Context: an optimization exercise on an open-source flow, tuned for small area. The choices shown serve that exercise and are no tape-out recipe.
Function was checked by simulation only, so behaviour that the tests miss may differ from the original.
Some runs may be left out. An edit can pass the tests and still lose a function that they never use.

File: flow/design.v
module MorseEncoder(	
	input logic clk, 		
	input logic rst_n,
	input logic [4:0] address,
	output logic [7:0] read_data,
	input logic write_enable,
	input logic [7:0] write_data,
	output logic [6:0] leds
	);
	integer i;
	logic [2:0] current_state;
	logic [2:0] next_state;
	logic [2:0] IDLE, QUEUE_LOAD, QUEUE_CHECK, DOT, DASH, SHORT_DELAY, LONG_DELAY, FINISH;
	assign IDLE = 3'd0;
	assign QUEUE_LOAD = 3'd1;
	assign QUEUE_CHECK = 3'd2;
	assign DOT = 3'd3;
	assign DASH = 3'd4;
	assign SHORT_DELAY = 3'd5;
	assign LONG_DELAY = 3'd6;
	assign FINISH = 3'd7;
	logic [7:0] register [31:0];		 
	logic [4:0] index;					 
	logic [2:0] queue [0:5];			 
	logic [31:0] counter1;	 
	logic [31:0] counter2; 	 
	logic [31:0] counter3; 	 
	logic [31:0] counter4;	 
	always_ff @ (negedge rst_n or posedge clk) begin
		if (!rst_n) begin 
			current_state <= IDLE;
			index <= 5'd1;
			for (i=0; i<32; i=i+1) register[i] <= 8'd0;
			for (i=0; i<6; i=i+1) queue[i] <= 3'd0;
			counter1 <= 0;
			counter2 <= 0;
			counter3 <= 0;
			counter4 <= 0;
		end
		else begin 
			current_state <= next_state;
			case (current_state) 
				IDLE:
					begin
						index <= 5'd1;				 
						if (write_enable) begin						 
							register[address] <= write_data;
						end
						else begin 
							for (i=0; i<32; i=i+1) register[i] <= register[i];
						end
						for (i=0; i<6; i=i+1) queue[i] <= queue[i];
						counter1 <= 0;
						counter2 <= 0;
						counter3 <= 0;
						counter4 <= 0;
					end
				QUEUE_LOAD:
					begin
						index <= index;
						for (i=0; i<32; i=i+1) register[i] <= register[i];
						case (register[index])
							"0": {queue[0],queue[1],queue[2],queue[3],queue[4],queue[5]} <= {DASH,DASH,DASH,DASH,DASH,LONG_DELAY}; 	
							"1": {queue[0],queue[1],queue[2],queue[3],queue[4],queue[5]} <= {DOT,DASH,DASH,DASH,DASH,LONG_DELAY}; 		
							"2": {queue[0],queue[1],queue[2],queue[3],queue[4],queue[5]} <= {DOT,DOT,DASH,DASH,DASH,LONG_DELAY}; 		
							"3": {queue[0],queue[1],queue[2],queue[3],queue[4],queue[5]} <= {DOT,DOT,DOT,DASH,DASH,LONG_DELAY}; 		
							"4": {queue[0],queue[1],queue[2],queue[3],queue[4],queue[5]} <= {DOT,DOT,DOT,DOT,DASH,LONG_DELAY}; 		
							"5": {queue[0],queue[1],queue[2],queue[3],queue[4],queue[5]} <= {DOT,DOT,DOT,DOT,DOT,LONG_DELAY}; 			
							"6": {queue[0],queue[1],queue[2],queue[3],queue[4],queue[5]} <= {DASH,DOT,DOT,DOT,DOT,LONG_DELAY}; 		
							"7": {queue[0],queue[1],queue[2],queue[3],queue[4],queue[5]} <= {DASH,DASH,DOT,DOT,DOT,LONG_DELAY}; 		
							"8": {queue[0],queue[1],queue[2],queue[3],queue[4],queue[5]} <= {DASH,DASH,DASH,DOT,DOT,LONG_DELAY}; 		
							"9": {queue[0],queue[1],queue[2],queue[3],queue[4],queue[5]} <= {DASH,DASH,DASH,DASH,DOT,LONG_DELAY}; 		
							"E": {queue[0],queue[1],queue[2],queue[3],queue[4],queue[5]} <= {DOT,LONG_DELAY,3'd0,3'd0,3'd0,3'd0};								
							"T": {queue[0],queue[1],queue[2],queue[3],queue[4],queue[5]} <= {DASH,LONG_DELAY,3'd0,3'd0,3'd0,3'd0};								
							"A": {queue[0],queue[1],queue[2],queue[3],queue[4],queue[5]} <= {DOT,DASH,LONG_DELAY,3'd0,3'd0,3'd0};							
							"I": {queue[0],queue[1],queue[2],queue[3],queue[4],queue[5]} <= {DOT,DOT,LONG_DELAY,3'd0,3'd0,3'd0};							
							"M": {queue[0],queue[1],queue[2],queue[3],queue[4],queue[5]} <= {DASH,DASH,LONG_DELAY,3'd0,3'd0,3'd0};						
							"N": {queue[0],queue[1],queue[2],queue[3],queue[4],queue[5]} <= {DASH,DOT,LONG_DELAY,3'd0,3'd0,3'd0};							
							"D": {queue[0],queue[1],queue[2],queue[3],queue[4],queue[5]} <= {DASH,DOT,DOT,LONG_DELAY,3'd0,3'd0};					
							"G": {queue[0],queue[1],queue[2],queue[3],queue[4],queue[5]} <= {DASH,DASH,DOT,LONG_DELAY,3'd0,3'd0};					
							"K": {queue[0],queue[1],queue[2],queue[3],queue[4],queue[5]} <= {DASH,DOT,DASH,LONG_DELAY,3'd0,3'd0};					
							"O": {queue[0],queue[1],queue[2],queue[3],queue[4],queue[5]} <= {DASH,DASH,DASH,LONG_DELAY,3'd0,3'd0};					
							"R": {queue[0],queue[1],queue[2],queue[3],queue[4],queue[5]} <= {DOT,DASH,DOT,LONG_DELAY,3'd0,3'd0};					
							"S": {queue[0],queue[1],queue[2],queue[3],queue[4],queue[5]} <= {DOT,DOT,DOT,LONG_DELAY,3'd0,3'd0};						
							"U": {queue[0],queue[1],queue[2],queue[3],queue[4],queue[5]} <= {DOT,DOT,DASH,LONG_DELAY,3'd0,3'd0};					
							"W": {queue[0],queue[1],queue[2],queue[3],queue[4],queue[5]} <= {DOT,DASH,DASH,LONG_DELAY,3'd0,3'd0};					
							"B": {queue[0],queue[1],queue[2],queue[3],queue[4],queue[5]} <= {DASH,DOT,DOT,DOT,LONG_DELAY,3'd0};				
							"C": {queue[0],queue[1],queue[2],queue[3],queue[4],queue[5]} <= {DASH,DOT,DASH,DOT,LONG_DELAY,3'd0};				
							"F": {queue[0],queue[1],queue[2],queue[3],queue[4],queue[5]} <= {DOT,DOT,DASH,DOT,LONG_DELAY,3'd0};				
							"H": {queue[0],queue[1],queue[2],queue[3],queue[4],queue[5]} <= {DOT,DOT,DOT,DOT,LONG_DELAY,3'd0}; 				
							"J": {queue[0],queue[1],queue[2],queue[3],queue[4],queue[5]} <= {DOT,DASH,DASH,DASH,LONG_DELAY,3'd0}; 			
							"L": {queue[0],queue[1],queue[2],queue[3],queue[4],queue[5]} <= {DOT,DASH,DOT,DOT,LONG_DELAY,3'd0};				
							"P": {queue[0],queue[1],queue[2],queue[3],queue[4],queue[5]} <= {DOT,DASH,DASH,DOT,LONG_DELAY,3'd0};				
							"Q": {queue[0],queue[1],queue[2],queue[3],queue[4],queue[5]} <= {DASH,DASH,DOT,DASH,LONG_DELAY,3'd0};			
							"V": {queue[0],queue[1],queue[2],queue[3],queue[4],queue[5]} <= {DOT,DOT,DOT,DASH,LONG_DELAY,3'd0};				
							"X": {queue[0],queue[1],queue[2],queue[3],queue[4],queue[5]} <= {DASH,DOT,DOT,DASH,LONG_DELAY,3'd0};				
							"Y": {queue[0],queue[1],queue[2],queue[3],queue[4],queue[5]} <= {DASH,DOT,DASH,DASH,LONG_DELAY,3'd0};			
							"Z": {queue[0],queue[1],queue[2],queue[3],queue[4],queue[5]} <= {DASH,DASH,DOT,DOT,LONG_DELAY,3'd0};
							default: {queue[0],queue[1],queue[2],queue[3],queue[4],queue[5]} <= {FINISH,3'd0,3'd0,3'd0,3'd0,3'd0};
						endcase
						counter1 <= counter1;
						counter2 <= counter2;
						counter3 <= counter3;
						counter4 <= counter4;
					end
				QUEUE_CHECK:
					begin
						index <= index;
						for (i=0; i<32; i=i+1) register[i] <= register[i];
						for (i=0; i<6; i=i+1) queue[i] <= queue[i];
						counter1 <= 0;
						counter2 <= 0;
						counter3 <= 0;
						counter4 <= 0;
					end
				DOT:
					begin
						index <= index;
						for (i=0; i<32; i=i+1) register[i] <= register[i];
						for (i=0; i<6; i=i+1) queue[i] <= queue[i];
						counter1 <= counter1 + 1;
						counter2 <= counter2;
						counter3 <= counter3;
						counter4 <= counter4;
					end
				DASH:
					begin
						index <= index;
						for (i=0; i<32; i=i+1) register[i] <= register[i];
						for (i=0; i<6; i=i+1) queue[i] <= queue[i];
						counter1 <= counter1;
						counter2 <= counter2 + 1;
						counter3 <= counter3;
						counter4 <= counter4;
					end
				SHORT_DELAY:
					begin
						index <= index;
						for (i=0; i<32; i=i+1) register[i] <= register[i];
						if (counter3 == 0) begin 
							{queue[0],queue[1],queue[2],queue[3],queue[4],queue[5]} <= {queue[1],queue[2],queue[3],queue[4],queue[5],3'd0};
						end
						else begin 
							{queue[0],queue[1],queue[2],queue[3],queue[4],queue[5]} <= {queue[0],queue[1],queue[2],queue[3],queue[4],queue[5]};
						end					
						counter1 <= counter1;
						counter2 <= counter2;
						counter3 <= counter3 + 1;
						counter4 <= counter4;
					end
				LONG_DELAY:
					begin
						if(counter4 == 0) begin
							index <= index + 5'd1;		 
						end
						else begin 
							index <= index;
						end
						for (i=0; i<32; i=i+1) register[i] <= register[i];
						for (i=0; i<6; i=i+1) queue[i] <= queue[i];
						counter1 <= counter1;
						counter2 <= counter2;
						counter3 <= counter3;
						counter4 <= counter4 + 1;
					end
				FINISH:
					begin
						index <= 5'd1;
						for (i=0; i<32; i=i+1) register[i] <= 8'd0;				 
						for (i=0; i<6; i=i+1) queue[i] <= 3'd0;					 
						counter1 <= 0;
						counter2 <= 0;
						counter3 <= 0;
						counter4 <= 0;
					end
				default:
					begin
						index <= 5'd1;
						for (i=0; i<32; i=i+1) register[i] <= 8'd0;				
						for (i=0; i<6; i=i+1) queue[i] <= 3'd0;					 
						counter1 <= 0;
						counter2 <= 0;
						counter3 <= 0;
						counter4 <= 0;
					end
			endcase
		end	 
	end	 
	assign read_data = register[address];
	always_comb begin 
		case (current_state)
			IDLE:
				begin
					if (register[0] == 8'd1) begin			 
						next_state = QUEUE_LOAD;
					end
					else begin
						next_state = IDLE;
					end
					leds = 7'b0000000;
				end
			QUEUE_LOAD:
				begin
					if (index == 5'd0)	begin						 
						next_state = FINISH;
					end
					else begin 
						next_state = QUEUE_CHECK;
					end
					leds = 7'b0000000;
				end
			QUEUE_CHECK:
				begin
					case (queue[0]) 
						DOT: next_state = DOT;
						DASH: next_state = DASH;
						LONG_DELAY: next_state = LONG_DELAY;
						FINISH: next_state = FINISH;
						default: next_state = FINISH;
					endcase
					leds = 7'b0000000;
				end
			DOT:
				begin
					if(counter1 < 125) begin 
						next_state = DOT;
					end
					else begin
						next_state = SHORT_DELAY;
					end
					leds = 7'b1111111;
				end
			DASH:
				begin
					if(counter2 < 375) begin			 
						next_state = DASH;
					end
					else begin
						next_state = SHORT_DELAY;
					end
					leds = 7'b1111111;
				end
			SHORT_DELAY:
				begin
					if(counter3 < 125) begin 		 
						next_state = SHORT_DELAY;
					end
					else begin
						next_state = QUEUE_CHECK;
					end
					leds = 7'b0000000;
				end
			LONG_DELAY:
				begin
					if(counter4 < 250) begin 		 
						next_state = LONG_DELAY;
					end
					else begin
						next_state = QUEUE_LOAD;
					end
					leds = 7'b0000000;
				end
			FINISH:
				begin
					next_state = IDLE;
					leds = 7'b0000000;
				end
			default:
				begin
					next_state = FINISH;
					leds = 7'b0000000;
				end
		endcase
	end
endmodule
File: flow/run.sh
#!/bin/bash
# synth_recipe.tcl (not shown) runs the flow's synth.tcl, then flattens the netlist and writes it again
# the make line also repeats each setting of config.mk as NAME=value (left out here)
make -C /OpenROAD-flow-scripts/flow DESIGN_CONFIG=/design/flow/config.mk WORK_HOME=/design/flow/orfs CLKGATE_MAP_FILE= SYNTH_SCRIPT=/design/flow/synth_recipe.tcl finish
File: flow/config.mk
export PLATFORM = sky130hd
export DESIGN_NAME = MorseEncoder
export DESIGN_NICKNAME = MorseEncoder
export VERILOG_FILES = /design/flow/design.v
export SDC_FILE = /design/flow/constraint.sdc
export NUM_CORES = 4
export LEC_CHECK = 0
export CAP_MARGIN = 20
export CORE_MARGIN = 2
export CORE_UTILIZATION = 40
export SLEW_MARGIN = 20
File: flow/constraint.sdc
create_clock -name core_clock -period 10.0 [get_ports {clk}]
set_input_delay 2.0000 -clock core_clock [delete_from_list [all_inputs] [get_ports {clk}]]
set_output_delay 2.0000 -clock core_clock [all_outputs]
set_load 0.01 [all_outputs]
**Run 1: clock distribution**

Bar = 50 µm.
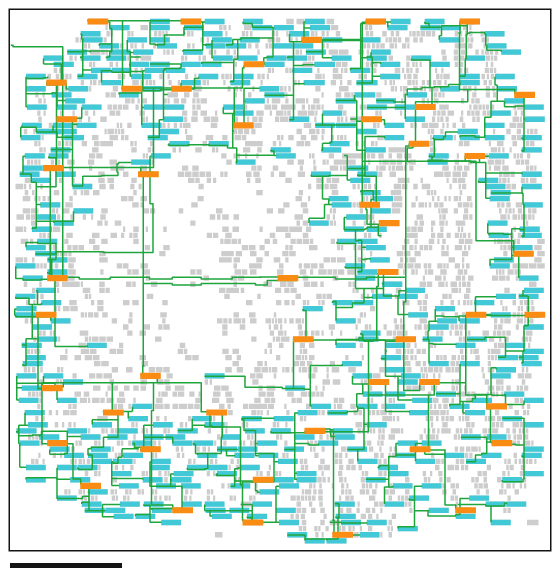
green -> clock wires  # length 6,020 µm
orange -> clock drivers  # count 47
cyan -> flip-flops  # count 408
routed clock nets = 48
Clock Latency Late Sink: 610 ps
clock skew: 17.6 ps

**Run 1: congestion heat map**

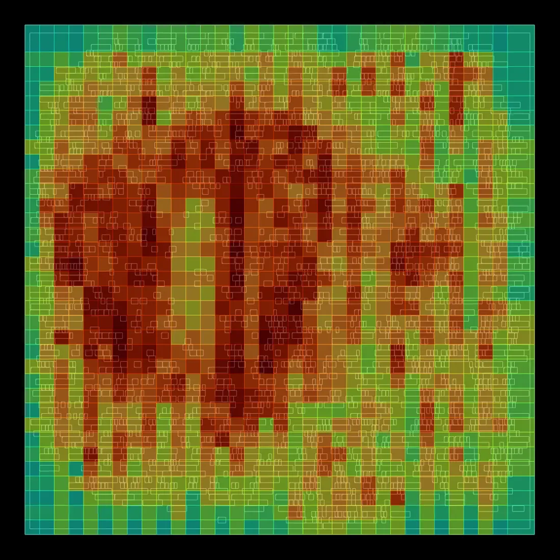
global route hottest layer: met2
met1 Usage GRT: 42.4%
total global-route track usage: 34.3%
post-layout util: 45.1%

**Run 1: placed cells, one colour a class**

Bar = 50 µm. Fill, decap, tap and diode cells in grey.
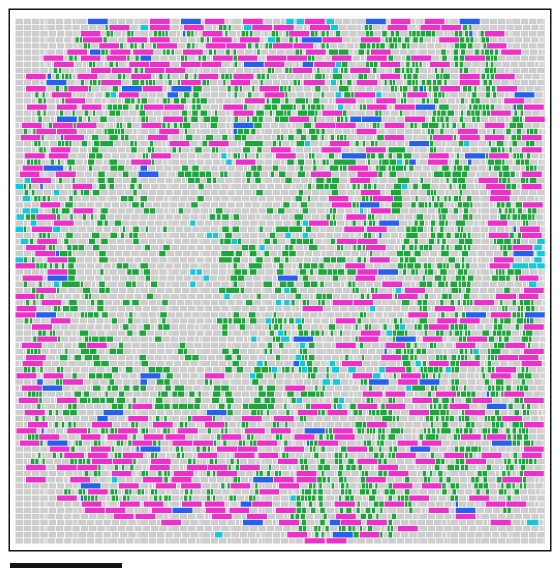
blue -> clock drivers and dummy loads  # cells 81, share of their area 6.0%
green -> combinational and other logic  # cells 1,984, share of their area 48%
cyan -> remaining buffers and delay cells  # cells 92, share of their area 3.3%
magenta -> sequential cells  # cells 408, share of their area 43%
sequential cell area share: 41.0%
std cell rows: 86

==> flow_summary_export.csv, run 1 <==
group,metric,value,unit
worst_setup_path,critical_path_class,"input port to output port",
logic_synthesis,synth.net_count,2603,
layout,final_cell_mix,"o21ai_0 (432), nand2_1 (417), dfrtp_1 (404), nor2_1 (161), a22oi_1 (81)",
logic_synthesis,post_synth_most_frequent_cells,"o21ai_0 (433), nand2_1 (421), dfrtp_1 (407), nor2_1 (175), clkbuf_1 (134)",
timing,timing.final.crit_share,75.9,%
logic_synthesis,syn_area_per_cell,8.69,µm²
layout,most_common_cell_after_layout_fill_and_taps_aside,"o21ai_0",
layout,share_of_cells_above_drive_strength_1,8.81,%
clock_tree,clock_sinks,408,
logic_synthesis,dominantRegCellSynth,"dfrtp_1",
floorplanning,initial_utilization,40.5,%
layout,layout.nets,2563,
route,drt.antenna.violating_nets,0,
placement,buffers_added_on_ports,30,
grt,maximum_number_of_pins_on_one_net_before_global_route_repair,146,
outcome,status,"no timing/DRC/antenna violations",
clock_tree,numCtsBuffers,47,
placement,post-dp-hpwl,69400,µm
worst_setup_path,critical_path_startpoint_category,"input port",
floorplanning,dieArea,57800,µm²
clock_tree,cts_buffer_depth,3,
worst_setup_path,cp_max_fo,9,
clock_tree,cts_root_buf,"clkbuf_16",
worst_setup_path,required,8000,ps
timing,max_slew_margin,8.52,%
logic_synthesis,synth_cell_types,90,
logic_synthesis,synth.ff_latch_count,408,
timing,grt_setup_unrepaired,"false",
timing,setup_viol_count_final,0,
placement,gp_congestion,1.05,
floorplanning,die_h,240,µm
logic_synthesis,synthesis.instances,2573,
clock_tree,clock_slew_seen_by_the_registers_of_the_worst_setup_and_hold_paths,50,ps
timing,tns,0,ps
grt,initial_antenna_violation_count,3,
clock_tree,post-cts-setup-buffers,0,
clock_tree,cts-htree-levels,2,
logic_synthesis,syn_area,22400,µm²
floorplanning,boundaryPins,31,
layout,fillerInstances,5367,
logic_synthesis,synth_sequential_area_ratio,45.7,%
timing,final_period_demand_of_the_worst_path,7590,ps
layout,finalInstanceArea,24900,µm²
logic_synthesis,synthMostInstantiatedCell,"o21ai_0",
route,detail_route.drc_violations,0,
logic_synthesis,yosys-top-cells-area,"dfrtp_1 (46%), o21ai_0 (9.7%), nand2_1 (7.1%)",
logic_synthesis,synthDominantAreaCellType,"dfrtp_1",
clock_tree,cts_hold_repair.buffers,0,
clock_tree,tritoncts,"yes",
route,routedWlPerCell,30.0,µm
clock_tree,cts-resized-gates,0,
route,detail_route.vias_per_cell,6.46,
route,drt_iter0_markers,2476,
floorplanning,die_x,240,µm
flow_run,timing.max_cap.violations,0,
timing,max_slew.worst_pin.slew,1370,ps
timing,timing.final.max_slew_violations,0,
timing,fmax,132,MHz
route,detailroute.via_count,21400,
logic_synthesis,number_of_enable_type_register_cells_in_the_synthesized_netlist,0,
[run 1: flip-flops by register name (all words and copies together), names as in the netlist]
| name | count |
|---|---|
| counter1 | 32 |
| counter2 | 32 |
| counter3 | 32 |
| counter4 | 32 |
| current_state | 3 |
| index | 5 |
| queue | 16 |
| register | 256 |
[run 1: final timing paths]
check	from	endpoint	slack [ps]	cells after the start
min in group asynchronous	rst_n	counter3[22]	1380	1
worst min register to register	queue[5][1]	queue[5][1]	470	2
worst min-delay path	queue[5][1]	queue[5][1]	470	2
worst max register to register	index[4]	queue[3][2]	4250	12
max in group asynchronous	rst_n	register[19][5]	6550	3
worst max-delay path	address[2]	read_data[4]	2410	9
[run 1: cells by family (layout without fill, tap and decap cells)]
| group | count (synthesis) | in the layout | share of synthesized area (%) |
|---|---|---|---|
| other | 0 | 4 | 0 |
| buffers and inverters | 213 | 205 | 4.28 |
| AO/OA/AOI/OAI | 896 | 896 | 25.2 |
| multiplexers | 50 | 50 | 2.56 |
| adder cells (fa/ha/maj) | 15 | 15 | 0.828 |
| XOR/XNOR | 37 | 37 | 1.45 |
| AND/OR/NAND/NOR | 954 | 954 | 20.0 |
| flip-flops | 408 | 408 | 45.7 |
[run 1: layer usage]
metal | up-vias | GRT usage (%) | share of wire [%]
li1 | 9409 | - | -
met1 | 10500 | 42.4 | 40
met2 | 1114 | 53.1 | 44
met3 | 391 | 7.38 | 7.8
met4 | 0 | 25.0 | 8.3
met5 | - | 0 | 0
[run 1: worst max-delay path, stage by stage]
cell and delay (ps):
clkdlybuf4s50_1 640, or3b_2 550, nor2_1 930, a22o_1 280
a221oi_1 50, nand4_1 170, nor3_1 80, a21oi_1 260
clkdlybuf4s50_1 620
[run 1: layout make-up]
type	instances	area, µm²	share of cell area, %
multi-input cells	1952	11400	45.8
flip-flops and latches	408	10200	41.0
clock buffers	69	1340	5.38
well taps	748	936	3.76
repair buffers	92	785	3.15
inverters	32	120	0.482
clock inverters	12	101	0.407
diodes	4	10.0	0.0402
[run 1: per-stage QoR]
step | cells | worst slack [ps]
2_1_floorplan | 2573 | 4300
3_3_place_gp | 3229 | 2560
3_5_place_dp | 3231 | 2570
4_1_cts | 3312 | 2540
5_1_grt | 3313 | 2410
6_report | 3317 | 2410
**Run 1: I/O pins on the die edge**

Bar = 50 µm. Pins as bars across the die edge, other pins in grey.
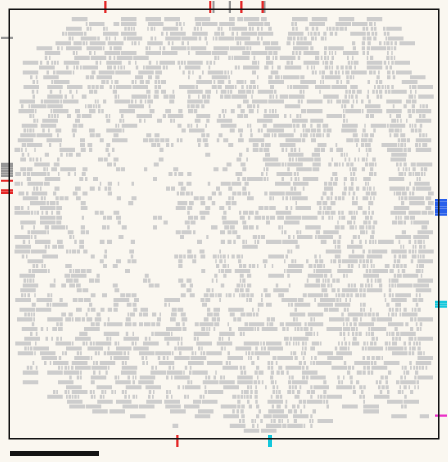

--- run 2 (changed files replaced; the others as in run 1) ---
==> flow/design.v <==
module MorseEncoder(
	input  logic       clk,
	input  logic       rst_n,
	input  logic [4:0] address,
	output logic [7:0] read_data,
	input  logic       write_enable,
	input  logic [7:0] write_data,
	output logic [6:0] leds
	);
	localparam logic [2:0] S_IDLE  = 3'd0;
	localparam logic [2:0] S_LOAD  = 3'd1;
	localparam logic [2:0] S_CHECK = 3'd2;
	localparam logic [2:0] S_ON    = 3'd3;
	localparam logic [2:0] S_SHORT = 3'd5;
	localparam logic [2:0] S_LONG  = 3'd6;
	localparam logic [2:0] S_FIN   = 3'd7;
	logic [7:0]  data [0:31];
	logic [31:0] valid;
	logic [2:0] state;
	logic [4:0] index;    
	logic [2:0] elem;     
	logic [8:0] tmr;      
	logic idle, wr;
	assign idle = (state == S_IDLE);
	assign wr = idle && write_enable;
	always_ff @(posedge clk) begin
		if (wr) data[address] <= write_data;
	end
	always_ff @(negedge rst_n or posedge clk) begin
		if (!rst_n) valid <= 32'd0;
		else if (state == S_FIN) valid <= 32'd0;
		else if (wr) valid[address] <= 1'b1;
	end
	logic [31:0] asel, isel;
	logic [7:0] ch;
	assign asel[0] = valid[0] && address == 5'd0;
	assign isel[0] = valid[0] && index == 5'd0;
	assign asel[1] = valid[1] && address == 5'd1;
	assign isel[1] = valid[1] && index == 5'd1;
	assign asel[2] = valid[2] && address == 5'd2;
	assign isel[2] = valid[2] && index == 5'd2;
	assign asel[3] = valid[3] && address == 5'd3;
	assign isel[3] = valid[3] && index == 5'd4;
	assign asel[4] = valid[4] && address == 5'd4;
	assign isel[4] = valid[4] && index == 5'd9;
	assign asel[5] = valid[5] && address == 5'd5;
	assign isel[5] = valid[5] && index == 5'd18;
	assign asel[6] = valid[6] && address == 5'd6;
	assign isel[6] = valid[6] && index == 5'd5;
	assign asel[7] = valid[7] && address == 5'd7;
	assign isel[7] = valid[7] && index == 5'd11;
	assign asel[8] = valid[8] && address == 5'd8;
	assign isel[8] = valid[8] && index == 5'd22;
	assign asel[9] = valid[9] && address == 5'd9;
	assign isel[9] = valid[9] && index == 5'd12;
	assign asel[10] = valid[10] && address == 5'd10;
	assign isel[10] = valid[10] && index == 5'd25;
	assign asel[11] = valid[11] && address == 5'd11;
	assign isel[11] = valid[11] && index == 5'd19;
	assign asel[12] = valid[12] && address == 5'd12;
	assign isel[12] = valid[12] && index == 5'd7;
	assign asel[13] = valid[13] && address == 5'd13;
	assign isel[13] = valid[13] && index == 5'd15;
	assign asel[14] = valid[14] && address == 5'd14;
	assign isel[14] = valid[14] && index == 5'd31;
	assign asel[15] = valid[15] && address == 5'd15;
	assign isel[15] = valid[15] && index == 5'd30;
	assign asel[16] = valid[16] && address == 5'd16;
	assign isel[16] = valid[16] && index == 5'd28;
	assign asel[17] = valid[17] && address == 5'd17;
	assign isel[17] = valid[17] && index == 5'd24;
	assign asel[18] = valid[18] && address == 5'd18;
	assign isel[18] = valid[18] && index == 5'd17;
	assign asel[19] = valid[19] && address == 5'd19;
	assign isel[19] = valid[19] && index == 5'd3;
	assign asel[20] = valid[20] && address == 5'd20;
	assign isel[20] = valid[20] && index == 5'd6;
	assign asel[21] = valid[21] && address == 5'd21;
	assign isel[21] = valid[21] && index == 5'd13;
	assign asel[22] = valid[22] && address == 5'd22;
	assign isel[22] = valid[22] && index == 5'd27;
	assign asel[23] = valid[23] && address == 5'd23;
	assign isel[23] = valid[23] && index == 5'd23;
	assign asel[24] = valid[24] && address == 5'd24;
	assign isel[24] = valid[24] && index == 5'd14;
	assign asel[25] = valid[25] && address == 5'd25;
	assign isel[25] = valid[25] && index == 5'd29;
	assign asel[26] = valid[26] && address == 5'd26;
	assign isel[26] = valid[26] && index == 5'd26;
	assign asel[27] = valid[27] && address == 5'd27;
	assign isel[27] = valid[27] && index == 5'd21;
	assign asel[28] = valid[28] && address == 5'd28;
	assign isel[28] = valid[28] && index == 5'd10;
	assign asel[29] = valid[29] && address == 5'd29;
	assign isel[29] = valid[29] && index == 5'd20;
	assign asel[30] = valid[30] && address == 5'd30;
	assign isel[30] = valid[30] && index == 5'd8;
	assign asel[31] = valid[31] && address == 5'd31;
	assign isel[31] = valid[31] && index == 5'd16;
	always_comb begin
		read_data = 8'd0;
		ch = 8'd0;
		for (int i = 0; i < 32; i++) begin
			read_data = read_data | ({8{asel[i]}} & data[i]);
			ch = ch | ({8{isel[i]}} & data[i]);
		end
	end
	logic       ok;
	logic [5:0] len;
	logic [4:0] code;
	always_comb begin
		ok = 1'b1;
		len = 6'd0;
		code = 5'b00000;
		case (ch)
			"0": begin len = 6'b100000; code = 5'b11111; end
			"1": begin len = 6'b100000; code = 5'b11110; end
			"2": begin len = 6'b100000; code = 5'b11100; end
			"3": begin len = 6'b100000; code = 5'b11000; end
			"4": begin len = 6'b100000; code = 5'b10000; end
			"5": begin len = 6'b100000; code = 5'b00000; end
			"6": begin len = 6'b100000; code = 5'b00001; end
			"7": begin len = 6'b100000; code = 5'b00011; end
			"8": begin len = 6'b100000; code = 5'b00111; end
			"9": begin len = 6'b100000; code = 5'b01111; end
			"A": begin len = 6'b000100; code = 5'b00010; end
			"B": begin len = 6'b010000; code = 5'b00001; end
			"C": begin len = 6'b010000; code = 5'b00101; end
			"D": begin len = 6'b001000; code = 5'b00001; end
			"E": begin len = 6'b000010; code = 5'b00000; end
			"F": begin len = 6'b010000; code = 5'b00100; end
			"G": begin len = 6'b001000; code = 5'b00011; end
			"H": begin len = 6'b010000; code = 5'b00000; end
			"I": begin len = 6'b000100; code = 5'b00000; end
			"J": begin len = 6'b010000; code = 5'b01110; end
			"K": begin len = 6'b001000; code = 5'b00101; end
			"L": begin len = 6'b010000; code = 5'b00010; end
			"M": begin len = 6'b000100; code = 5'b00011; end
			"N": begin len = 6'b000100; code = 5'b00001; end
			"O": begin len = 6'b001000; code = 5'b00111; end
			"P": begin len = 6'b010000; code = 5'b00110; end
			"Q": begin len = 6'b010000; code = 5'b01011; end
			"R": begin len = 6'b001000; code = 5'b00010; end
			"S": begin len = 6'b001000; code = 5'b00000; end
			"T": begin len = 6'b000010; code = 5'b00001; end
			"U": begin len = 6'b001000; code = 5'b00100; end
			"V": begin len = 6'b010000; code = 5'b01000; end
			"W": begin len = 6'b001000; code = 5'b00110; end
			"X": begin len = 6'b010000; code = 5'b01001; end
			"Y": begin len = 6'b010000; code = 5'b01101; end
			"Z": begin len = 6'b010000; code = 5'b00011; end
			default: ok = 1'b0;
		endcase
	end
	logic [5:0] eoh;
	assign eoh[0] = ~elem[2] & ~elem[0];
	assign eoh[1] = ~elem[1] &  elem[0];
	assign eoh[2] = ~elem[2] &  elem[1];
	assign eoh[3] =  elem[2] &  elem[0];
	assign eoh[4] =  elem[1] & ~elem[0];
	assign eoh[5] =  elem[2] & ~elem[1];
	logic last, dash;
	assign last = |(len & eoh);
	assign dash = |(code & eoh[4:0]);
	logic on_end, short_end, long_end;
	assign on_end = dash ? (tmr == 9'd130) : (tmr == 9'd239);
	assign short_end = (tmr == 9'd239);
	assign long_end = (tmr == 9'd358);
	always_ff @(posedge clk) begin
		if (state == S_ON ? on_end : (state != S_SHORT && state != S_LONG))
			tmr <= 9'd0;
		else
			tmr <= {tmr[7:0], ~(tmr[8] ^ tmr[4])};
	end
	always_ff @(posedge clk) begin
		if (state == S_LOAD) elem <= 3'd0;
		else if (state == S_SHORT && short_end) elem <= {elem[1:0], ~elem[2]};
	end
	always_ff @(posedge clk) begin
		if (idle) index <= 5'd1;
		else if (state == S_LONG && long_end)
			index <= {index[3:0], index[4] ^ index[2] ^ (index[3:0] == 4'd0)};
	end
	always_ff @(negedge rst_n or posedge clk) begin
		if (!rst_n) state <= S_IDLE;
		else begin
			case (state)
				S_IDLE:  if (valid[0] && data[0] == 8'd1) state <= S_LOAD;
				S_LOAD:  state <= (index == 5'd0) ? S_FIN : S_CHECK;
				S_CHECK: state <= !ok ? S_FIN : last ? S_LONG : S_ON;
				S_ON:    if (on_end) state <= S_SHORT;
				S_SHORT: if (short_end) state <= S_CHECK;
				S_LONG:  if (long_end) state <= S_LOAD;
				default: state <= S_IDLE;
			endcase
		end
	end
	assign leds = {7{state == S_ON}};
endmodule
**Run 2: I/O pins on the die edge**

Bar = 50 µm. Pins as bars across the die edge, other pins in grey.
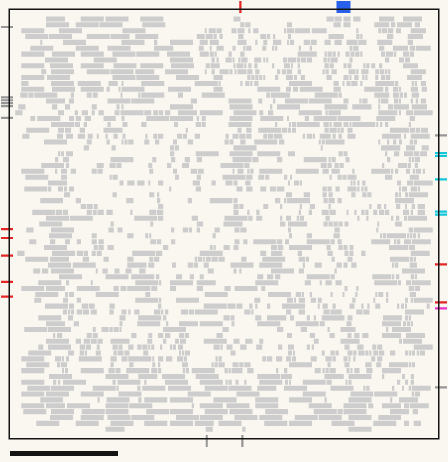
blue -> `leds`  # pins 7, direction output, edge top
magenta -> `rst_n`  # pins 1, direction input, edge right
cyan -> `address`  # pins 5, direction input, edge right
red -> `read_data`  # pins 8, direction output, edge 5 left, 2 right, 1 top
buffers added on ports: 30
die width: 199 µm

**Run 2: clock distribution**

Bar = 50 µm.
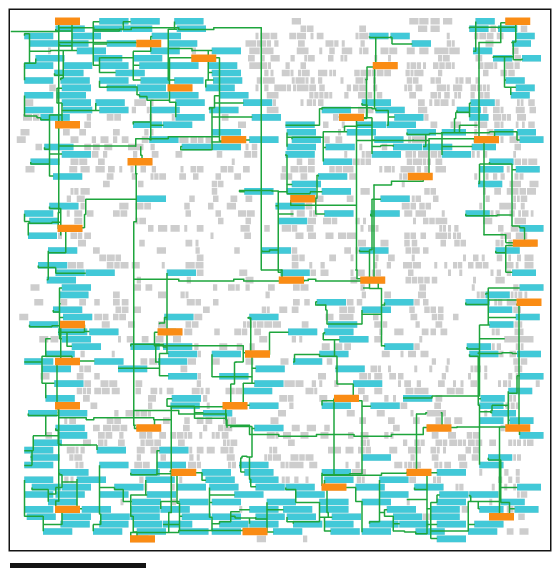
orange -> clock drivers  # count 35
cyan -> flip-flops  # count 308
green -> clock wires  # length 4,340 µm
flops lie = spread over the die
routed clock nets = 36
Clock Latency Late Sink: 600 ps
clock skew: 17.6 ps

==> flow_summary_export.csv, run 2 <==
group,metric,value,unit
clock_tree,clock_sinks,308,
min_path,worstHoldPathType,"flip-flop to flip-flop",
logic_synthesis,number_of_enable_type_register_cells_in_the_synthesized_netlist,256,
placement,gp_congestion,1.07,
worst_setup_path,critical_path_startpoint_category,"input port",
route,postRouteWirelength,83800,µm
worst_setup_path,end_kind,"output port",
outcome,status,"no timing/DRC/antenna violations",
timing,max_slew.worst_pin.slew,1150,ps
timing,final_period_demand_of_the_worst_path,7650,ps
clock_tree,post-cts-setup-buffers,0,
timing,max_slew_margin,21.3,%
logic_synthesis,synthMostInstantiatedCell,"edfxtp_1",
grt,globalRouteOverflowTotal,0,
route,drt.antenna.violating_nets,0,
timing,finalHoldViolations,0,
timing,grt_setup_unrepaired,"false",
timing,tns,0,ps
worst_setup_path,required,8000,ps
logic_synthesis,synth-warning-count,1,
route,detail_route.vias_per_cell,7.42,
logic_synthesis,syn_area_per_cell,11.5,µm²
placement,post-dp-hpwl,59600,µm
route,detailroute.via_count,13900,
floorplanning,initial_utilization,40.4,%
worst_setup_path,worst-r2r-setup-slack,3750,ps
flow_run,timing.max_cap.violations,0,
route,drt_iter0_markers,2380,
logic_synthesis,synth.ff_latch_count,308,
worst_setup_path,r2r_path_end,"state[2]",
layout,most_common_cell_after_layout_fill_and_taps_aside,"edfxtp_1",
layout,share_of_cells_above_drive_strength_1,10.2,%
grt,grt_first_pass_wirelength,112000,µm
logic_synthesis,synth_sequential_area_ratio,58.8,%
route,routedWlPerCell,44.6,µm
timing,fmax,131,MHz
floorplanning,boundaryPins,31,
logic_synthesis,synthDominantAreaCellType,"edfxtp_1",
logic_synthesis,yosys-top-cells-area,"edfxtp_1 (51%), a22oi_1 (5.9%), dfrtp_1 (5.8%)",
layout,largest_register,"data",
logic_synthesis,dominantRegCellSynth,"edfxtp_1",
clock_tree,cts-resized-gates,0,
min_path,min_to,"tmr[2]",
timing,setup_viol_count_final,0,
layout,largest_register_ff_count,256,
layout,fillerInstances,3580,
logic_synthesis,post-synth-top-area-fraction,50.7,%
worst_setup_path,cp_max_fo,11,
layout,area_growth,13.3,%
min_path,hold_path_cells,1,
timing,timing.final.max_slew_violations,0,
layout,final_cell_mix,"edfxtp_1 (256), a22oi_1 (119), nand2_1 (104), nor2_1 (100), nor3_1 (75)",
route,first_pass_iters,11,
clock_tree,clock_slew_seen_by_the_registers_of_the_worst_setup_and_hold_paths,50,ps
layout,reg.largest.list,"data: 256 flops, valid: 32 flops, tmr: 9 flops",
min_path,hold_start,"tmr[1]",
clock_tree,tritoncts,"yes",
logic_synthesis,post_synth_most_frequent_cells,"edfxtp_1 (256), a22oi_1 (119), nor2_1 (107), nand2_1 (104), nor3_1 (76)",
logic_synthesis,async_reset_ff_share,11.4,%
grt,initial_antenna_violation_count,5,
grt,maximum_number_of_pins_on_one_net_before_global_route_repair,36,
clock_tree,cts_buffer_depth,3,
worst_setup_path,critical_path_class,"input port to output port",
route,detail_route.drc_violations,0,
placement,placed_cell_area,16100,µm²
logic_synthesis,synth_cell_types,76,
logic_synthesis,synth.net_count,1347,
grt,globalRouteTotalUtil,42.9,%
clock_tree,cts_root_buf,"clkbuf_16",
logic_synthesis,syn_area,15200,µm²
clock_tree,numCtsBuffers,35,
worst_setup_path,r2r_start,"index[0]",
clock_tree,cts_hold_repair.buffers,0,
clock_tree,cts-htree-levels,2,
layout,layout.nets,1369,
grt,number_of_global_route_vias_before_repair,13200,
worst_setup_path,timing.reg2reg.worst_path_depth,14,
logic_synthesis,synthesis.instances,1318,
floorplanning,dieArea,39500,µm²
worst_setup_path,critPathArrivalTime,5650,ps
timing,timing.final.crit_share,76.5,%
**Run 2: placed cells, one colour a class**

Bar = 50 µm. Fill, decap, tap and diode cells in grey.
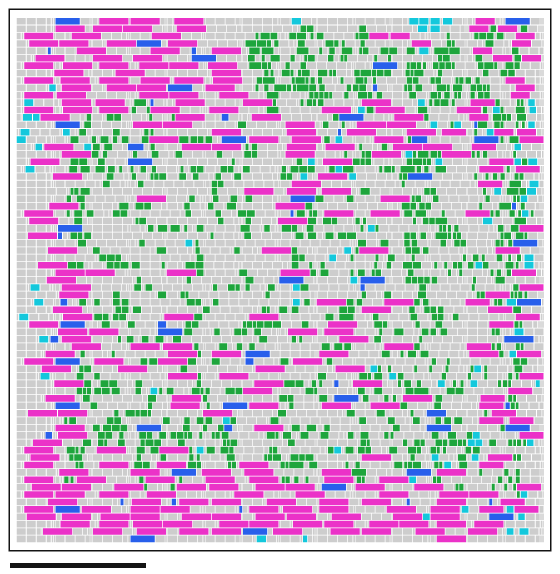
cyan -> remaining buffers and delay cells  # cells 88, share of their area 4.4%
blue -> clock drivers and dummy loads  # cells 63, share of their area 6.6%
green -> combinational and other logic  # cells 907, share of their area 35%
magenta -> sequential cells  # cells 308, share of their area 54%
total core area: 37,500 µm²
total non-filler cell area in the finished layout: 17,200 µm²
sequential cell area share: 51.9%
std cell rows: 71
post-layout util: 45.8%

## run 2: kinds of logic after synthesis
kind of cell,after synthesis,share of synthesized area (%)
AND/OR/NAND/NOR,557,20.1
AO/OA/AOI/OAI,303,15.3
multiplexers,15,1.07
buffers and inverters,120,3.63
adder cells (fa/ha/maj),13,1.07
XOR/XNOR,2,0.116
flip-flops,308,58.8
## run 2: worst max-delay path: stages
cell	delay, ps
clkdlybuf4s50_1	720
clkinv_1	360
and2_1	260
and3_1	430
a222oi_1	680
nand3_1	140
or4_1	550
clkdlybuf4s50_1	510
## run 2: layout make-up
cell class | instances | area, µm² | share of cell area [%]
clock inverters | 22 | 191 | 1.12
inverters | 17 | 63.8 | 0.372
flip-flops and latches | 308 | 8900 | 51.9
multi-input cells | 890 | 5740 | 33.4
diodes | 4 | 10.0 | 0.0583
repair buffers | 88 | 726 | 4.23
well taps | 511 | 639 | 3.72
clock buffers | 41 | 898 | 5.23
## run 2: how the worst max path moves through the flow
stage               slack, ps       start            to
floorplan                3910  address[4]  read_data[4]
finish                   2350  address[4]  read_data[0]
CTS                      2420  address[0]  read_data[0]
global route             2240  address[0]  read_data[0]
detailed placement       2460  address[0]  read_data[0]
global placement         2520  address[0]  read_data[0]
## run 2: routing by layer
metal	wire, µm	global-route usage, %	vias up
met5	14	0	-
met4	8040	32.4	2
met3	10500	14.3	398
met2	35300	62.9	1321
met1	30000	52.3	6924
li1	-	-	5303
## run 2: stage by stage
stage          cells  hold WS, ps  utilization (%)  setup slack [ps]
3_5_place_dp    1813          470             42.8              2460
6_report        1881          477             45.8              2350
3_3_place_gp    1812          467             42.8              2520
4_1_cts         1876          477             45.7              2420
5_1_grt         1877          492             45.8              2240
2_1_floorplan   1318          458                -              3910
--- run 3 (changed files replaced; the others as in run 2) ---
removed: flow/run.sh
==> flow/design.v <==
module MorseEncoder(
	input  logic       clk,
	input  logic       rst_n,
	input  logic [4:0] address,
	output logic [7:0] read_data,
	input  logic       write_enable,
	input  logic [7:0] write_data,
	output logic [6:0] leds
	);
	localparam logic [2:0] S_IDLE  = 3'd0;
	localparam logic [2:0] S_LOAD  = 3'd1;
	localparam logic [2:0] S_CHECK = 3'd2;
	localparam logic [2:0] S_ON    = 3'd3;
	localparam logic [2:0] S_SHORT = 3'd5;
	localparam logic [2:0] S_LONG  = 3'd6;
	localparam logic [2:0] S_FIN   = 3'd7;
	logic [7:0]  data [0:31];
	logic [31:0] valid;
	logic [2:0] state;
	logic [4:0] index;    
	logic [2:0] elem;     
	logic [8:0] tmr;      
	logic idle, wr;
	assign idle = (state == S_IDLE);
	assign wr = idle && write_enable;
	logic [31:0] adec;
	always_comb for (int i = 0; i < 32; i++) adec[i] = (address == i);
	always_ff @(posedge clk) begin
		for (int i = 0; i < 32; i++)
			if (wr && adec[i]) data[i] <= write_data;
	end
	always_ff @(negedge rst_n or posedge clk) begin
		if (!rst_n) valid <= 32'd0;
		else if (state == S_FIN) valid <= 32'd0;
		else for (int i = 0; i < 32; i++)
			if (wr && adec[i]) valid[i] <= 1'b1;
	end
	logic [31:0] asel, isel;
	logic [7:0] ch;
	assign asel[0] = valid[0] && adec[0];
	assign isel[0] = valid[0] && index == 5'd0;
	assign asel[1] = valid[1] && adec[1];
	assign isel[1] = valid[1] && index == 5'd1;
	assign asel[2] = valid[2] && adec[2];
	assign isel[2] = valid[2] && index == 5'd2;
	assign asel[3] = valid[3] && adec[3];
	assign isel[3] = valid[3] && index == 5'd4;
	assign asel[4] = valid[4] && adec[4];
	assign isel[4] = valid[4] && index == 5'd9;
	assign asel[5] = valid[5] && adec[5];
	assign isel[5] = valid[5] && index == 5'd18;
	assign asel[6] = valid[6] && adec[6];
	assign isel[6] = valid[6] && index == 5'd5;
	assign asel[7] = valid[7] && adec[7];
	assign isel[7] = valid[7] && index == 5'd11;
	assign asel[8] = valid[8] && adec[8];
	assign isel[8] = valid[8] && index == 5'd22;
	assign asel[9] = valid[9] && adec[9];
	assign isel[9] = valid[9] && index == 5'd12;
	assign asel[10] = valid[10] && adec[10];
	assign isel[10] = valid[10] && index == 5'd25;
	assign asel[11] = valid[11] && adec[11];
	assign isel[11] = valid[11] && index == 5'd19;
	assign asel[12] = valid[12] && adec[12];
	assign isel[12] = valid[12] && index == 5'd7;
	assign asel[13] = valid[13] && adec[13];
	assign isel[13] = valid[13] && index == 5'd15;
	assign asel[14] = valid[14] && adec[14];
	assign isel[14] = valid[14] && index == 5'd31;
	assign asel[15] = valid[15] && adec[15];
	assign isel[15] = valid[15] && index == 5'd30;
	assign asel[16] = valid[16] && adec[16];
	assign isel[16] = valid[16] && index == 5'd28;
	assign asel[17] = valid[17] && adec[17];
	assign isel[17] = valid[17] && index == 5'd24;
	assign asel[18] = valid[18] && adec[18];
	assign isel[18] = valid[18] && index == 5'd17;
	assign asel[19] = valid[19] && adec[19];
	assign isel[19] = valid[19] && index == 5'd3;
	assign asel[20] = valid[20] && adec[20];
	assign isel[20] = valid[20] && index == 5'd6;
	assign asel[21] = valid[21] && adec[21];
	assign isel[21] = valid[21] && index == 5'd13;
	assign asel[22] = valid[22] && adec[22];
	assign isel[22] = valid[22] && index == 5'd27;
	assign asel[23] = valid[23] && adec[23];
	assign isel[23] = valid[23] && index == 5'd23;
	assign asel[24] = valid[24] && adec[24];
	assign isel[24] = valid[24] && index == 5'd14;
	assign asel[25] = valid[25] && adec[25];
	assign isel[25] = valid[25] && index == 5'd29;
	assign asel[26] = valid[26] && adec[26];
	assign isel[26] = valid[26] && index == 5'd26;
	assign asel[27] = valid[27] && adec[27];
	assign isel[27] = valid[27] && index == 5'd21;
	assign asel[28] = valid[28] && adec[28];
	assign isel[28] = valid[28] && index == 5'd10;
	assign asel[29] = valid[29] && adec[29];
	assign isel[29] = valid[29] && index == 5'd20;
	assign asel[30] = valid[30] && adec[30];
	assign isel[30] = valid[30] && index == 5'd8;
	assign asel[31] = valid[31] && adec[31];
	assign isel[31] = valid[31] && index == 5'd16;
	always_comb begin
		read_data = 8'd0;
		ch = 8'd0;
		for (int i = 0; i < 32; i++) begin
			read_data = read_data | ({8{asel[i]}} & data[i]);
			ch = ch | ({8{isel[i]}} & data[i]);
		end
	end
	logic       ok;
	logic [5:0] len;
	logic [4:0] code;
	always_comb begin
		ok = 1'b1;
		len = 6'd0;
		code = 5'b00000;
		case (ch)
			"0": begin len = 6'b100000; code = 5'b11111; end
			"1": begin len = 6'b100000; code = 5'b11110; end
			"2": begin len = 6'b100000; code = 5'b11100; end
			"3": begin len = 6'b100000; code = 5'b11000; end
			"4": begin len = 6'b100000; code = 5'b10000; end
			"5": begin len = 6'b100000; code = 5'b00000; end
			"6": begin len = 6'b100000; code = 5'b00001; end
			"7": begin len = 6'b100000; code = 5'b00011; end
			"8": begin len = 6'b100000; code = 5'b00111; end
			"9": begin len = 6'b100000; code = 5'b01111; end
			"A": begin len = 6'b000100; code = 5'b00010; end
			"B": begin len = 6'b010000; code = 5'b00001; end
			"C": begin len = 6'b010000; code = 5'b00101; end
			"D": begin len = 6'b001000; code = 5'b00001; end
			"E": begin len = 6'b000010; code = 5'b00000; end
			"F": begin len = 6'b010000; code = 5'b00100; end
			"G": begin len = 6'b001000; code = 5'b00011; end
			"H": begin len = 6'b010000; code = 5'b00000; end
			"I": begin len = 6'b000100; code = 5'b00000; end
			"J": begin len = 6'b010000; code = 5'b01110; end
			"K": begin len = 6'b001000; code = 5'b00101; end
			"L": begin len = 6'b010000; code = 5'b00010; end
			"M": begin len = 6'b000100; code = 5'b00011; end
			"N": begin len = 6'b000100; code = 5'b00001; end
			"O": begin len = 6'b001000; code = 5'b00111; end
			"P": begin len = 6'b010000; code = 5'b00110; end
			"Q": begin len = 6'b010000; code = 5'b01011; end
			"R": begin len = 6'b001000; code = 5'b00010; end
			"S": begin len = 6'b001000; code = 5'b00000; end
			"T": begin len = 6'b000010; code = 5'b00001; end
			"U": begin len = 6'b001000; code = 5'b00100; end
			"V": begin len = 6'b010000; code = 5'b01000; end
			"W": begin len = 6'b001000; code = 5'b00110; end
			"X": begin len = 6'b010000; code = 5'b01001; end
			"Y": begin len = 6'b010000; code = 5'b01101; end
			"Z": begin len = 6'b010000; code = 5'b00011; end
			default: ok = 1'b0;
		endcase
	end
	logic [5:0] eoh;
	assign eoh[0] = ~elem[2] & ~elem[0];
	assign eoh[1] = ~elem[1] &  elem[0];
	assign eoh[2] = ~elem[2] &  elem[1];
	assign eoh[3] =  elem[2] &  elem[0];
	assign eoh[4] =  elem[1] & ~elem[0];
	assign eoh[5] =  elem[2] & ~elem[1];
	logic last, dash;
	assign last = |(len & eoh);
	assign dash = |(code & eoh[4:0]);
	logic on_end, short_end, long_end;
	assign on_end = dash ? (tmr == 9'd130) : (tmr == 9'd239);
	assign short_end = (tmr == 9'd239);
	assign long_end = (tmr == 9'd358);
	always_ff @(posedge clk) begin
		if (state == S_ON ? on_end : (state != S_SHORT && state != S_LONG))
			tmr <= 9'd0;
		else
			tmr <= {tmr[7:0], ~(tmr[8] ^ tmr[4])};
	end
	always_ff @(posedge clk) begin
		if (state == S_LOAD) elem <= 3'd0;
		else if (state == S_SHORT && short_end) elem <= {elem[1:0], ~elem[2]};
	end
	always_ff @(posedge clk) begin
		if (idle) index <= 5'd1;
		else if (state == S_LONG && long_end)
			index <= {index[3:0], index[4] ^ index[2] ^ (index[3:0] == 4'd0)};
	end
	always_ff @(negedge rst_n or posedge clk) begin
		if (!rst_n) state <= S_IDLE;
		else begin
			case (state)
				S_IDLE:  if (valid[0] && data[0] == 8'd1) state <= S_LOAD;
				S_LOAD:  state <= (index == 5'd0) ? S_FIN : S_CHECK;
				S_CHECK: state <= !ok ? S_FIN : last ? S_LONG : S_ON;
				S_ON:    if (on_end) state <= S_SHORT;
				S_SHORT: if (short_end) state <= S_CHECK;
				S_LONG:  if (long_end) state <= S_LOAD;
				default: state <= S_IDLE;
			endcase
		end
	end
	assign leds = {7{state == S_ON}};
endmodule
==> flow/flow/run.sh <==
#!/bin/bash
set -e
bash standard.sh > standard.log 2>&1
==> flow/standard.sh <==
#!/bin/bash
# synth_recipe.tcl (not shown) runs the flow's synth.tcl, then flattens the netlist and writes it again
# the make line also repeats each setting of config.mk as NAME=value (left out here)
make -C /OpenROAD-flow-scripts/flow DESIGN_CONFIG=/design/flow/config.mk WORK_HOME=/design/flow/orfs CLKGATE_MAP_FILE= SYNTH_SCRIPT=/design/flow/synth_recipe.tcl "${@:-finish}"
**Run 3: where the registers sit**

Other sequential cells in the stronger grey, the rest of the logic in the fainter grey.
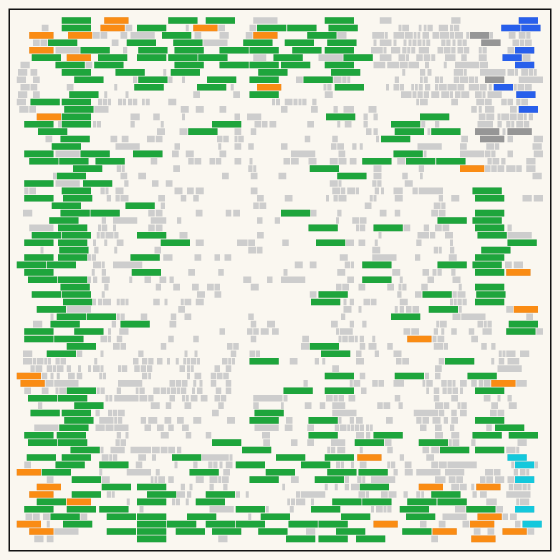
green -> `data`  # placed flops 256, where spread over the die
blue -> `tmr`  # placed flops 9, where top right
orange -> `valid`  # placed flops 32, where spread over the die
cyan -> `index`  # placed flops 5, where bottom right
sequential cell area share: 52.0%
post-layout util: 45.8%
storage element area: 8900 µm²

**Run 3: clock distribution**

Bar = 50 µm.
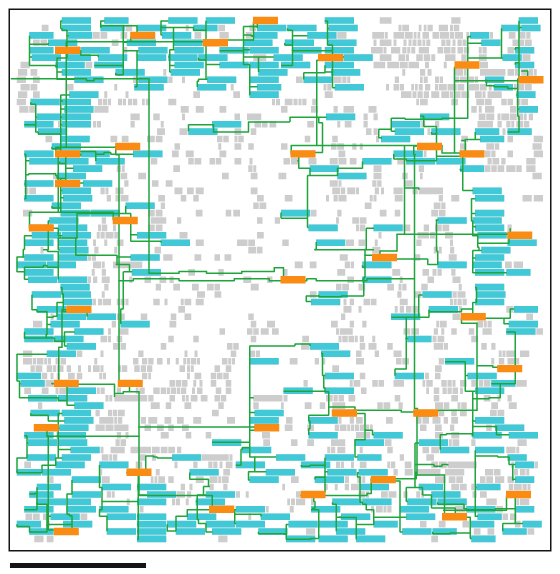
green -> clock wires  # length 4,170 µm
cyan -> flip-flops  # count 308
orange -> clock drivers  # count 34
routed clock nets = 35
flops lie = spread over the die
Clock Latency Late Sink: 570 ps
clock skew: 18.6 ps

==> flow_summary_export.csv, run 3 <==
group,metric,value,unit
timing,timing.final.crit_share,76.1,%
clock_tree,cts-resized-gates,0,
timing,timing.final.max_slew_violations,0,
timing,final_worst_setup_slack,2390,ps
grt,globalRouteOverflowTotal,0,
logic_synthesis,synth_sequential_area_ratio,58.9,%
logic_synthesis,number_of_enable_type_register_cells_in_the_synthesized_netlist,256,
placement,placed_cells,1798,
logic_synthesis,yosys-top-cells-area,"edfxtp_1 (51%), dfrtp_1 (5.8%), a22oi_1 (5.7%)",
logic_synthesis,synth_cell_types,83,
timing,finalHoldViolations,0,
logic_synthesis,syn_area_per_cell,11.6,µm²
route,detailroute.via_count,14000,
timing,grt_setup_unrepaired,"false",
worst_setup_path,end_kind,"output port",
timing,fmax,131,MHz
floorplanning,dieArea,39300,µm²
clock_tree,cts_root_buf,"clkbuf_16",
clock_tree,cts_hold_repair.buffers,0,
timing,max_slew_margin,15.7,%
clock_tree,numCtsBuffers,34,
clock_tree,cts-htree-levels,2,
logic_synthesis,post-synth-top-area-fraction,50.9,%
worst_setup_path,critical_path_startpoint_category,"input port",
route,postRouteWirelength,91200,µm
layout,area_growth,13.4,%
layout,filler_free_cell_count_of_the_finished_design,1870,
layout,final_cell_mix,"edfxtp_1 (256), nand2_1 (154), nor3_1 (120), a22oi_1 (114), and3_1 (63)",
floorplanning,die_h,198,µm
floorplanning,die_x,198,µm
logic_synthesis,synthesis.instances,1298,
grt,maximum_number_of_pins_on_one_net_before_global_route_repair,36,
route,drt.antenna.violating_nets,0,
layout,most_common_cell_after_layout_fill_and_taps_aside,"edfxtp_1",
logic_synthesis,synth-warning-count,2,
logic_synthesis,post_synth_most_frequent_cells,"edfxtp_1 (256), nand2_1 (154), nor3_1 (121), a22oi_1 (114), and3_1 (63)",
timing,final_period_demand_of_the_worst_path,7610,ps
placement,post-dp-hpwl,65900,µm
timing,setup_viol_count_final,0,
clock_tree,tritoncts,"yes",
layout,finalInstanceArea,17100,µm²
clock_tree,post-cts-setup-buffers,0,
floorplanning,initial_utilization,40.4,%
route,drt_iter0_markers,2635,
timing,tns,0,ps
min_path,worstHoldPathType,"flip-flop to flip-flop",
logic_synthesis,synth.ff_latch_count,308,
floorplanning,boundaryPins,31,
clock_tree,clock_sinks,308,
worst_setup_path,required,8000,ps
layout,largest_register,"data",
layout,fillerInstances,3429,
layout,layout.nets,1348,
grt,number_of_global_route_vias_before_repair,12800,
floorplanning,fp-row-count,71,
placement,buffers_added_on_ports,30,
layout,share_of_cells_above_drive_strength_1,11.3,%
grt,grt_first_pass_wirelength,118000,µm
outcome,status,"no timing/DRC/antenna violations",
logic_synthesis,syn_area,15100,µm²
worst_setup_path,cp_max_fo,12,
worst_setup_path,critical_path_class,"input port to output port",
logic_synthesis,synthDominantAreaCellType,"edfxtp_1",
placement,dp_slack,2510,ps
route,detail_route.drc_violations,0,
logic_synthesis,synthMostInstantiatedCell,"edfxtp_1",
logic_synthesis,async_reset_ff_share,11.4,%
placement,gp_congestion,1.14,
flow_run,timing.max_cap.violations,0,
logic_synthesis,synth.net_count,1321,
clock_tree,clock_slew_seen_by_the_registers_of_the_worst_setup_and_hold_paths,60,ps
timing,max_slew.worst_pin.slew,1230,ps
grt,initial_antenna_violation_count,14,
layout,largest_register_ff_count,256,
layout,reg.largest.list,"data: 256 flops, valid: 32 flops, tmr: 9 flops",
route,detail_route.vias_per_cell,7.50,
route,first_pass_iters,9,
logic_synthesis,dominantRegCellSynth,"edfxtp_1",
worst_setup_path,critPathArrivalTime,5610,ps
placement,placed_cell_area,15900,µm²
grt,globalRouteTotalUtil,46.5,%
clock_tree,cts_buffer_depth,3,
floorplanning,placeableCoreArea,37400,µm²
**Run 3: congestion heat map**

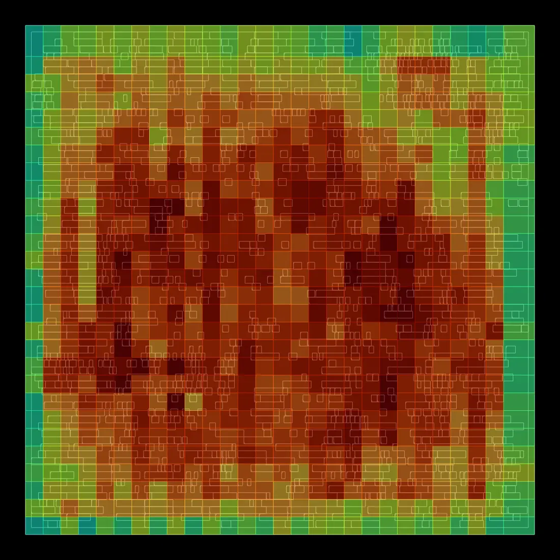
met2 Track Usage GR: 65.7%
met1 Usage GRT: 58.4%
routed length per instance: 48.8 µm
Global Route met3 Usage: 17.0%

==> run 3: cell count changes in the layout (fill, tap and decap cells not counted), moves of 13 or more <==
cell,change
a21oi_1,-28
a221oi_1,+17
a222oi_1,-16
a22o_1,+13
and4_1,-50
nand2_1,+50
nor2_1,-52
nor3_1,+45
o21a_1,+31
==> run 3: routing by layer <==
layer,wire length (µm),vias to the layer above,global-route usage [%]
li1,-,5188,-
met1,33300,6995,58.4
met2,37000,1442,65.7
met3,12600,386,17.0
met4,8250,6,33.8
met5,34,-,0
==> run 3: per-stage QoR <==
step                      hold slack [ps]  utilization [%]
final                                 484             45.8
after global routing                  501             45.8
after CTS                             486             45.7
after detailed placement              472             42.6
after global placement                464             42.6
after floorplan                       458                -
==> run 3: final timing paths <==
check / endpoint / from / slack, ps / cells after the start
min in group asynchronous: valid[19] / rst_n / 1530 / 2
max: read_data[7] / address[2] / 2390 / 9
max in group asynchronous: valid[13] / rst_n / 7970 / 2
max reg2reg: state[0] / index[0] / 4030 / 11
min reg2reg: tmr[2] / tmr[1] / 480 / 1
min: tmr[2] / tmr[1] / 480 / 1
==> run 3: worst max-delay path, cell delays in order <==
cell	delay (ps)
clkdlybuf4s50_1	730
nor2_1	230
and2_1	240
and3_1	430
a22o_1	290
a221oi_1	570
nand4_1	150
or3_1	450
clkdlybuf4s50_1	500
==> run 3: kinds of logic after synthesis <==
kind of cell    synth area share [%]
simple gates                    19.5
flops                           58.9
compound gates                  16.3
buf+inv                         3.88
mux                            0.712
fa+ha+maj                      0.580
xor+xnor                       0.116
==> run 3: area by class of cell <==
type	instances	area (µm²)	share of cell area (%)
inverters	9	33.8	0.197
repair buffers	87	727	4.24
multi-input cells	885	5660	33.0
diodes	8	20.0	0.117
clock buffers	49	991	5.78
well taps	511	639	3.73
flip-flops and latches	308	8900	52.0
clock inverters	13	159	0.927
**Run 3: placed cells, one colour a class**

Bar = 50 µm. Fill, decap, tap and diode cells in grey.
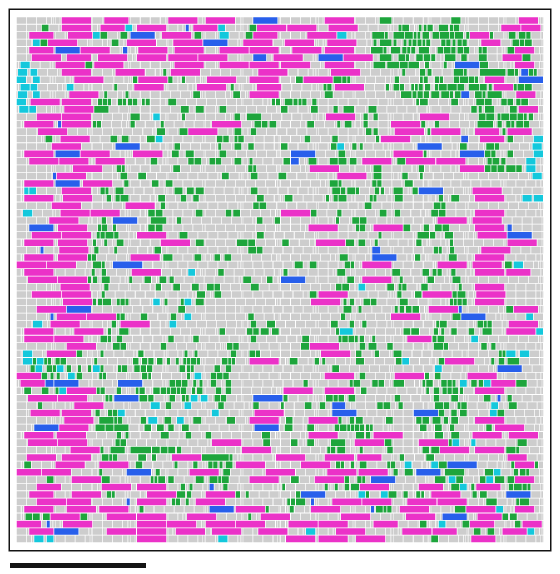

## Run 4: what changed since run 3
==> flow/run.sh (new file) <==
#!/bin/bash
# synth_recipe.tcl (not shown) runs the flow's synth.tcl, then flattens the netlist and writes it again
# the make line also repeats each setting of config.mk as NAME=value (left out here)
make -C /OpenROAD-flow-scripts/flow DESIGN_CONFIG=/design/flow/config.mk WORK_HOME=/design/flow/orfs CLKGATE_MAP_FILE= SYNTH_SCRIPT=/design/flow/synth_recipe.tcl finish
--- a/flow/config.mk
+++ b/flow/config.mk
@@ -5,7 +5,10 @@
 export SDC_FILE = /design/flow/constraint.sdc
 export NUM_CORES = 4
 export LEC_CHECK = 0
-export CAP_MARGIN = 20
+export CAP_MARGIN = 0
 export CORE_MARGIN = 2
 export CORE_UTILIZATION = 40
-export SLEW_MARGIN = 20
+export CTS_BUF_LIST = sky130_fd_sc_hd__clkbuf_8
+export CTS_CLUSTER_SIZE = 30
+export GPL_TIMING_DRIVEN = 0
+export SLEW_MARGIN = 0
removed: flow/flow/run.sh
removed: flow/standard.sh
**Run 4: placed cells, one colour a class**

Bar = 50 µm. Fill, decap, tap and diode cells in grey.
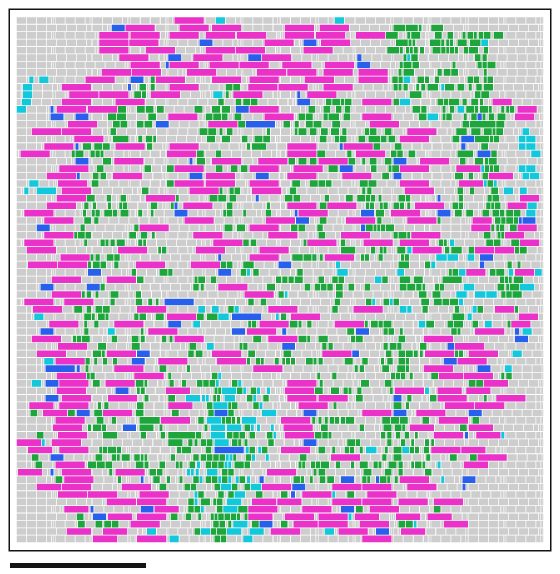
blue -> clock drivers and dummy loads  # cells 99, share of their area 6.7%
green -> combinational and other logic  # cells 894, share of their area 34%
cyan -> remaining buffers and delay cells  # cells 148, share of their area 6.8%
magenta -> sequential cells  # cells 308, share of their area 53%
post-layout util: 47.0%
total non-filler cell area in the finished layout: 17,600 µm²

**Run 4: congestion heat map**

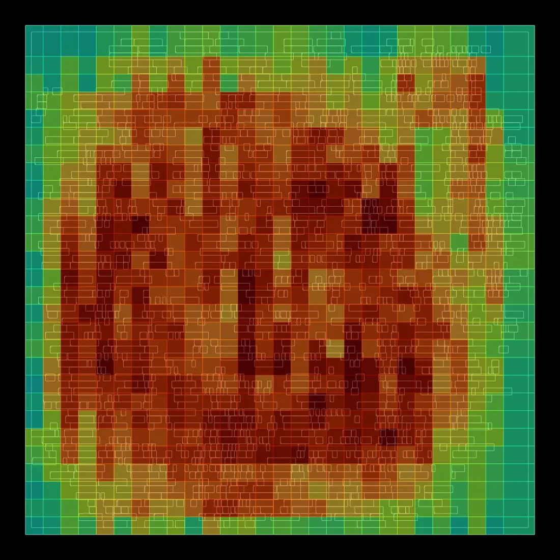
met2 Track Usage GR: 58.1%
met1 Usage GRT: 51.5%
routed length per instance: 41.0 µm
total global-route track usage: 41.3%
Global Route met3 Usage: 15.5%

**Run 4: clock distribution**

Bar = 50 µm.
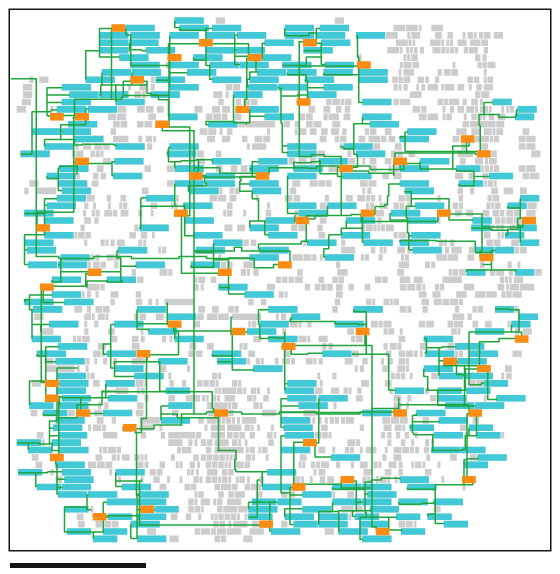
green -> clock wires  # length 4,710 µm
orange -> clock drivers  # count 54
cyan -> flip-flops  # count 308
routed clock nets = 55
Clock Latency Late Sink: 700 ps
clock skew: 28.6 ps

==> flow_summary_export.csv, run 4 <==
group,metric,value,unit
grt,grt_first_pass_wirelength,107000,µm
logic_synthesis,async_reset_ff_share,11.4,%
logic_synthesis,synthesis.instances,1298,
worst_setup_path,critical_path_class,"input port to output port",
timing,holdWs,487,ps
clock_tree,cts-resized-gates,0,
layout,filler_free_cell_count_of_the_finished_design,1964,
clock_tree,cts_root_buf,"clkbuf_8",
timing,setup_viol_count_final,0,
placement,post-dp-hpwl,55200,µm
route,drt.antenna.violating_nets,0,
layout,most_common_cell_after_layout_fill_and_taps_aside,"edfxtp_1",
clock_tree,numCtsBuffers,54,
floorplanning,placeableCoreArea,37400,µm²
logic_synthesis,synthDominantAreaCellType,"edfxtp_1",
worst_setup_path,cp_max_fo,10,
layout,share_of_cells_above_drive_strength_1,14.4,%
logic_synthesis,synthMostInstantiatedCell,"edfxtp_1",
logic_synthesis,post-synth-top-area-fraction,50.9,%
floorplanning,die_x,198,µm
route,first_pass_iters,7,
grt,maximum_number_of_pins_on_one_net_before_global_route_repair,33,
grt,number_of_global_route_vias_before_repair,13100,
worst_setup_path,end_kind,"output port",
logic_synthesis,syn_area_per_cell,11.6,µm²
timing,timing.final.max_slew_violations,0,
logic_synthesis,number_of_enable_type_register_cells_in_the_synthesized_netlist,256,
timing,finalHoldViolations,0,
placement,gp_congestion,1.06,
logic_synthesis,dominantRegCellSynth,"edfxtp_1",
layout,fillerInstances,3457,
layout,layout.nets,1429,
timing,grt_setup_unrepaired,"false",
worst_setup_path,required,8000,ps
timing,max_slew.worst_pin.slew,1410,ps
min_path,worstHoldPathType,"flip-flop to flip-flop",
logic_synthesis,yosys-top-cells-area,"edfxtp_1 (51%), dfrtp_1 (5.8%), a22oi_1 (5.7%)",
clock_tree,tritoncts,"yes",
logic_synthesis,synth.ff_latch_count,308,
clock_tree,cts_hold_repair.buffers,0,
clock_tree,cts-htree-levels,2,
floorplanning,die_h,198,µm
placement,placed_cells,1860,
floorplanning,initial_utilization,40.4,%
worst_setup_path,critPathArrivalTime,6060,ps
flow_run,timing.max_cap.violations,0,
clock_tree,clock_sinks,308,
layout,final_cell_mix,"edfxtp_1 (256), nand2_1 (154), nor3_1 (117), a22oi_1 (114), and3_1 (63)",
timing,fmax,124,MHz
timing,tns,0,ps
floorplanning,boundaryPins,31,
route,detailroute.via_count,13900,
floorplanning,fp-row-count,71,
layout,largest_register_ff_count,256,
grt,initial_antenna_violation_count,2,
logic_synthesis,post_synth_most_frequent_cells,"edfxtp_1 (256), nand2_1 (154), nor3_1 (121), a22oi_1 (114), and3_1 (63)",
logic_synthesis,synth-warning-count,2,
logic_synthesis,syn_area,15100,µm²
placement,buffers_added_on_ports,29,
route,detail_route.drc_violations,0,
timing,timing.final.crit_share,80.6,%
floorplanning,dieArea,39300,µm²
route,detail_route.vias_per_cell,7.07,
clock_tree,post-cts-setup-buffers,0,
logic_synthesis,synth.net_count,1321,
outcome,status,"no timing/DRC/antenna violations",
logic_synthesis,synth_sequential_area_ratio,58.9,%
timing,max_slew_margin,5.90,%
## run 4: routing by layer
layer	track usage [%]	wire, µm	vias to the layer above
met5	1.02	64	-
met4	31.1	7390	4
met3	15.5	11500	392
met2	58.1	32500	1378
met1	51.5	29000	6758
li1	-	-	5354
## run 4: worst paths after layout
path / from / slack, ps / cells past startpoint / end
worst min-delay path: tmr[7] / 490 / 1 / tmr[8]
worst max register to register: index[1] / 4320 / 15 / tmr[0]
min in group asynchronous: rst_n / 1200 / 1 / state[0]
worst min register to register: tmr[7] / 490 / 1 / tmr[8]
max in group asynchronous: rst_n / 8290 / 2 / valid[8]
worst max-delay path: address[3] / 1940 / 11 / read_data[0]
## run 4: critical path, stage by stage
cell and delay, ps:
clkdlybuf4s50_1 580, clkbuf_1 490, nor2_1 250, and2_1 260, and3_1 170, clkbuf_1 530, a22o_1 420, a221oi_1 260
nand4_1 160, or3_1 430, clkdlybuf4s50_1 500
## run 4: final cells by class
type | count | area [µm²] | share of cell area [%]
Sequential cell | 308 | 8900 | 50.7
Multi-Input combinational cell | 885 | 5700 | 32.5
Clock buffer | 60 | 826 | 4.70
Tap cell | 511 | 639 | 3.64
Timing Repair Buffer | 52 | 594 | 3.38
Buffer | 96 | 553 | 3.15
Clock inverter | 39 | 307 | 1.75
Inverter | 9 | 33.8 | 0.192
Antenna cell | 4 | 10.0 | 0.0570
## run 4: kinds of logic after synthesis
logic type / Yosys count / share of synthesized area (%)
xor gates and xnor gates: 2 / 0.116
adders and majority gates: 7 / 0.580
buffers and inverters: 105 / 3.88
and+or+nand+nor: 561 / 19.5
AOI/OAI and AO/OA: 305 / 16.3
DFF: 308 / 58.9
muxes: 10 / 0.712
## run 4: metrics by stage
stage | setup slack [ps] | instance area [µm²]
floorplan | 4120 | 15100
global placement | 2250 | 16000
detailed placement | 2170 | 16400
CTS | 2190 | 17600
global route | 1920 | 17600
finish | 1940 | 17600
## Run 5: what changed since run 4
==> flow/flow/run.sh (new file) <==
#!/bin/bash
# Standard ORFS layout, with an area-oriented ABC script in the (otherwise
# standard) synthesis, small port buffers and a lighter clock tree.
set -euo pipefail
HERE=$PWD
ABC_SCRIPT=$HERE/flow/area.abc
sed "s#log_cmd abc {\*}\$abc_args#log_cmd abc {*}[lreplace \$abc_args 1 1 $ABC_SCRIPT]#" \
  "$FLOW_HOME/scripts/synth.tcl" > synth_area.tcl
grep -q "$ABC_SCRIPT" synth_area.tcl
sed "s#source \$::env(SCRIPTS_DIR)/synth.tcl#source $HERE/synth_area.tcl#" synth_recipe.tcl > synth_recipe_area.tcl
grep -q "synth_area.tcl" synth_recipe_area.tcl
CTS="-sink_clustering_enable -repair_clock_nets -dont_use_dummy_load -buf_list sky130_fd_sc_hd__clkbuf_8 -sink_clustering_size 16 -sink_clustering_max_diameter 80"
bash standard.sh SYNTH_SCRIPT="$HERE/synth_recipe_area.tcl" \
  BUFFER_PORTS_ARGS="-buffer_cell sky130_fd_sc_hd__buf_1" \
  CTS_ARGS="$CTS" finish > standard.log 2>&1
==> flow/flow/area.abc (new file) <==
strash
&get -n
&fraig -x
&put
dc2
strash
&get -n
&dch -f
&nf -a -R 1000 -C 32 -p
&put
topo
stime -c
==> flow/standard.sh (new file) <==
#!/bin/bash
# synth_recipe.tcl (not shown) runs the flow's synth.tcl, then flattens the netlist and writes it again
# the make line also repeats each setting of config.mk as NAME=value (left out here)
make -C /OpenROAD-flow-scripts/flow DESIGN_CONFIG=/design/flow/config.mk WORK_HOME=/design/flow/orfs CLKGATE_MAP_FILE= SYNTH_SCRIPT=/design/flow/synth_recipe.tcl "${@:-finish}"
==> flow/config.mk (replaced) <==
export PLATFORM = sky130hd
export DESIGN_NAME = MorseEncoder
export DESIGN_NICKNAME = MorseEncoder
export VERILOG_FILES = /design/flow/design.v
export SDC_FILE = /design/flow/constraint.sdc
export NUM_CORES = 4
export LEC_CHECK = 0
export CAP_MARGIN = 20
export CORE_MARGIN = 2
export CORE_UTILIZATION = 60
export SLEW_MARGIN = 20
removed: flow/run.sh
==> flow_summary_export.csv, run 5 <==
group,metric,value,unit
outcome,status,"no timing/DRC/antenna violations",
logic_synthesis,syn_area_per_cell,13.8,µm²
timing,fmax,137,MHz
clock_tree,cts_root_buf,"clkbuf_8",
timing,max_slew_margin,5.76,%
timing,grt_setup_unrepaired,"false",
clock_tree,cts_hold_repair.buffers,0,
logic_synthesis,synth.net_count,984,
timing,timing.final.crit_share,73.0,%
route,postRouteWirelength,53700,µm
placement,placed_cell_area,14200,µm²
grt,number_of_global_route_vias_before_repair,11300,
placement,dp_slack,3400,ps
clock_tree,post-cts-setup-buffers,0,
flow_run,timing.max_cap.violations,0,
logic_synthesis,number_of_enable_type_register_cells_in_the_synthesized_netlist,256,
logic_synthesis,post-synth-top-area-fraction,57.8,%
placement,gp_congestion,1.09,
layout,largest_register_ff_count,256,
worst_setup_path,critical_path_class,"input port to output port",
timing,holdWs,493,ps
clock_tree,cts-resized-gates,0,
route,drt_iter0_markers,3348,
timing,final_period_demand_of_the_worst_path,7300,ps
worst_setup_path,critical_path_startpoint_category,"input port",
grt,globalRouteOverflowTotal,0,
logic_synthesis,synth-warning-count,2,
placement,post-dp-hpwl,36800,µm
layout,most_common_cell_after_layout_fill_and_taps_aside,"edfxtp_1",
layout,share_of_cells_above_drive_strength_1,9.04,%
worst_setup_path,required,8000,ps
worst_setup_path,cp_max_fo,8,
worst_setup_path,worst-r2r-setup-slack,3380,ps
route,drt.antenna.violating_nets,0,
layout,filler_free_cell_count_of_the_finished_design,1331,
route,detailroute.via_count,11500,
min_path,hold_path_cells,1,
clock_tree,clock_sinks,308,
layout,area_growth,9.51,%
clock_tree,cts-htree-levels,1,
placement,placed_cells,1304,
worst_setup_path,r2r_path_end,"state[1]",
layout,finalInstanceArea,14600,µm²
floorplanning,die_h,153,µm
timing,timing.final.max_slew_violations,0,
clock_tree,numCtsBuffers,23,
layout,largest_register,"data",
layout,reg.largest.list,"data: 256 flops, valid: 32 flops, tmr: 9 flops",
floorplanning,initial_utilization,61.0,%
logic_synthesis,post_synth_most_frequent_cells,"edfxtp_1 (256), a222oi_1 (107), nor2_1 (79), a22oi_1 (59), nand2_1 (56)",
logic_synthesis,yosys-top-cells-area,"edfxtp_1 (58%), a222oi_1 (8.0%), dfrtp_1 (6.6%)",
grt,maximum_number_of_pins_on_one_net_before_global_route_repair,54,
placement,buffers_added_on_ports,30,
worst_setup_path,end_kind,"output port",
timing,finalHoldViolations,0,
worst_setup_path,timing.reg2reg.worst_path_depth,21,
timing,tns,0,ps
floorplanning,dieArea,23400,µm²
min_path,worstHoldPathType,"flip-flop to flip-flop",
min_path,hold_start,"tmr[0]",
floorplanning,boundaryPins,31,
floorplanning,placeableCoreArea,21800,µm²
min_path,min_to,"tmr[1]",
worst_setup_path,r2r_start,"index[3]",
route,detail_route.drc_violations,0,
clock_tree,cts_buffer_depth,3,
logic_synthesis,synth_cell_types,49,
route,first_pass_iters,14,
floorplanning,die_x,153,µm
timing,final_worst_setup_slack,2700,ps
layout,layout.nets,1076,
layout,final_cell_mix,"edfxtp_1 (256), a222oi_1 (107), nor2_1 (73), a22oi_1 (59), nand2_1 (55)",
route,detail_route.vias_per_cell,8.63,
logic_synthesis,syn_area,13300,µm²
clock_tree,clock_slew_seen_by_the_registers_of_the_worst_setup_and_hold_paths,100,ps
grt,initial_antenna_violation_count,0,
logic_synthesis,synthDominantAreaCellType,"edfxtp_1",
timing,max_slew.worst_pin.slew,1410,ps
clock_tree,tritoncts,"yes",
logic_synthesis,async_reset_ff_share,11.4,%
grt,grt_first_pass_wirelength,76000,µm
logic_synthesis,synthMostInstantiatedCell,"edfxtp_1",
logic_synthesis,dominantRegCellSynth,"edfxtp_1",
timing,setup_viol_count_final,0,
worst_setup_path,critPathArrivalTime,5300,ps
layout,fillerInstances,1579,
layout,antenna_cells,0,
logic_synthesis,synth_sequential_area_ratio,66.9,%
logic_synthesis,synthesis.instances,961,
logic_synthesis,synth.ff_latch_count,308,
floorplanning,fp-row-count,54,
[run 5: changes by cell type in the layout (fill, tap and decap cells not counted), moves of 27 or more]
| cell | before | now |
|---|---|---|
| clkdlybuf4s50_1 | 27 | 0 |
| clkbuf_1 | 49 | 0 |
| a22oi_1 | 114 | 59 |
| o21a_1 | 32 | 0 |
| and3_1 | 63 | 22 |
| nor3_1 | 117 | 19 |
| a21o_1 | 1 | 33 |
| nor2_1 | 34 | 73 |
| a2111oi_0 | 28 | 0 |
| nand2_1 | 154 | 55 |
| clkbuf_8 | 60 | 23 |
| a222oi_1 | 2 | 107 |
[run 5: worst max-delay path, stage by stage]
cell and delay (ps):
buf_1 200, nand2b_1 530, nor2_1 130, and3_1 420, a222oi_1 1150, nand4_1 180, or4_1 500, buf_1 170
[run 5: logic make-up after synthesis]
logic type / count (synthesis) / share of synthesized area (%)
adder cells (fa/ha/maj): 7 / 0.658
flip-flops: 308 / 66.9
AND/OR/NAND/NOR: 337 / 13.4
XOR/XNOR: 2 / 0.132
buffers and inverters: 16 / 0.620
AO/OA/AOI/OAI: 285 / 17.9
multiplexers: 6 / 0.461
[run 5: layout make-up]
cell class	count	area [µm²]	area share (%)
inverter	10	37.5	0.258
tap	280	350	2.40
timing repair buffer	73	457	3.13
sequential	308	8900	61.1
multi-input combinational	637	4510	30.9
clock buffer	23	317	2.17
[run 5: worst max-delay path by stage]
stage / start / slack [ps] / to / cells after the start
6_report: address[0] / 2700 / read_data[3] / 8
5_1_grt: address[0] / 2910 / read_data[3] / 8
4_1_cts: address[4] / 3390 / read_data[2] / 7
3_5_place_dp: address[4] / 3400 / read_data[2] / 7
3_3_place_gp: address[4] / 3410 / read_data[2] / 7
2_1_floorplan: address[0] / 4350 / read_data[6] / 7
[run 5: routing by layer]
metal / up-vias / share of wire (%) / track usage (%)
li1: 4306 / - / -
met1: 5334 / 31 / 57.2
met2: 1428 / 42 / 66.6
met3: 415 / 17 / 17.0
met4: 0 / 8.9 / 28.1
met5: - / 0 / 0
**Run 5: where the registers sit**

Other sequential cells in the stronger grey, the rest of the logic in the fainter grey.
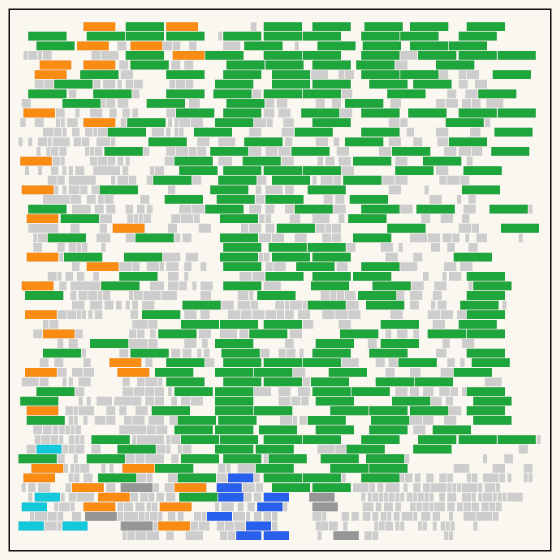
blue -> `tmr`  # placed flops 9, where bottom middle
cyan -> `index`  # placed flops 5, where bottom left
green -> `data`  # placed flops 256, where spread over the die
orange -> `valid`  # placed flops 32
not coloured = 6
sequential cell area share: 61.1%
post-layout util: 66.8%

**Run 5: clock distribution**

Bar = 50 µm.
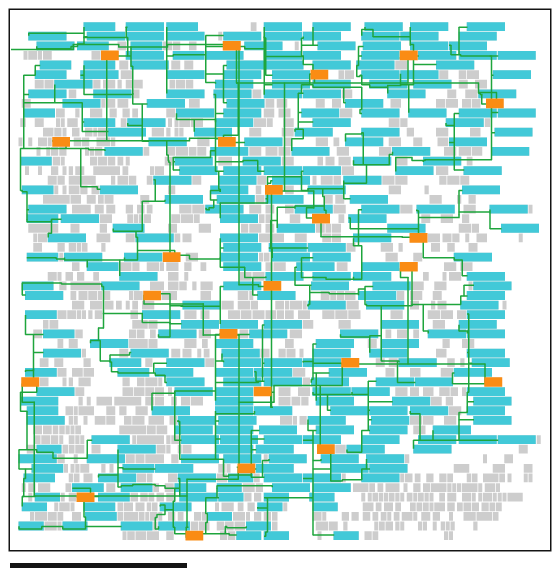
green -> clock wires  # length 3,270 µm
cyan -> flip-flops  # count 308
orange -> clock drivers  # count 23
routed clock nets = 24
clock skew: 57.3 ps
Clock Latency Late Sink: 600 ps

**Run 5: congestion heat map**

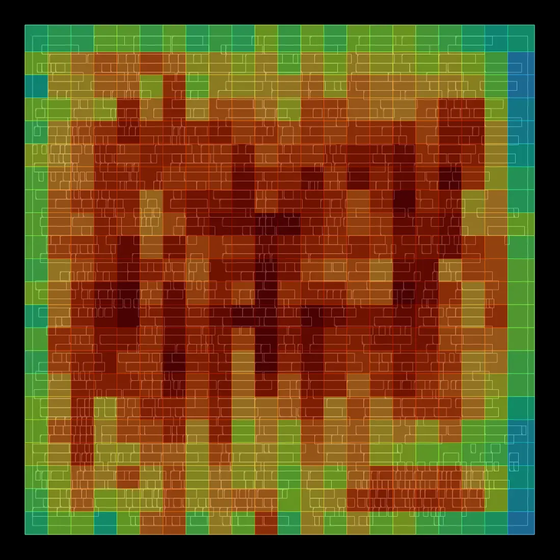
met2 Track Usage GR: 66.6%
routed length per instance: 40.3 µm
met1 Usage GRT: 57.2%
total global-route track usage: 45.3%

**Run 5: I/O pins on the die edge**

Bar = 50 µm. Pins as bars across the die edge, other pins in grey.
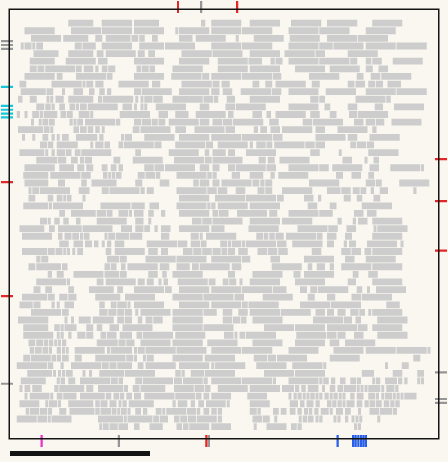

## Run 6: what changed since run 5
==> flow/flow/run.sh (replaced) <==
#!/bin/bash
# Standard ORFS layout (standard.sh) with these changes:
#  - ports buffered with buf_1, a lighter clock tree (clkbuf_8 clusters, no
#    dummy loads), and power recovery (downsizing) after global routing.
# Each tool's output goes to the ORFS logs under orfs/logs; make's own output
# goes to standard.log here.
set -euo pipefail
HERE=$PWD
ABC_SCRIPT=$HERE/flow/area.abc
sed -e "s#log_cmd abc {\*}\$abc_args#log_cmd abc {*}[lreplace \$abc_args 1 1 $ABC_SCRIPT]#" \
    -e "s#^  extract_fa .*#  \# extract_fa skipped#" \
  "$FLOW_HOME/scripts/synth.tcl" > synth_area.tcl
grep -q "$ABC_SCRIPT" synth_area.tcl
grep -q "extract_fa skipped" synth_area.tcl
sed "s#source \$::env(SCRIPTS_DIR)/synth.tcl#source $HERE/synth_area.tcl#" synth_recipe.tcl > synth_recipe_area.tcl
grep -q "synth_area.tcl" synth_recipe_area.tcl
CTS="-sink_clustering_enable -repair_clock_nets -dont_use_dummy_load -buf_list sky130_fd_sc_hd__clkbuf_8 -sink_clustering_size 16 -sink_clustering_max_diameter 80"
bash standard.sh SYNTH_SCRIPT="$HERE/synth_recipe_area.tcl" \
  BUFFER_PORTS_ARGS="-buffer_cell sky130_fd_sc_hd__buf_1" \
  CTS_ARGS="$CTS" RECOVER_POWER=100 finish > standard.log 2>&1
==> flow/config.mk (replaced) <==
export PLATFORM = sky130hd
export DESIGN_NAME = MorseEncoder
export DESIGN_NICKNAME = MorseEncoder
export VERILOG_FILES = /design/flow/design.v
export SDC_FILE = /design/flow/constraint.sdc
export NUM_CORES = 4
export LEC_CHECK = 0
export CAP_MARGIN = 0
export CORE_MARGIN = 2
export CORE_UTILIZATION = 45
export GPL_TIMING_DRIVEN = 0
export SLEW_MARGIN = 0
**Run 6: I/O pins on the die edge**

Bar = 50 µm. Pins as bars across the die edge, other pins in grey.
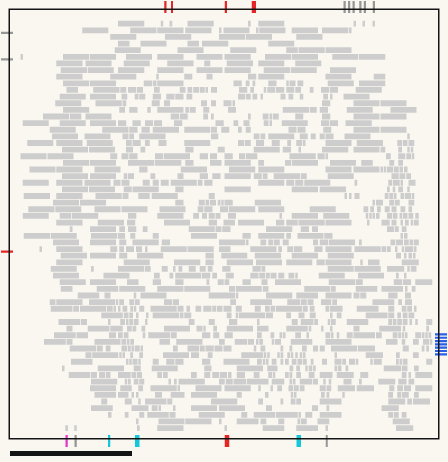
red -> `read_data`  # pins 8, direction output, edge 5 top, 2 bottom, 1 left
blue -> `leds`  # pins 7, direction output, edge right
cyan -> `address`  # pins 5, direction input, edge bottom
magenta -> `rst_n`  # pins 1, direction input, edge bottom
height of the die: 176 µm
die width: 176 µm

**Run 6: congestion heat map**

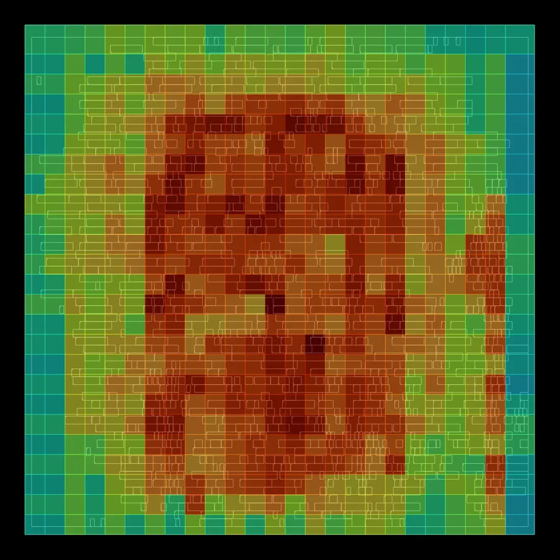
post-layout util: 50.0%
Global Route met3 Usage: 11.5%
met1 Usage GRT: 47.6%
total global-route track usage: 34.2%

==> flow_summary_export.csv, run 6 <==
group,metric,value,unit
outcome,status,"finished with violations",
outcome,layout.failed_checks,"max-capacitance violations, max-slew violations",
placement,buffers_added_on_ports,30,
timing,final_period_demand_of_the_worst_path,7380,ps
route,routedWlPerCell,37.7,µm
route,detail_route.drc_violations,0,
placement,gp_congestion,1.09,
timing,tns,0,ps
timing,fmax,136,MHz
floorplanning,dieArea,30800,µm²
timing,max_slew.worst_pin.slew,2200,ps
layout,layout.nets,1053,
clock_tree,cts-resized-gates,0,
worst_setup_path,worst-r2r-setup-slack,3780,ps
logic_synthesis,syn_area,13300,µm²
layout,final_cell_mix,"edfxtp_1 (256), a222oi_1 (108), nor2_1 (74), nand2_1 (67), a22oi_1 (66)",
layout,most_common_cell_after_layout_fill_and_taps_aside,"edfxtp_1",
layout,largest_register,"data",
timing,finalHoldViolations,0,
logic_synthesis,synthMostInstantiatedCell,"edfxtp_1",
logic_synthesis,yosys-top-cells-area,"edfxtp_1 (58%), a222oi_1 (8.2%), dfrtp_1 (6.6%)",
logic_synthesis,post_synth_most_frequent_cells,"edfxtp_1 (256), a222oi_1 (108), nor2_1 (74), nand2_1 (67), a22oi_1 (66)",
layout,finalInstanceArea,14400,µm²
floorplanning,initial_utilization,45.9,%
worst_setup_path,end_kind,"output port",
worst_setup_path,timing.reg2reg.worst_path_depth,19,
route,detailroute.via_count,10900,
grt,grt_first_pass_wirelength,74100,µm
floorplanning,fp-row-count,62,
worst_setup_path,critPathArrivalTime,5380,ps
timing,grt_setup_unrepaired,"false",
flow_run,timing.max_cap.violations,15,
clock_tree,clock_sinks,308,
placement,dp_slack,2860,ps
clock_tree,numCtsBuffers,23,
worst_setup_path,critical_path_startpoint_category,"input port",
placement,placed_cell_area,14200,µm²
logic_synthesis,synthDominantAreaCellType,"edfxtp_1",
worst_setup_path,required,8000,ps
floorplanning,placeableCoreArea,28900,µm²
timing,max_slew_margin,-46.4,%
logic_synthesis,syn_area_per_cell,13.8,µm²
grt,maximum_number_of_pins_on_one_net_before_global_route_repair,40,
min_path,hold_path_cells,1,
clock_tree,post-cts-setup-buffers,0,
clock_tree,cts_root_buf,"clkbuf_8",
layout,filler_free_cell_count_of_the_finished_design,1421,
grt,initial_antenna_violation_count,0,
placement,placed_cells,1396,
timing,setup_viol_count_final,0,
logic_synthesis,synthesis.instances,957,
worst_setup_path,r2r_path_end,"state[1]",
logic_synthesis,synth.ff_latch_count,308,
route,detail_route.vias_per_cell,7.66,
worst_setup_path,critical_path_class,"input port to output port",
clock_tree,tritoncts,"yes",
timing,timing.final.max_slew_violations,317,
clock_tree,clock_slew_seen_by_the_registers_of_the_worst_setup_and_hold_paths,100,ps
layout,largest_register_ff_count,256,
timing,final_worst_setup_slack,2620,ps
clock_tree,cts-htree-levels,1,
worst_setup_path,cp_max_fo,9,
clock_tree,cts_buffer_depth,3,
logic_synthesis,synth-warning-count,2,
timing,timing.final.crit_share,73.8,%
logic_synthesis,async_reset_ff_share,11.4,%
route,drt_iter0_markers,3140,
min_path,min_to,"tmr[2]",
clock_tree,cts_hold_repair.buffers,0,
route,drt.antenna.violating_nets,0,
layout,area_growth,8.85,%
grt,globalRouteOverflowTotal,0,
grt,number_of_global_route_vias_before_repair,10000,
logic_synthesis,synth_cell_types,48,
route,first_pass_iters,15,
logic_synthesis,post-synth-top-area-fraction,58.0,%
logic_synthesis,number_of_enable_type_register_cells_in_the_synthesized_netlist,256,
logic_synthesis,synth.net_count,973,
layout,reg.largest.list,"data: 256 flops, valid: 32 flops, tmr: 9 flops",
logic_synthesis,synth_sequential_area_ratio,67.2,%
worst_setup_path,r2r_start,"index[3]",
route,postRouteWirelength,53600,µm
logic_synthesis,dominantRegCellSynth,"edfxtp_1",
min_path,hold_start,"tmr[1]",
floorplanning,boundaryPins,31,
placement,post-dp-hpwl,37500,µm
layout,share_of_cells_above_drive_strength_1,5.51,%
min_path,worstHoldPathType,"flip-flop to flip-flop",
**Run 6: clock distribution**

Bar = 50 µm.
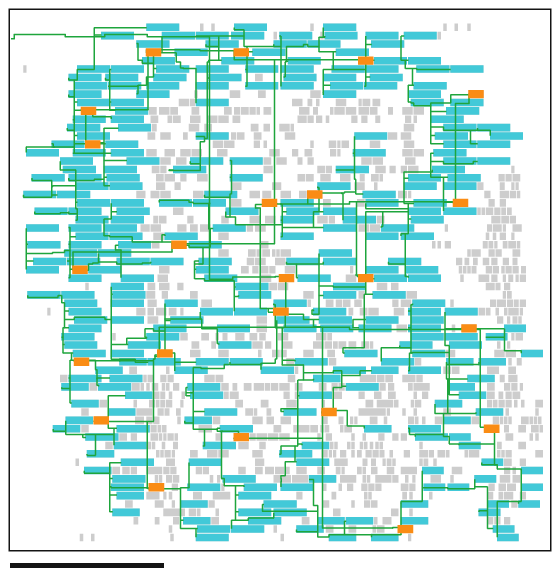
cyan -> flip-flops  # count 308
green -> clock wires  # length 3,490 µm
orange -> clock drivers  # count 23
routed clock nets = 24
flops lie = spread over the die
Clock Latency Late Sink: 570 ps
clock skew: 35.0 ps

-- run 6: worst max path at each step --
stage	from	end	slack, ps	depth (start not counted)
after detailed placement	address[0]	read_data[1]	2860	8
final	address[0]	read_data[1]	2620	8
after floorplan	address[0]	read_data[2]	4430	6
after CTS	address[0]	read_data[1]	2860	8
after global placement	address[4]	read_data[2]	1550	7
after global routing	address[0]	read_data[2]	2740	9
-- run 6: per-stage QoR --
| stage | utilization [%] | hold slack [ps] |
|---|---|---|
| 2_1_floorplan | - | 445 |
| 3_3_place_gp | 48.0 | 466 |
| 3_5_place_dp | 49.4 | 468 |
| 4_1_cts | 50.5 | 494 |
| 5_1_grt | 50.0 | 508 |
| 6_report | 50.0 | 490 |
-- run 6: area by class of cell --
| cell class | count | area, µm² |
|---|---|---|
| Fill cell | 2547 | 14400 |
| Sequential cell | 308 | 8900 |
| Multi-Input combinational cell | 642 | 4400 |
| Tap cell | 384 | 480 |
| Clock buffer | 23 | 317 |
| Timing Repair Buffer | 55 | 273 |
| Buffer | 6 | 45.0 |
| Antenna cell | 2 | 5.00 |
| Inverter | 1 | 3.75 |
-- run 6: kinds of logic after synthesis --
| logic type | Yosys count | share of synthesized area [%] |
|---|---|---|
| buffers and inverters | 7 | 0.368 |
| and+or+nand+nor | 358 | 14.4 |
| AOI/OAI and AO/OA | 277 | 17.5 |
| xor gates and xnor gates | 1 | 0.0661 |
| DFF | 308 | 67.2 |
| muxes | 6 | 0.463 |
-- run 6: worst max-delay path, stage by stage --
cell and delay [ps]:
clkbuf_1 130, nor2_1 730, nand2_1 190, nor3b_1 1290
a222oi_1 440, nand4_1 280, or4_1 150, buf_1 150
-- run 6: metal layers --
metal | vias up | GRT usage (%) | wire [µm] | share of wire (%)
met3 | 239 | 11.5 | 9040 | 17
met2 | 1110 | 47.9 | 21600 | 40
li1 | 4277 | - | - | -
met5 | - | 0 | 0 | 0
met4 | 0 | 16.9 | 3610 | 6.7
met1 | 5257 | 47.6 | 19400 | 36
## Run 7: what changed since run 6
==> flow/flow/run.sh (replaced) <==
#!/bin/bash
# Standard ORFS layout (standard.sh) with these changes:
#  - ports buffered with buf_1 and a lighter clock tree (clkbuf_8 clusters, no
#    dummy loads).
# Each tool's output goes to the ORFS logs under orfs/logs; make's own output
# goes to standard.log here.
set -euo pipefail
HERE=$PWD
ABC_SCRIPT=$HERE/flow/area.abc
sed -e "s#log_cmd abc {\*}\$abc_args#log_cmd abc {*}[lreplace \$abc_args 1 1 $ABC_SCRIPT]#" \
    -e "s#^  extract_fa .*#  \# extract_fa skipped#" \
  "$FLOW_HOME/scripts/synth.tcl" > synth_area.tcl
grep -q "$ABC_SCRIPT" synth_area.tcl
grep -q "extract_fa skipped" synth_area.tcl
sed "s#source \$::env(SCRIPTS_DIR)/synth.tcl#source $HERE/synth_area.tcl#" synth_recipe.tcl > synth_recipe_area.tcl
grep -q "synth_area.tcl" synth_recipe_area.tcl
CTS="-sink_clustering_enable -repair_clock_nets -dont_use_dummy_load -buf_list sky130_fd_sc_hd__clkbuf_8 -sink_clustering_size 14 -sink_clustering_max_diameter 60"
bash standard.sh SYNTH_SCRIPT="$HERE/synth_recipe_area.tcl" \
  BUFFER_PORTS_ARGS="-buffer_cell sky130_fd_sc_hd__buf_1" \
  CTS_ARGS="$CTS" finish > standard.log 2>&1
--- a/flow/config.mk
+++ b/flow/config.mk
@@ -5,8 +5,7 @@
 export SDC_FILE = /design/flow/constraint.sdc
 export NUM_CORES = 4
 export LEC_CHECK = 0
-export CAP_MARGIN = 0
+export CAP_MARGIN = 20
 export CORE_MARGIN = 2
 export CORE_UTILIZATION = 45
-export GPL_TIMING_DRIVEN = 0
-export SLEW_MARGIN = 0
+export SLEW_MARGIN = 20
**Run 7: where the registers sit**

Other sequential cells in the stronger grey, the rest of the logic in the fainter grey.
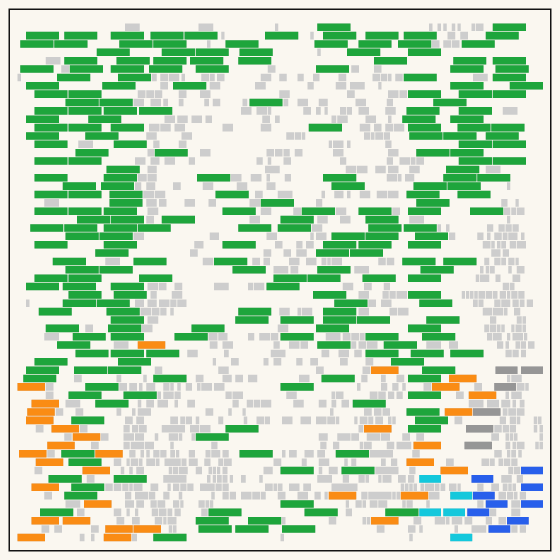
green -> `data`  # placed flops 256, where spread over the die
cyan -> `index`  # placed flops 5, where bottom right
blue -> `tmr`  # placed flops 9, where bottom right
orange -> `valid`  # placed flops 32
not coloured = 6
sequential cell area share: 60.6%
post-layout util: 51.0%

**Run 7: I/O pins on the die edge**

Bar = 50 µm. Pins as bars across the die edge, other pins in grey.
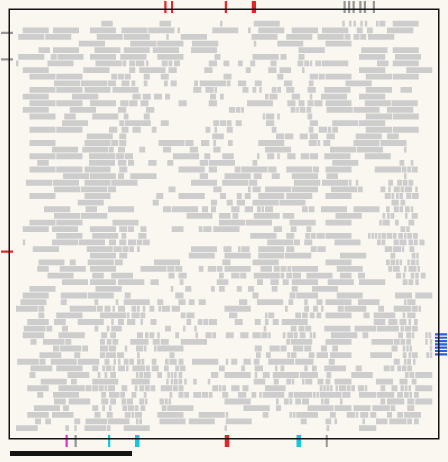
cyan -> `address`  # pins 5, direction input, edge bottom
magenta -> `rst_n`  # pins 1, direction input, edge bottom
red -> `read_data`  # pins 8, direction output, edge 5 top, 2 bottom, 1 left
blue -> `leds`  # pins 7, direction output, edge right

**Run 7: clock distribution**

Bar = 50 µm.
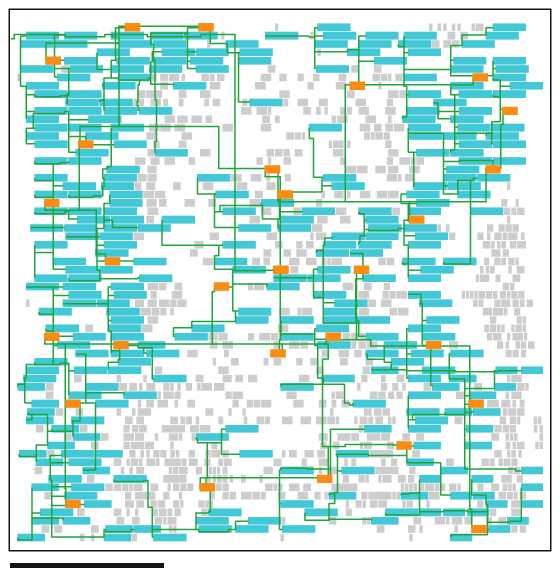
cyan -> flip-flops  # count 308
orange -> clock drivers  # count 28
green -> clock wires  # length 3,700 µm
flops lie = spread over the die
routed clock nets = 29
clock skew: 34.2 ps
Clock Latency Late Sink: 620 ps

==> flow_summary_export.csv, run 7 <==
group,metric,value,unit
placement,placed_cells,1413,
placement,gp_congestion,1.01,
placement,buffers_added_on_ports,30,
worst_setup_path,timing.reg2reg.worst_path_depth,20,
route,postRouteWirelength,58400,µm
timing,timing.final.crit_share,68.4,%
worst_setup_path,r2r_start,"index[0]",
timing,grt_setup_unrepaired,"false",
grt,grt.met2_usage,51.5,%
timing,fmax,146,MHz
route,detailroute.via_count,11100,
layout,filler_free_cell_count_of_the_finished_design,1441,
floorplanning,boundaryPins,31,
logic_synthesis,synth_cell_types,48,
layout,largest_register,"data",
layout,register_area,8900,µm²
logic_synthesis,async_reset_ff_share,11.4,%
grt,grt.busiest_layer,"met1",
clock_tree,cts_hold_repair.buffers,0,
clock_tree,clock_slew_seen_by_the_registers_of_the_worst_setup_and_hold_paths,90,ps
timing,finalHoldViolations,0,
logic_synthesis,dominantRegCellSynth,"edfxtp_1",
logic_synthesis,synth.ff_latch_count,308,
floorplanning,initial_utilization,45.9,%
grt,global_route_met3_usage,11.3,%
timing,setup_viol_count_final,0,
logic_synthesis,synthMostInstantiatedCell,"edfxtp_1",
clock_tree,tritoncts,"yes",
min_path,worstHoldPathType,"flip-flop to flip-flop",
logic_synthesis,yosys-top-cells-area,"edfxtp_1 (58%), a222oi_1 (8.2%), dfrtp_1 (6.6%)",
layout,area_growth,11.0,%
clock_tree,cts-htree-levels,1,
worst_setup_path,crit_chain,"buf_1, nor2_1, nand3_1, nor2b_1, a222oi_1, nand2_1, a221oi_1, nand4_1, buf_1",
clock_tree,cts_buffer_depth,3,
floorplanning,fp-row-count,62,
worst_setup_path,required,8000,ps
grt,gr-usage-met1,55.7,%
logic_synthesis,syn_area_per_cell,13.8,µm²
layout,multi_input_comb_area,4460,µm²
logic_synthesis,synth-warning-count,2,
layout,largest_register_ff_count,256,
worst_setup_path,critical_path_startpoint_category,"input port",
route,detail_route.vias_per_cell,7.68,
floorplanning,die_x,176,µm
timing,max_slew_margin,22.2,%
logic_synthesis,synthesis.instances,957,
logic_synthesis,syn_area,13300,µm²
layout,fillerInstances,2543,
floorplanning,dieArea,30800,µm²
flow_run,timing.max_cap.violations,0,
layout,reg.largest.list,"data: 256 flops, valid: 32 flops, tmr: 9 flops",
clock_tree,cts-resized-gates,0,
timing,timing.final.max_slew_violations,0,
grt,initial_antenna_violation_count,1,
worst_setup_path,critPathArrivalTime,4840,ps
timing,tns,0,ps
logic_synthesis,synth.net_count,973,
floorplanning,placeableCoreArea,28900,µm²
logic_synthesis,number_of_enable_type_register_cells_in_the_synthesized_netlist,256,
grt,number_of_global_route_vias_before_repair,10300,
clock_tree,cts_root_buf,"clkbuf_8",
logic_synthesis,synthDominantAreaCellType,"edfxtp_1",
route,first_pass_iters,11,
clock_tree,clock_sinks,308,
worst_setup_path,worst_path_largest_cell_delay,920,ps
worst_setup_path,cp_slowest_cell,"nor2b_1",
timing,holdWs,489,ps
worst_setup_path,timing.critical_path.mode_cell,"buf_1",
floorplanning,die_h,176,µm
grt,globalRouteTotalUtil,37.6,%
timing,final_period_demand_of_the_worst_path,6840,ps
worst_setup_path,end_kind,"output port",
layout,final_cell_mix,"edfxtp_1 (256), a222oi_1 (108), nor2_1 (68), nand2_1 (67), a22oi_1 (66)",
worst_setup_path,crit_path_end,"read_data[2]",
outcome,status,"no timing/DRC/antenna violations",
worst_setup_path,setup.worst_path.start,"address[0]",
layout,share_of_cells_above_drive_strength_1,9.56,%
clock_tree,post-cts-setup-buffers,0,
clock_tree,numCtsBuffers,28,
grt,maximum_number_of_pins_on_one_net_before_global_route_repair,54,
timing,max_slew.worst_pin.slew,1160,ps
layout,layout.nets,1075,
grt,globalRouteOverflowTotal,0,
placement,post-dp-hpwl,41300,µm
worst_setup_path,r2r_path_end,"state[1]",
worst_setup_path,worst-r2r-setup-slack,3990,ps
grt,grt_first_pass_wirelength,80600,µm
route,drt.antenna.violating_nets,0,
route,detail_route.drc_violations,0,
layout,antenna_cells,0,
layout,most_common_cell_after_layout_fill_and_taps_aside,"edfxtp_1",
route,drt_iter0_markers,3291,
logic_synthesis,post-synth-top-area-fraction,58.0,%
worst_setup_path,cp_max_fo,9,
worst_setup_path,critical_path_class,"input port to output port",
route,routedWlPerCell,40.5,µm
run 7: cell counts after synthesis:
No cell type changed its count.
run 7: cell type report:
class	instances	share of cell area, %
repair buffers	78	3.23
clock buffers	28	2.62
multi-input cells	642	30.3
flip-flops and latches	308	60.6
inverters	1	0.0255
well taps	384	3.27
run 7: worst max-delay path: cells and delay by family:
kind | cells | cell delay [ps]
simple gates | 5 | 2180
buf+inv | 2 | 320
compound gates | 2 | 330
run 7: worst min path at each step:
stage / start / endpoint / cells past startpoint
detailed placement: tmr[1] / tmr[2] / 1
global route: tmr[0] / tmr[1] / 1
floorplan: tmr[1] / tmr[2] / 1
CTS: tmr[0] / tmr[1] / 1
global placement: tmr[0] / tmr[1] / 1
finish: tmr[0] / tmr[1] / 1
run 7: cell families (layout without fill, tap and decap cells):
family / Yosys count / after routing / share of synthesized area [%]
muxes: 6 / 6 / 0.463
DFF: 308 / 308 / 67.2
AOI/OAI and AO/OA: 277 / 277 / 17.5
xor gates and xnor gates: 1 / 1 / 0.0661
buffers and inverters: 7 / 107 / 0.368
and+or+nand+nor: 358 / 358 / 14.4
run 7: metrics by stage:
stage | instance area (µm²) | setup WS, ps
CTS | 14700 | 3410
finish | 14700 | 3160
floorplan | 13300 | 4430
detailed placement | 14300 | 3420
global placement | 14300 | 3360
global route | 14700 | 3220
run 7: metal layers:
| metal | up-vias | routed length (µm) |
|---|---|---|
| met5 | - | 0 |
| met4 | 0 | 3030 |
| met3 | 220 | 9540 |
| met2 | 1154 | 23100 |
| met1 | 5391 | 22600 |
| li1 | 4306 | - |
**Run 7: congestion heat map**

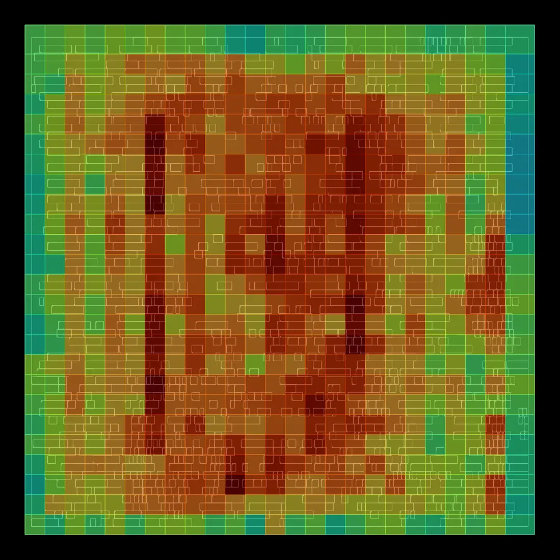

## Run 8: files that changed since run 7, shown whole
==> flow/design.v <==
module MorseEncoder(
	input  logic       clk,
	input  logic       rst_n,
	input  logic [4:0] address,
	output logic [7:0] read_data,
	input  logic       write_enable,
	input  logic [7:0] write_data,
	output logic [6:0] leds
	);
	localparam logic [2:0] S_IDLE  = 3'd0;
	localparam logic [2:0] S_LOAD  = 3'd1;
	localparam logic [2:0] S_CHECK = 3'd2;
	localparam logic [2:0] S_ON    = 3'd3;
	localparam logic [2:0] S_SHORT = 3'd5;
	localparam logic [2:0] S_LONG  = 3'd6;
	localparam logic [2:0] S_FIN   = 3'd7;
	logic [7:0]  data [0:31];
	logic [2:0] state;
	logic [4:0] index;    
	logic [2:0] elem;     
	logic [8:0] tmr;      
	logic idle, wr, fin;
	assign idle = (state == S_IDLE);
	assign wr = idle && write_enable;
	assign fin = (state == S_FIN);
	logic [31:0] adec;
	always_comb for (int i = 0; i < 32; i++) adec[i] = (address == i);
	always_ff @(negedge rst_n or posedge clk) begin
		if (!rst_n) begin
			for (int i = 0; i < 32; i++) data[i] <= 8'd0;
		end else begin
			for (int i = 0; i < 32; i++)
				if (fin) data[i] <= 8'd0;
				else if (wr && adec[i]) data[i] <= write_data;
		end
	end
	logic [31:0] isel;
	logic [7:0] ch;
	assign isel[0] = index == 5'd0;
	assign isel[1] = index == 5'd1;
	assign isel[2] = index == 5'd2;
	assign isel[3] = index == 5'd4;
	assign isel[4] = index == 5'd9;
	assign isel[5] = index == 5'd18;
	assign isel[6] = index == 5'd5;
	assign isel[7] = index == 5'd11;
	assign isel[8] = index == 5'd22;
	assign isel[9] = index == 5'd12;
	assign isel[10] = index == 5'd25;
	assign isel[11] = index == 5'd19;
	assign isel[12] = index == 5'd7;
	assign isel[13] = index == 5'd15;
	assign isel[14] = index == 5'd31;
	assign isel[15] = index == 5'd30;
	assign isel[16] = index == 5'd28;
	assign isel[17] = index == 5'd24;
	assign isel[18] = index == 5'd17;
	assign isel[19] = index == 5'd3;
	assign isel[20] = index == 5'd6;
	assign isel[21] = index == 5'd13;
	assign isel[22] = index == 5'd27;
	assign isel[23] = index == 5'd23;
	assign isel[24] = index == 5'd14;
	assign isel[25] = index == 5'd29;
	assign isel[26] = index == 5'd26;
	assign isel[27] = index == 5'd21;
	assign isel[28] = index == 5'd10;
	assign isel[29] = index == 5'd20;
	assign isel[30] = index == 5'd8;
	assign isel[31] = index == 5'd16;
	always_comb begin
		read_data = 8'd0;
		ch = 8'd0;
		for (int i = 0; i < 32; i++) begin
			read_data = read_data | ({8{adec[i]}} & data[i]);
			ch = ch | ({8{isel[i]}} & data[i]);
		end
	end
	logic       ok;
	logic [5:0] len;
	logic [4:0] code;
	always_comb begin
		ok = 1'b1;
		len = 6'd0;
		code = 5'b00000;
		case (ch)
			"0": begin len = 6'b100000; code = 5'b11111; end
			"1": begin len = 6'b100000; code = 5'b11110; end
			"2": begin len = 6'b100000; code = 5'b11100; end
			"3": begin len = 6'b100000; code = 5'b11000; end
			"4": begin len = 6'b100000; code = 5'b10000; end
			"5": begin len = 6'b100000; code = 5'b00000; end
			"6": begin len = 6'b100000; code = 5'b00001; end
			"7": begin len = 6'b100000; code = 5'b00011; end
			"8": begin len = 6'b100000; code = 5'b00111; end
			"9": begin len = 6'b100000; code = 5'b01111; end
			"A": begin len = 6'b000100; code = 5'b00010; end
			"B": begin len = 6'b010000; code = 5'b00001; end
			"C": begin len = 6'b010000; code = 5'b00101; end
			"D": begin len = 6'b001000; code = 5'b00001; end
			"E": begin len = 6'b000010; code = 5'b00000; end
			"F": begin len = 6'b010000; code = 5'b00100; end
			"G": begin len = 6'b001000; code = 5'b00011; end
			"H": begin len = 6'b010000; code = 5'b00000; end
			"I": begin len = 6'b000100; code = 5'b00000; end
			"J": begin len = 6'b010000; code = 5'b01110; end
			"K": begin len = 6'b001000; code = 5'b00101; end
			"L": begin len = 6'b010000; code = 5'b00010; end
			"M": begin len = 6'b000100; code = 5'b00011; end
			"N": begin len = 6'b000100; code = 5'b00001; end
			"O": begin len = 6'b001000; code = 5'b00111; end
			"P": begin len = 6'b010000; code = 5'b00110; end
			"Q": begin len = 6'b010000; code = 5'b01011; end
			"R": begin len = 6'b001000; code = 5'b00010; end
			"S": begin len = 6'b001000; code = 5'b00000; end
			"T": begin len = 6'b000010; code = 5'b00001; end
			"U": begin len = 6'b001000; code = 5'b00100; end
			"V": begin len = 6'b010000; code = 5'b01000; end
			"W": begin len = 6'b001000; code = 5'b00110; end
			"X": begin len = 6'b010000; code = 5'b01001; end
			"Y": begin len = 6'b010000; code = 5'b01101; end
			"Z": begin len = 6'b010000; code = 5'b00011; end
			default: ok = 1'b0;
		endcase
	end
	logic [5:0] eoh;
	assign eoh[0] = ~elem[2] & ~elem[0];
	assign eoh[1] = ~elem[1] &  elem[0];
	assign eoh[2] = ~elem[2] &  elem[1];
	assign eoh[3] =  elem[2] &  elem[0];
	assign eoh[4] =  elem[1] & ~elem[0];
	assign eoh[5] =  elem[2] & ~elem[1];
	logic last, dash;
	assign last = |(len & eoh);
	assign dash = |(code & eoh[4:0]);
	logic on_end, short_end, long_end;
	assign on_end = dash ? (tmr == 9'd130) : (tmr == 9'd239);
	assign short_end = (tmr == 9'd239);
	assign long_end = (tmr == 9'd358);
	always_ff @(posedge clk) begin
		if (state == S_ON ? on_end : (state != S_SHORT && state != S_LONG))
			tmr <= 9'd0;
		else
			tmr <= {tmr[7:0], ~(tmr[8] ^ tmr[4])};
	end
	always_ff @(posedge clk) begin
		if (state == S_LOAD) elem <= 3'd0;
		else if (state == S_SHORT && short_end) elem <= {elem[1:0], ~elem[2]};
	end
	always_ff @(posedge clk) begin
		if (idle) index <= 5'd1;
		else if (state == S_LONG && long_end)
			index <= {index[3:0], index[4] ^ index[2] ^ (index[3:0] == 4'd0)};
	end
	always_ff @(negedge rst_n or posedge clk) begin
		if (!rst_n) state <= S_IDLE;
		else begin
			case (state)
				S_IDLE:  if (data[0] == 8'd1) state <= S_LOAD;
				S_LOAD:  state <= (index == 5'd0) ? S_FIN : S_CHECK;
				S_CHECK: state <= !ok ? S_FIN : last ? S_LONG : S_ON;
				S_ON:    if (on_end) state <= S_SHORT;
				S_SHORT: if (short_end) state <= S_CHECK;
				S_LONG:  if (long_end) state <= S_LOAD;
				default: state <= S_IDLE;
			endcase
		end
	end
	assign leds = {7{state == S_ON}};
endmodule
==> flow/flow/run.sh <==
#!/bin/bash
# Standard ORFS layout (standard.sh) with these changes:
#  - ports buffered with buf_1 and a lighter clock tree (clkbuf_8 clusters, no
#    dummy loads).
# Each tool's output goes to the ORFS logs under orfs/logs; make's own output
# goes to standard.log here.
set -euo pipefail
HERE=$PWD
ABC_SCRIPT=$HERE/flow/area.abc
# cells kept out of ABC's mapping: weak NOR-type cells that the later
# repair otherwise has to buffer or upsize
DONT="nor4_1 nor4b_1 nor4bb_1 nor3b_1 nor3_1 nor2_1 a2111oi_0"
EXTRA=""
for c in $DONT; do EXTRA="$EXTRA -dont_use sky130_fd_sc_hd__$c"; done
sed -e "s#log_cmd abc {\*}\$abc_args#log_cmd abc {*}[concat [lreplace \$abc_args 1 1 $ABC_SCRIPT] {$EXTRA}]#" \
    -e "s#^  extract_fa .*#  \# extract_fa skipped#" \
  "$FLOW_HOME/scripts/synth.tcl" > synth_area.tcl
grep -q "$ABC_SCRIPT" synth_area.tcl
grep -q "extract_fa skipped" synth_area.tcl
sed "s#source \$::env(SCRIPTS_DIR)/synth.tcl#source $HERE/synth_area.tcl#" synth_recipe.tcl > synth_recipe_area.tcl
grep -q "synth_area.tcl" synth_recipe_area.tcl
CTS="-sink_clustering_enable -repair_clock_nets -dont_use_dummy_load -buf_list sky130_fd_sc_hd__clkbuf_8 -sink_clustering_size 14 -sink_clustering_max_diameter 60"
bash standard.sh SYNTH_SCRIPT="$HERE/synth_recipe_area.tcl" \
  BUFFER_PORTS_ARGS="-buffer_cell sky130_fd_sc_hd__buf_1" \
  CTS_ARGS="$CTS" finish > standard.log 2>&1
**Run 8: congestion heat map**

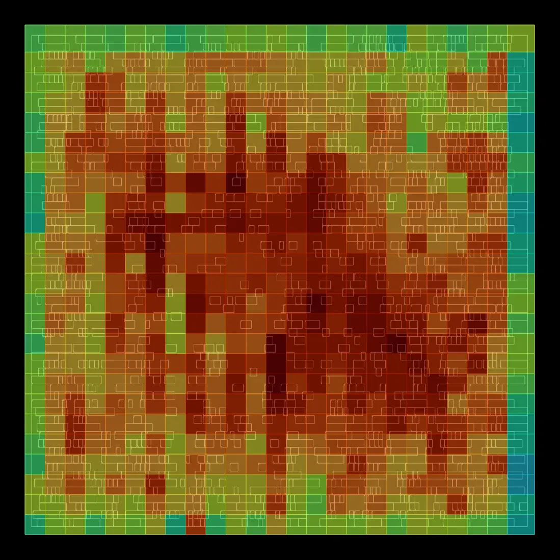
met1 Usage GRT: 59.1%
met2 Track Usage GR: 66.6%
routed length per instance: 36.9 µm
post-layout util: 49.5%

**Run 8: clock distribution**

Bar = 50 µm.
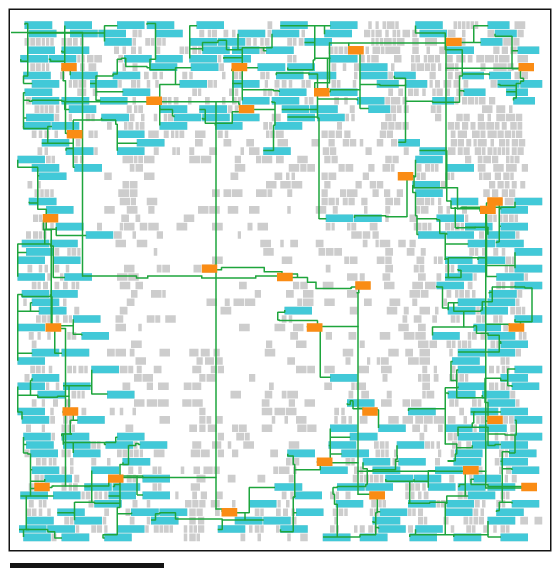
green -> clock wires  # length 3,390 µm
cyan -> flip-flops  # count 276
orange -> clock drivers  # count 29
flops lie = spread over the die

==> flow_summary_export.csv, run 8 <==
group,metric,value,unit
logic_synthesis,synthDominantAreaCellType,"dfrtp_1",
timing,fmax,152,MHz
layout,largest_register_ff_count,256,
timing,final_period_demand_of_the_worst_path,6580,ps
clock_tree,tritoncts,"yes",
floorplanning,dieArea,30600,µm²
timing,setup_viol_count_final,0,
layout,layout.nets,1474,
logic_synthesis,post_synth_most_frequent_cells,"nand2_1 (339), o21ai_0 (272), dfrtp_1 (259), a222oi_1 (115), a22oi_1 (73)",
timing,max_slew.worst_pin.slew,1130,ps
worst_setup_path,cp_top_family,"simple AND/OR/NAND/NOR gates",
flow_run,timing.max_cap.violations,0,
placement,gp_congestion,1.06,
worst_setup_path,timing.critical_path.mode_cell,"buf_1",
placement,buffers_added_on_ports,30,
clock_tree,clock_sinks,276,
clock_tree,post-cts-setup-buffers,0,
timing,final_worst_setup_slack,3420,ps
floorplanning,die_h,175,µm
timing,max_slew_margin,24.8,%
timing,timing.final.max_slew_violations,0,
clock_tree,cts-resized-gates,0,
min_path,worstHoldPathType,"flip-flop to flip-flop",
worst_setup_path,critical_path_class,"input port to output port",
grt,number_of_global_route_vias_before_repair,12800,
clock_tree,cts_buffer_depth,3,
placement,dp_slack,3480,ps
logic_synthesis,dominantRegCellSynth,"dfrtp_1",
floorplanning,initial_utilization,45.8,%
clock_tree,cts_root_buf,"clkbuf_8",
timing,grt_setup_unrepaired,"false",
grt,initial_antenna_violation_count,6,
worst_setup_path,crit_chain,"buf_1, and3b_1, a222oi_1, nand4_1, or4_1, buf_1",
timing,finalHoldViolations,0,
route,postRouteWirelength,68100,µm
route,detailroute.via_count,13800,
worst_setup_path,required,8000,ps
timing,tns,0,ps
clock_tree,cts_hold_repair.buffers,0,
floorplanning,die_x,175,µm
clock_tree,clock_slew_seen_by_the_registers_of_the_worst_setup_and_hold_paths,50,ps
layout,reg.largest.list,"data: 256 flops, tmr: 9 flops, index: 5 flops",
grt,globalRouteTotalUtil,44.6,%
layout,share_of_cells_above_drive_strength_1,3.71,%
clock_tree,cts-htree-levels,1,
placement,placed_cell_area,13800,µm²
worst_setup_path,cp_max_fo,32,
worst_setup_path,worst_path_largest_cell_delay,640,ps
logic_synthesis,async_reset_ff_share,93.8,%
logic_synthesis,syn_area_per_cell,9.45,µm²
floorplanning,boundaryPins,31,
layout,area_growth,8.15,%
route,drt.antenna.violating_nets,0,
logic_synthesis,synthMostInstantiatedCell,"nand2_1",
layout,most_common_cell_after_layout_fill_and_taps_aside,"nand2_1",
grt,grt_first_pass_wirelength,97600,µm
clock_tree,numCtsBuffers,29,
logic_synthesis,synth.ff_latch_count,276,
worst_setup_path,end_kind,"output port",
worst_setup_path,critPathArrivalTime,4580,ps
logic_synthesis,synth_sequential_area_ratio,51.9,%
logic_synthesis,post-synth-top-area-fraction,49.3,%
logic_synthesis,synth.net_count,1407,
logic_synthesis,syn_area,13100,µm²
route,drt_iter0_markers,3228,
timing,timing.final.crit_share,65.8,%
logic_synthesis,yosys-top-cells-area,"dfrtp_1 (49%), o21ai_0 (10%), nand2_1 (9.7%)",
worst_setup_path,critical_path_startpoint_category,"input port",
layout,final_cell_mix,"nand2_1 (337), o21ai_0 (272), dfrtp_1 (259), a222oi_1 (115), a22oi_1 (73)",
outcome,status,"no timing/DRC/antenna violations",
timing,fin_worst_skew,66.1,ps
route,detail_route.vias_per_cell,7.46,
grt,maximum_number_of_pins_on_one_net_before_global_route_repair,78,
timing,holdWs,476,ps
worst_setup_path,path_buf_inv,2,
clock_tree,clkLatencyLatePin,620,ps
worst_setup_path,cp_slowest_cell,"buf_1",
logic_synthesis,synth_cell_types,48,
route,first_pass_iters,13,
route,detail_route.drc_violations,0,
logic_synthesis,synth-warning-count,2,
logic_synthesis,synthesis.instances,1391,
placement,post-dp-hpwl,49400,µm
grt,globalRouteOverflowTotal,0,
layout,largest_register,"data",
logic_synthesis,number_of_enable_type_register_cells_in_the_synthesized_netlist,0,
**Run 8: placed cells, one colour a class**

Bar = 50 µm. Fill, decap, tap and diode cells in grey.
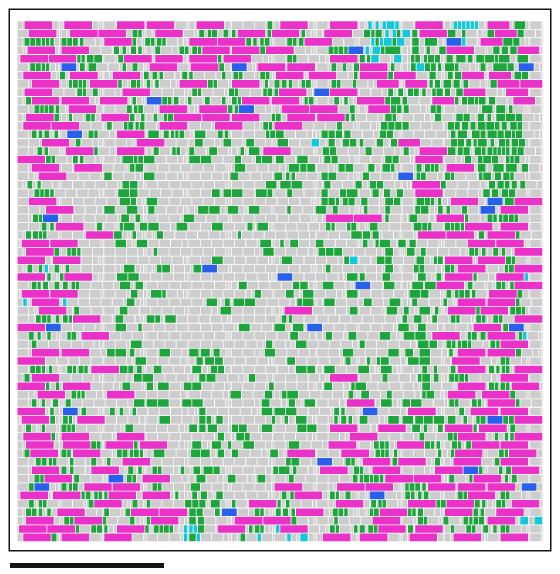
green -> combinational and other logic  # cells 1,109, share of their area 46%
blue -> clock drivers  # cells 29, share of their area 2.9%
magenta -> sequential cells  # cells 276, share of their area 50%
cyan -> remaining buffers and delay cells  # cells 42, share of their area 1.5%
total core area: 28,700 µm²
std cell rows: 62
total non-filler cell area in the finished layout: 14,200 µm²

[run 8: cell types whose count changed after synthesis, sizes merged, moves of 12 or more]
cell,before,now
a21oi,15,53
o21ai,7,272
nand2,67,339
nor4b,14,0
and3b,4,16
nor3,12,0
a21o,36,1
dfrtp,35,259
nand4,37,21
and3,21,51
nor2,74,9
edfxtp,256,0
[run 8: worst paths after layout]
check	start	to	slack, ps	cells past startpoint
worst max-delay path	address[4]	read_data[0]	3420	6
worst min-delay path	tmr[3]	tmr[4]	480	1
worst max register to register	index[4]	state[1]	3580	16
worst min register to register	tmr[3]	tmr[4]	480	1
max in group asynchronous	rst_n	data[5][5]	6320	3
min in group asynchronous	rst_n	data[27][2]	1460	1
[run 8: metal layers]
| metal | track usage [%] | wire length, µm |
|---|---|---|
| met2 | 66.6 | 29000 |
| met1 | 59.1 | 25700 |
| met5 | 0 | 0 |
| met3 | 13.4 | 8740 |
| met4 | 22.5 | 4660 |
[run 8: cell type report]
class	count	area [µm²]
diodes	7	17.5
clock buffers	29	399
fillers	2687	14500
inverters	10	37.5
multi-input cells	1099	6250
flip-flops and latches	276	6820
well taps	384	480
repair buffers	42	206
[run 8: per-stage QoR]
step / std cells
6_report: 1847
5_1_grt: 1841
4_1_cts: 1840
3_5_place_dp: 1811
3_3_place_gp: 1811
2_1_floorplan: 1391
[run 8: kinds of logic after synthesis]
family | after synthesis | share of synthesized area, %
AOI/OAI and AO/OA | 546 | 27.3
xor gates and xnor gates | 1 | 0.0667
and+or+nand+nor | 551 | 20.0
buffers and inverters | 16 | 0.628
DFF | 276 | 51.9
muxes | 1 | 0.0857
[run 8: worst register-to-register path: stages, from the launching register on]
cell and delay (ps):
dfxtp_1 600, clkinv_1 490, and3_1 480, a222oi_1 780
nand3_1 430, or4_1 820, clkinv_1 270, a21boi_0 170
a221oi_1 270, o21ai_0 180, nand2_1 110, o2111ai_1 110
a41o_1 280, o41ai_1 460, o221ai_1 240, a21oi_1 270
mux2_1 350
## Run 9: what changed since run 8
--- a/flow/flow/run.sh
+++ b/flow/flow/run.sh
@@ -1,6 +1,6 @@
 #!/bin/bash
 # Standard ORFS layout (standard.sh) with these changes:
-#  - ports buffered with buf_1 and a lighter clock tree (clkbuf_8 clusters, no
+#  - ports buffered with buf_1 and a lighter clock tree (clkbuf_4 clusters, no
 #    dummy loads).
 # Each tool's output goes to the ORFS logs under orfs/logs; make's own output
 # goes to standard.log here.
@@ -19,7 +19,7 @@
 grep -q "extract_fa skipped" synth_area.tcl
 sed "s#source \$::env(SCRIPTS_DIR)/synth.tcl#source $HERE/synth_area.tcl#" synth_recipe.tcl > synth_recipe_area.tcl
 grep -q "synth_area.tcl" synth_recipe_area.tcl
-CTS="-sink_clustering_enable -repair_clock_nets -dont_use_dummy_load -buf_list sky130_fd_sc_hd__clkbuf_8 -sink_clustering_size 14 -sink_clustering_max_diameter 60"
+CTS="-sink_clustering_enable -repair_clock_nets -dont_use_dummy_load -buf_list sky130_fd_sc_hd__clkbuf_4 -sink_clustering_size 9 -sink_clustering_max_diameter 40"
 bash standard.sh SYNTH_SCRIPT="$HERE/synth_recipe_area.tcl" \
   BUFFER_PORTS_ARGS="-buffer_cell sky130_fd_sc_hd__buf_1" \
   CTS_ARGS="$CTS" finish > standard.log 2>&1
**Run 9: clock distribution**

Bar = 50 µm.
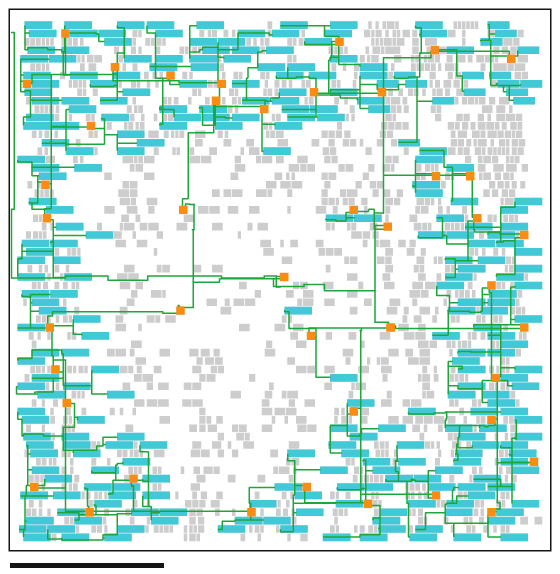
cyan -> flip-flops  # count 276
green -> clock wires  # length 3,410 µm
orange -> clock drivers  # count 43
flops lie = spread over the die
Clock Latency Late Sink: 730 ps
clock skew: 58.3 ps

**Run 9: I/O pins on the die edge**

Bar = 50 µm. Pins as bars across the die edge, other pins in grey.
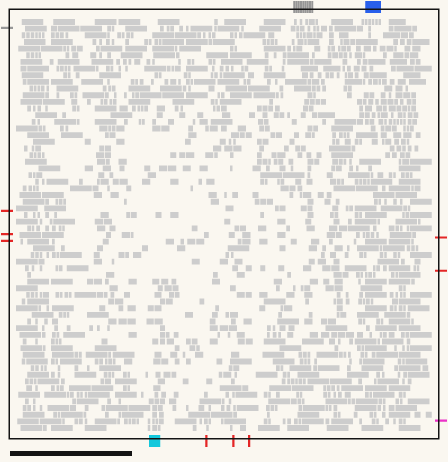
magenta -> `rst_n`  # pins 1, direction input, edge right
red -> `read_data`  # pins 8, direction output, edge 3 bottom, 3 left, 2 right
blue -> `leds`  # pins 7, direction output, edge top
cyan -> `address`  # pins 5, direction input, edge bottom
all pins by edge = 16 top, 8 bottom, 4 left, 3 right
height of the die: 175 µm
die width: 175 µm

==> flow_summary_export.csv, run 9 <==
group,metric,value,unit
clock_tree,tritoncts,"yes",
logic_synthesis,syn_area_per_cell,9.45,µm²
placement,buffers_added_on_ports,30,
timing,tns,0,ps
flow_run,timing.max_cap.violations,0,
clock_tree,cts_hold_repair.buffers,0,
floorplanning,initial_utilization,45.8,%
timing,timing.final.crit_share,66.3,%
clock_tree,cts-resized-gates,0,
grt,globalRouteOverflowTotal,0,
floorplanning,placeableCoreArea,28700,µm²
clock_tree,numCtsBuffers,43,
logic_synthesis,post-synth-top-area-fraction,49.3,%
worst_setup_path,critical_path_class,"input port to output port",
logic_synthesis,synthDominantAreaCellType,"dfrtp_1",
grt,grt_first_pass_wirelength,97800,µm
route,routedWlPerCell,36.9,µm
layout,final_cell_mix,"nand2_1 (337), o21ai_0 (272), dfrtp_1 (259), a222oi_1 (115), a22oi_1 (73)",
timing,final_period_demand_of_the_worst_path,6630,ps
layout,reg.largest.list,"data: 256 flops, tmr: 9 flops, index: 5 flops",
outcome,status,"no timing/DRC/antenna violations",
logic_synthesis,number_of_enable_type_register_cells_in_the_synthesized_netlist,0,
placement,placed_cells,1811,
worst_setup_path,critical_path_startpoint_category,"input port",
route,drt_iter0_markers,3271,
layout,largest_register,"data",
logic_synthesis,synthesis.instances,1391,
logic_synthesis,synth_sequential_area_ratio,51.9,%
layout,filler_free_cell_count_of_the_finished_design,1857,
timing,timing.final.max_slew_violations,0,
logic_synthesis,synth_cell_types,48,
logic_synthesis,synth.ff_latch_count,276,
clock_tree,post-cts-setup-buffers,0,
logic_synthesis,synth-warning-count,2,
placement,post-dp-hpwl,49400,µm
**Run 9: placed cells, one colour a class**

Bar = 50 µm. Fill, decap, tap and diode cells in grey.
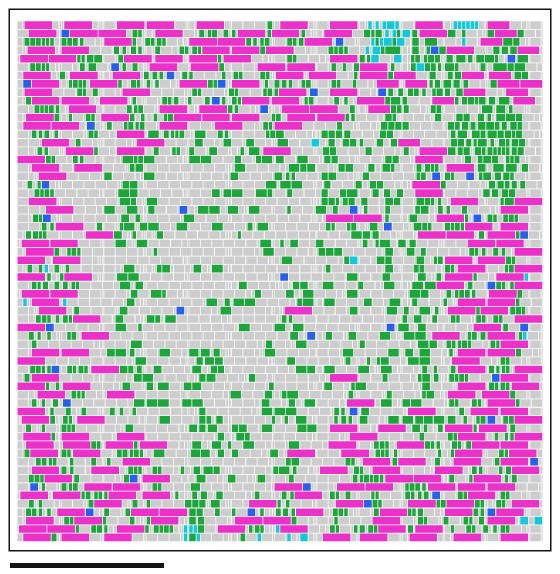
cyan -> remaining buffers and delay cells  # cells 42, share of their area 1.5%
blue -> clock drivers  # cells 43, share of their area 2.4%
green -> combinational and other logic  # cells 1,109, share of their area 46%
magenta -> sequential cells  # cells 276, share of their area 50%
total non-filler cell area in the finished layout: 14,100 µm²
sequential cell area share: 48.3%

-- run 9: cell counts after synthesis --
No cell type changed its count.
-- run 9: cell type report --
class	instances	area share [%]
Inverter	10	0.266
Tap cell	384	3.40
Multi-Input combinational cell	1099	44.2
Clock buffer	43	2.29
Antenna cell	3	0.0531
Sequential cell	276	48.3
Timing Repair Buffer	42	1.46
-- run 9: cells by family (layout without fill, tap and decap cells) --
family / after synthesis / count (layout) / synth area share (%)
AOI/OAI and AO/OA: 546 / 546 / 27.3
and+or+nand+nor: 551 / 551 / 20.0
xor gates and xnor gates: 1 / 1 / 0.0667
other: 0 / 3 / 0
muxes: 1 / 1 / 0.0857
DFF: 276 / 276 / 51.9
buffers and inverters: 16 / 95 / 0.628
-- run 9: worst paths after layout --
check | from | endpoint | slack (ps) | cells past startpoint
worst max-delay path | address[4] | read_data[7] | 3370 | 6
worst max register to register | index[4] | state[1] | 3540 | 16
worst min register to register | tmr[3] | tmr[4] | 480 | 1
max in group asynchronous | rst_n | data[7][5] | 6370 | 3
worst min-delay path | tmr[3] | tmr[4] | 480 | 1
min in group asynchronous | rst_n | data[27][2] | 1370 | 1
-- run 9: per-layer routing --
metal  up-vias  GRT usage, %  part of all wire [%]
met1      6817          59.8                    37
met2      1221          66.9                    43
met5         -             0                 0.035
li1       5572             -                     -
met4         4          21.1                   6.6
met3       302          13.9                    14
-- run 9: worst max-delay path: cells and delay by family --
kind            cells  cell delay (ps)
compound gates      1              480
simple gates        3             1320
buf+inv             2              810

[afterwards: timing with drivers on the ports]
Ports are ideal in the flow. The routed layouts listed here were re-timed in OpenROAD.
Step 1 sets driving cells, clkbuf_16 on the clock port and buf_2 on the other inputs (assumed; they add their load-dependent delay and slew).
Step 2 times the ports against the registers' clock, not the clock port: input delays grow and output delays shrink by t, the midpoint of the rising clock arrivals with the driver on.
a / b / c = ideal ports / drivers / drivers and shift; a / b = the first two.
run | shift t [ns] | setup WS [ns] | slew at the worst register clock pin (ns) | max-slew violations | cell pins on the clock port's net
run 1 | 0.665 | 2.412 / 2.322 / 2.322 | 0.08 / 0.08 | 0 / 0 | 1
run 2 | 0.643 | 2.347 / 2.305 / 2.305 | 0.07 / 0.07 | 0 / 0 | 1
run 3 | 0.609 | 2.390 / 2.367 / 2.367 | 0.07 / 0.07 | 0 / 0 | 1
run 4 | 0.736 | 1.941 / 1.913 / 1.913 | 0.07 / 0.07 | 0 / 0 | 1
run 5 | 0.614 | 2.701 / 2.673 / 2.673 | 0.12 / 0.12 | 0 / 0 | 1
run 6 | 0.619 | 2.624 / 2.603 / 2.603 | 0.12 / 0.12 | 317 / 318 | 1
run 7 | 0.651 | 3.157 / 3.132 / 3.132 | 0.10 / 0.10 | 0 / 0 | 1
run 8 | 0.647 | 3.415 / 3.390 / 3.390 | 0.10 / 0.10 | 0 / 0 | 1
run 9 | 0.716 | 3.370 / 3.345 / 3.345 | 0.10 / 0.10 | 0 / 0 | 1
The drivers bring new slew violations in run 6. The setup slack of run 1, which loses most, moves by -0.090 ns with the drivers and by -0.090 ns with both steps.
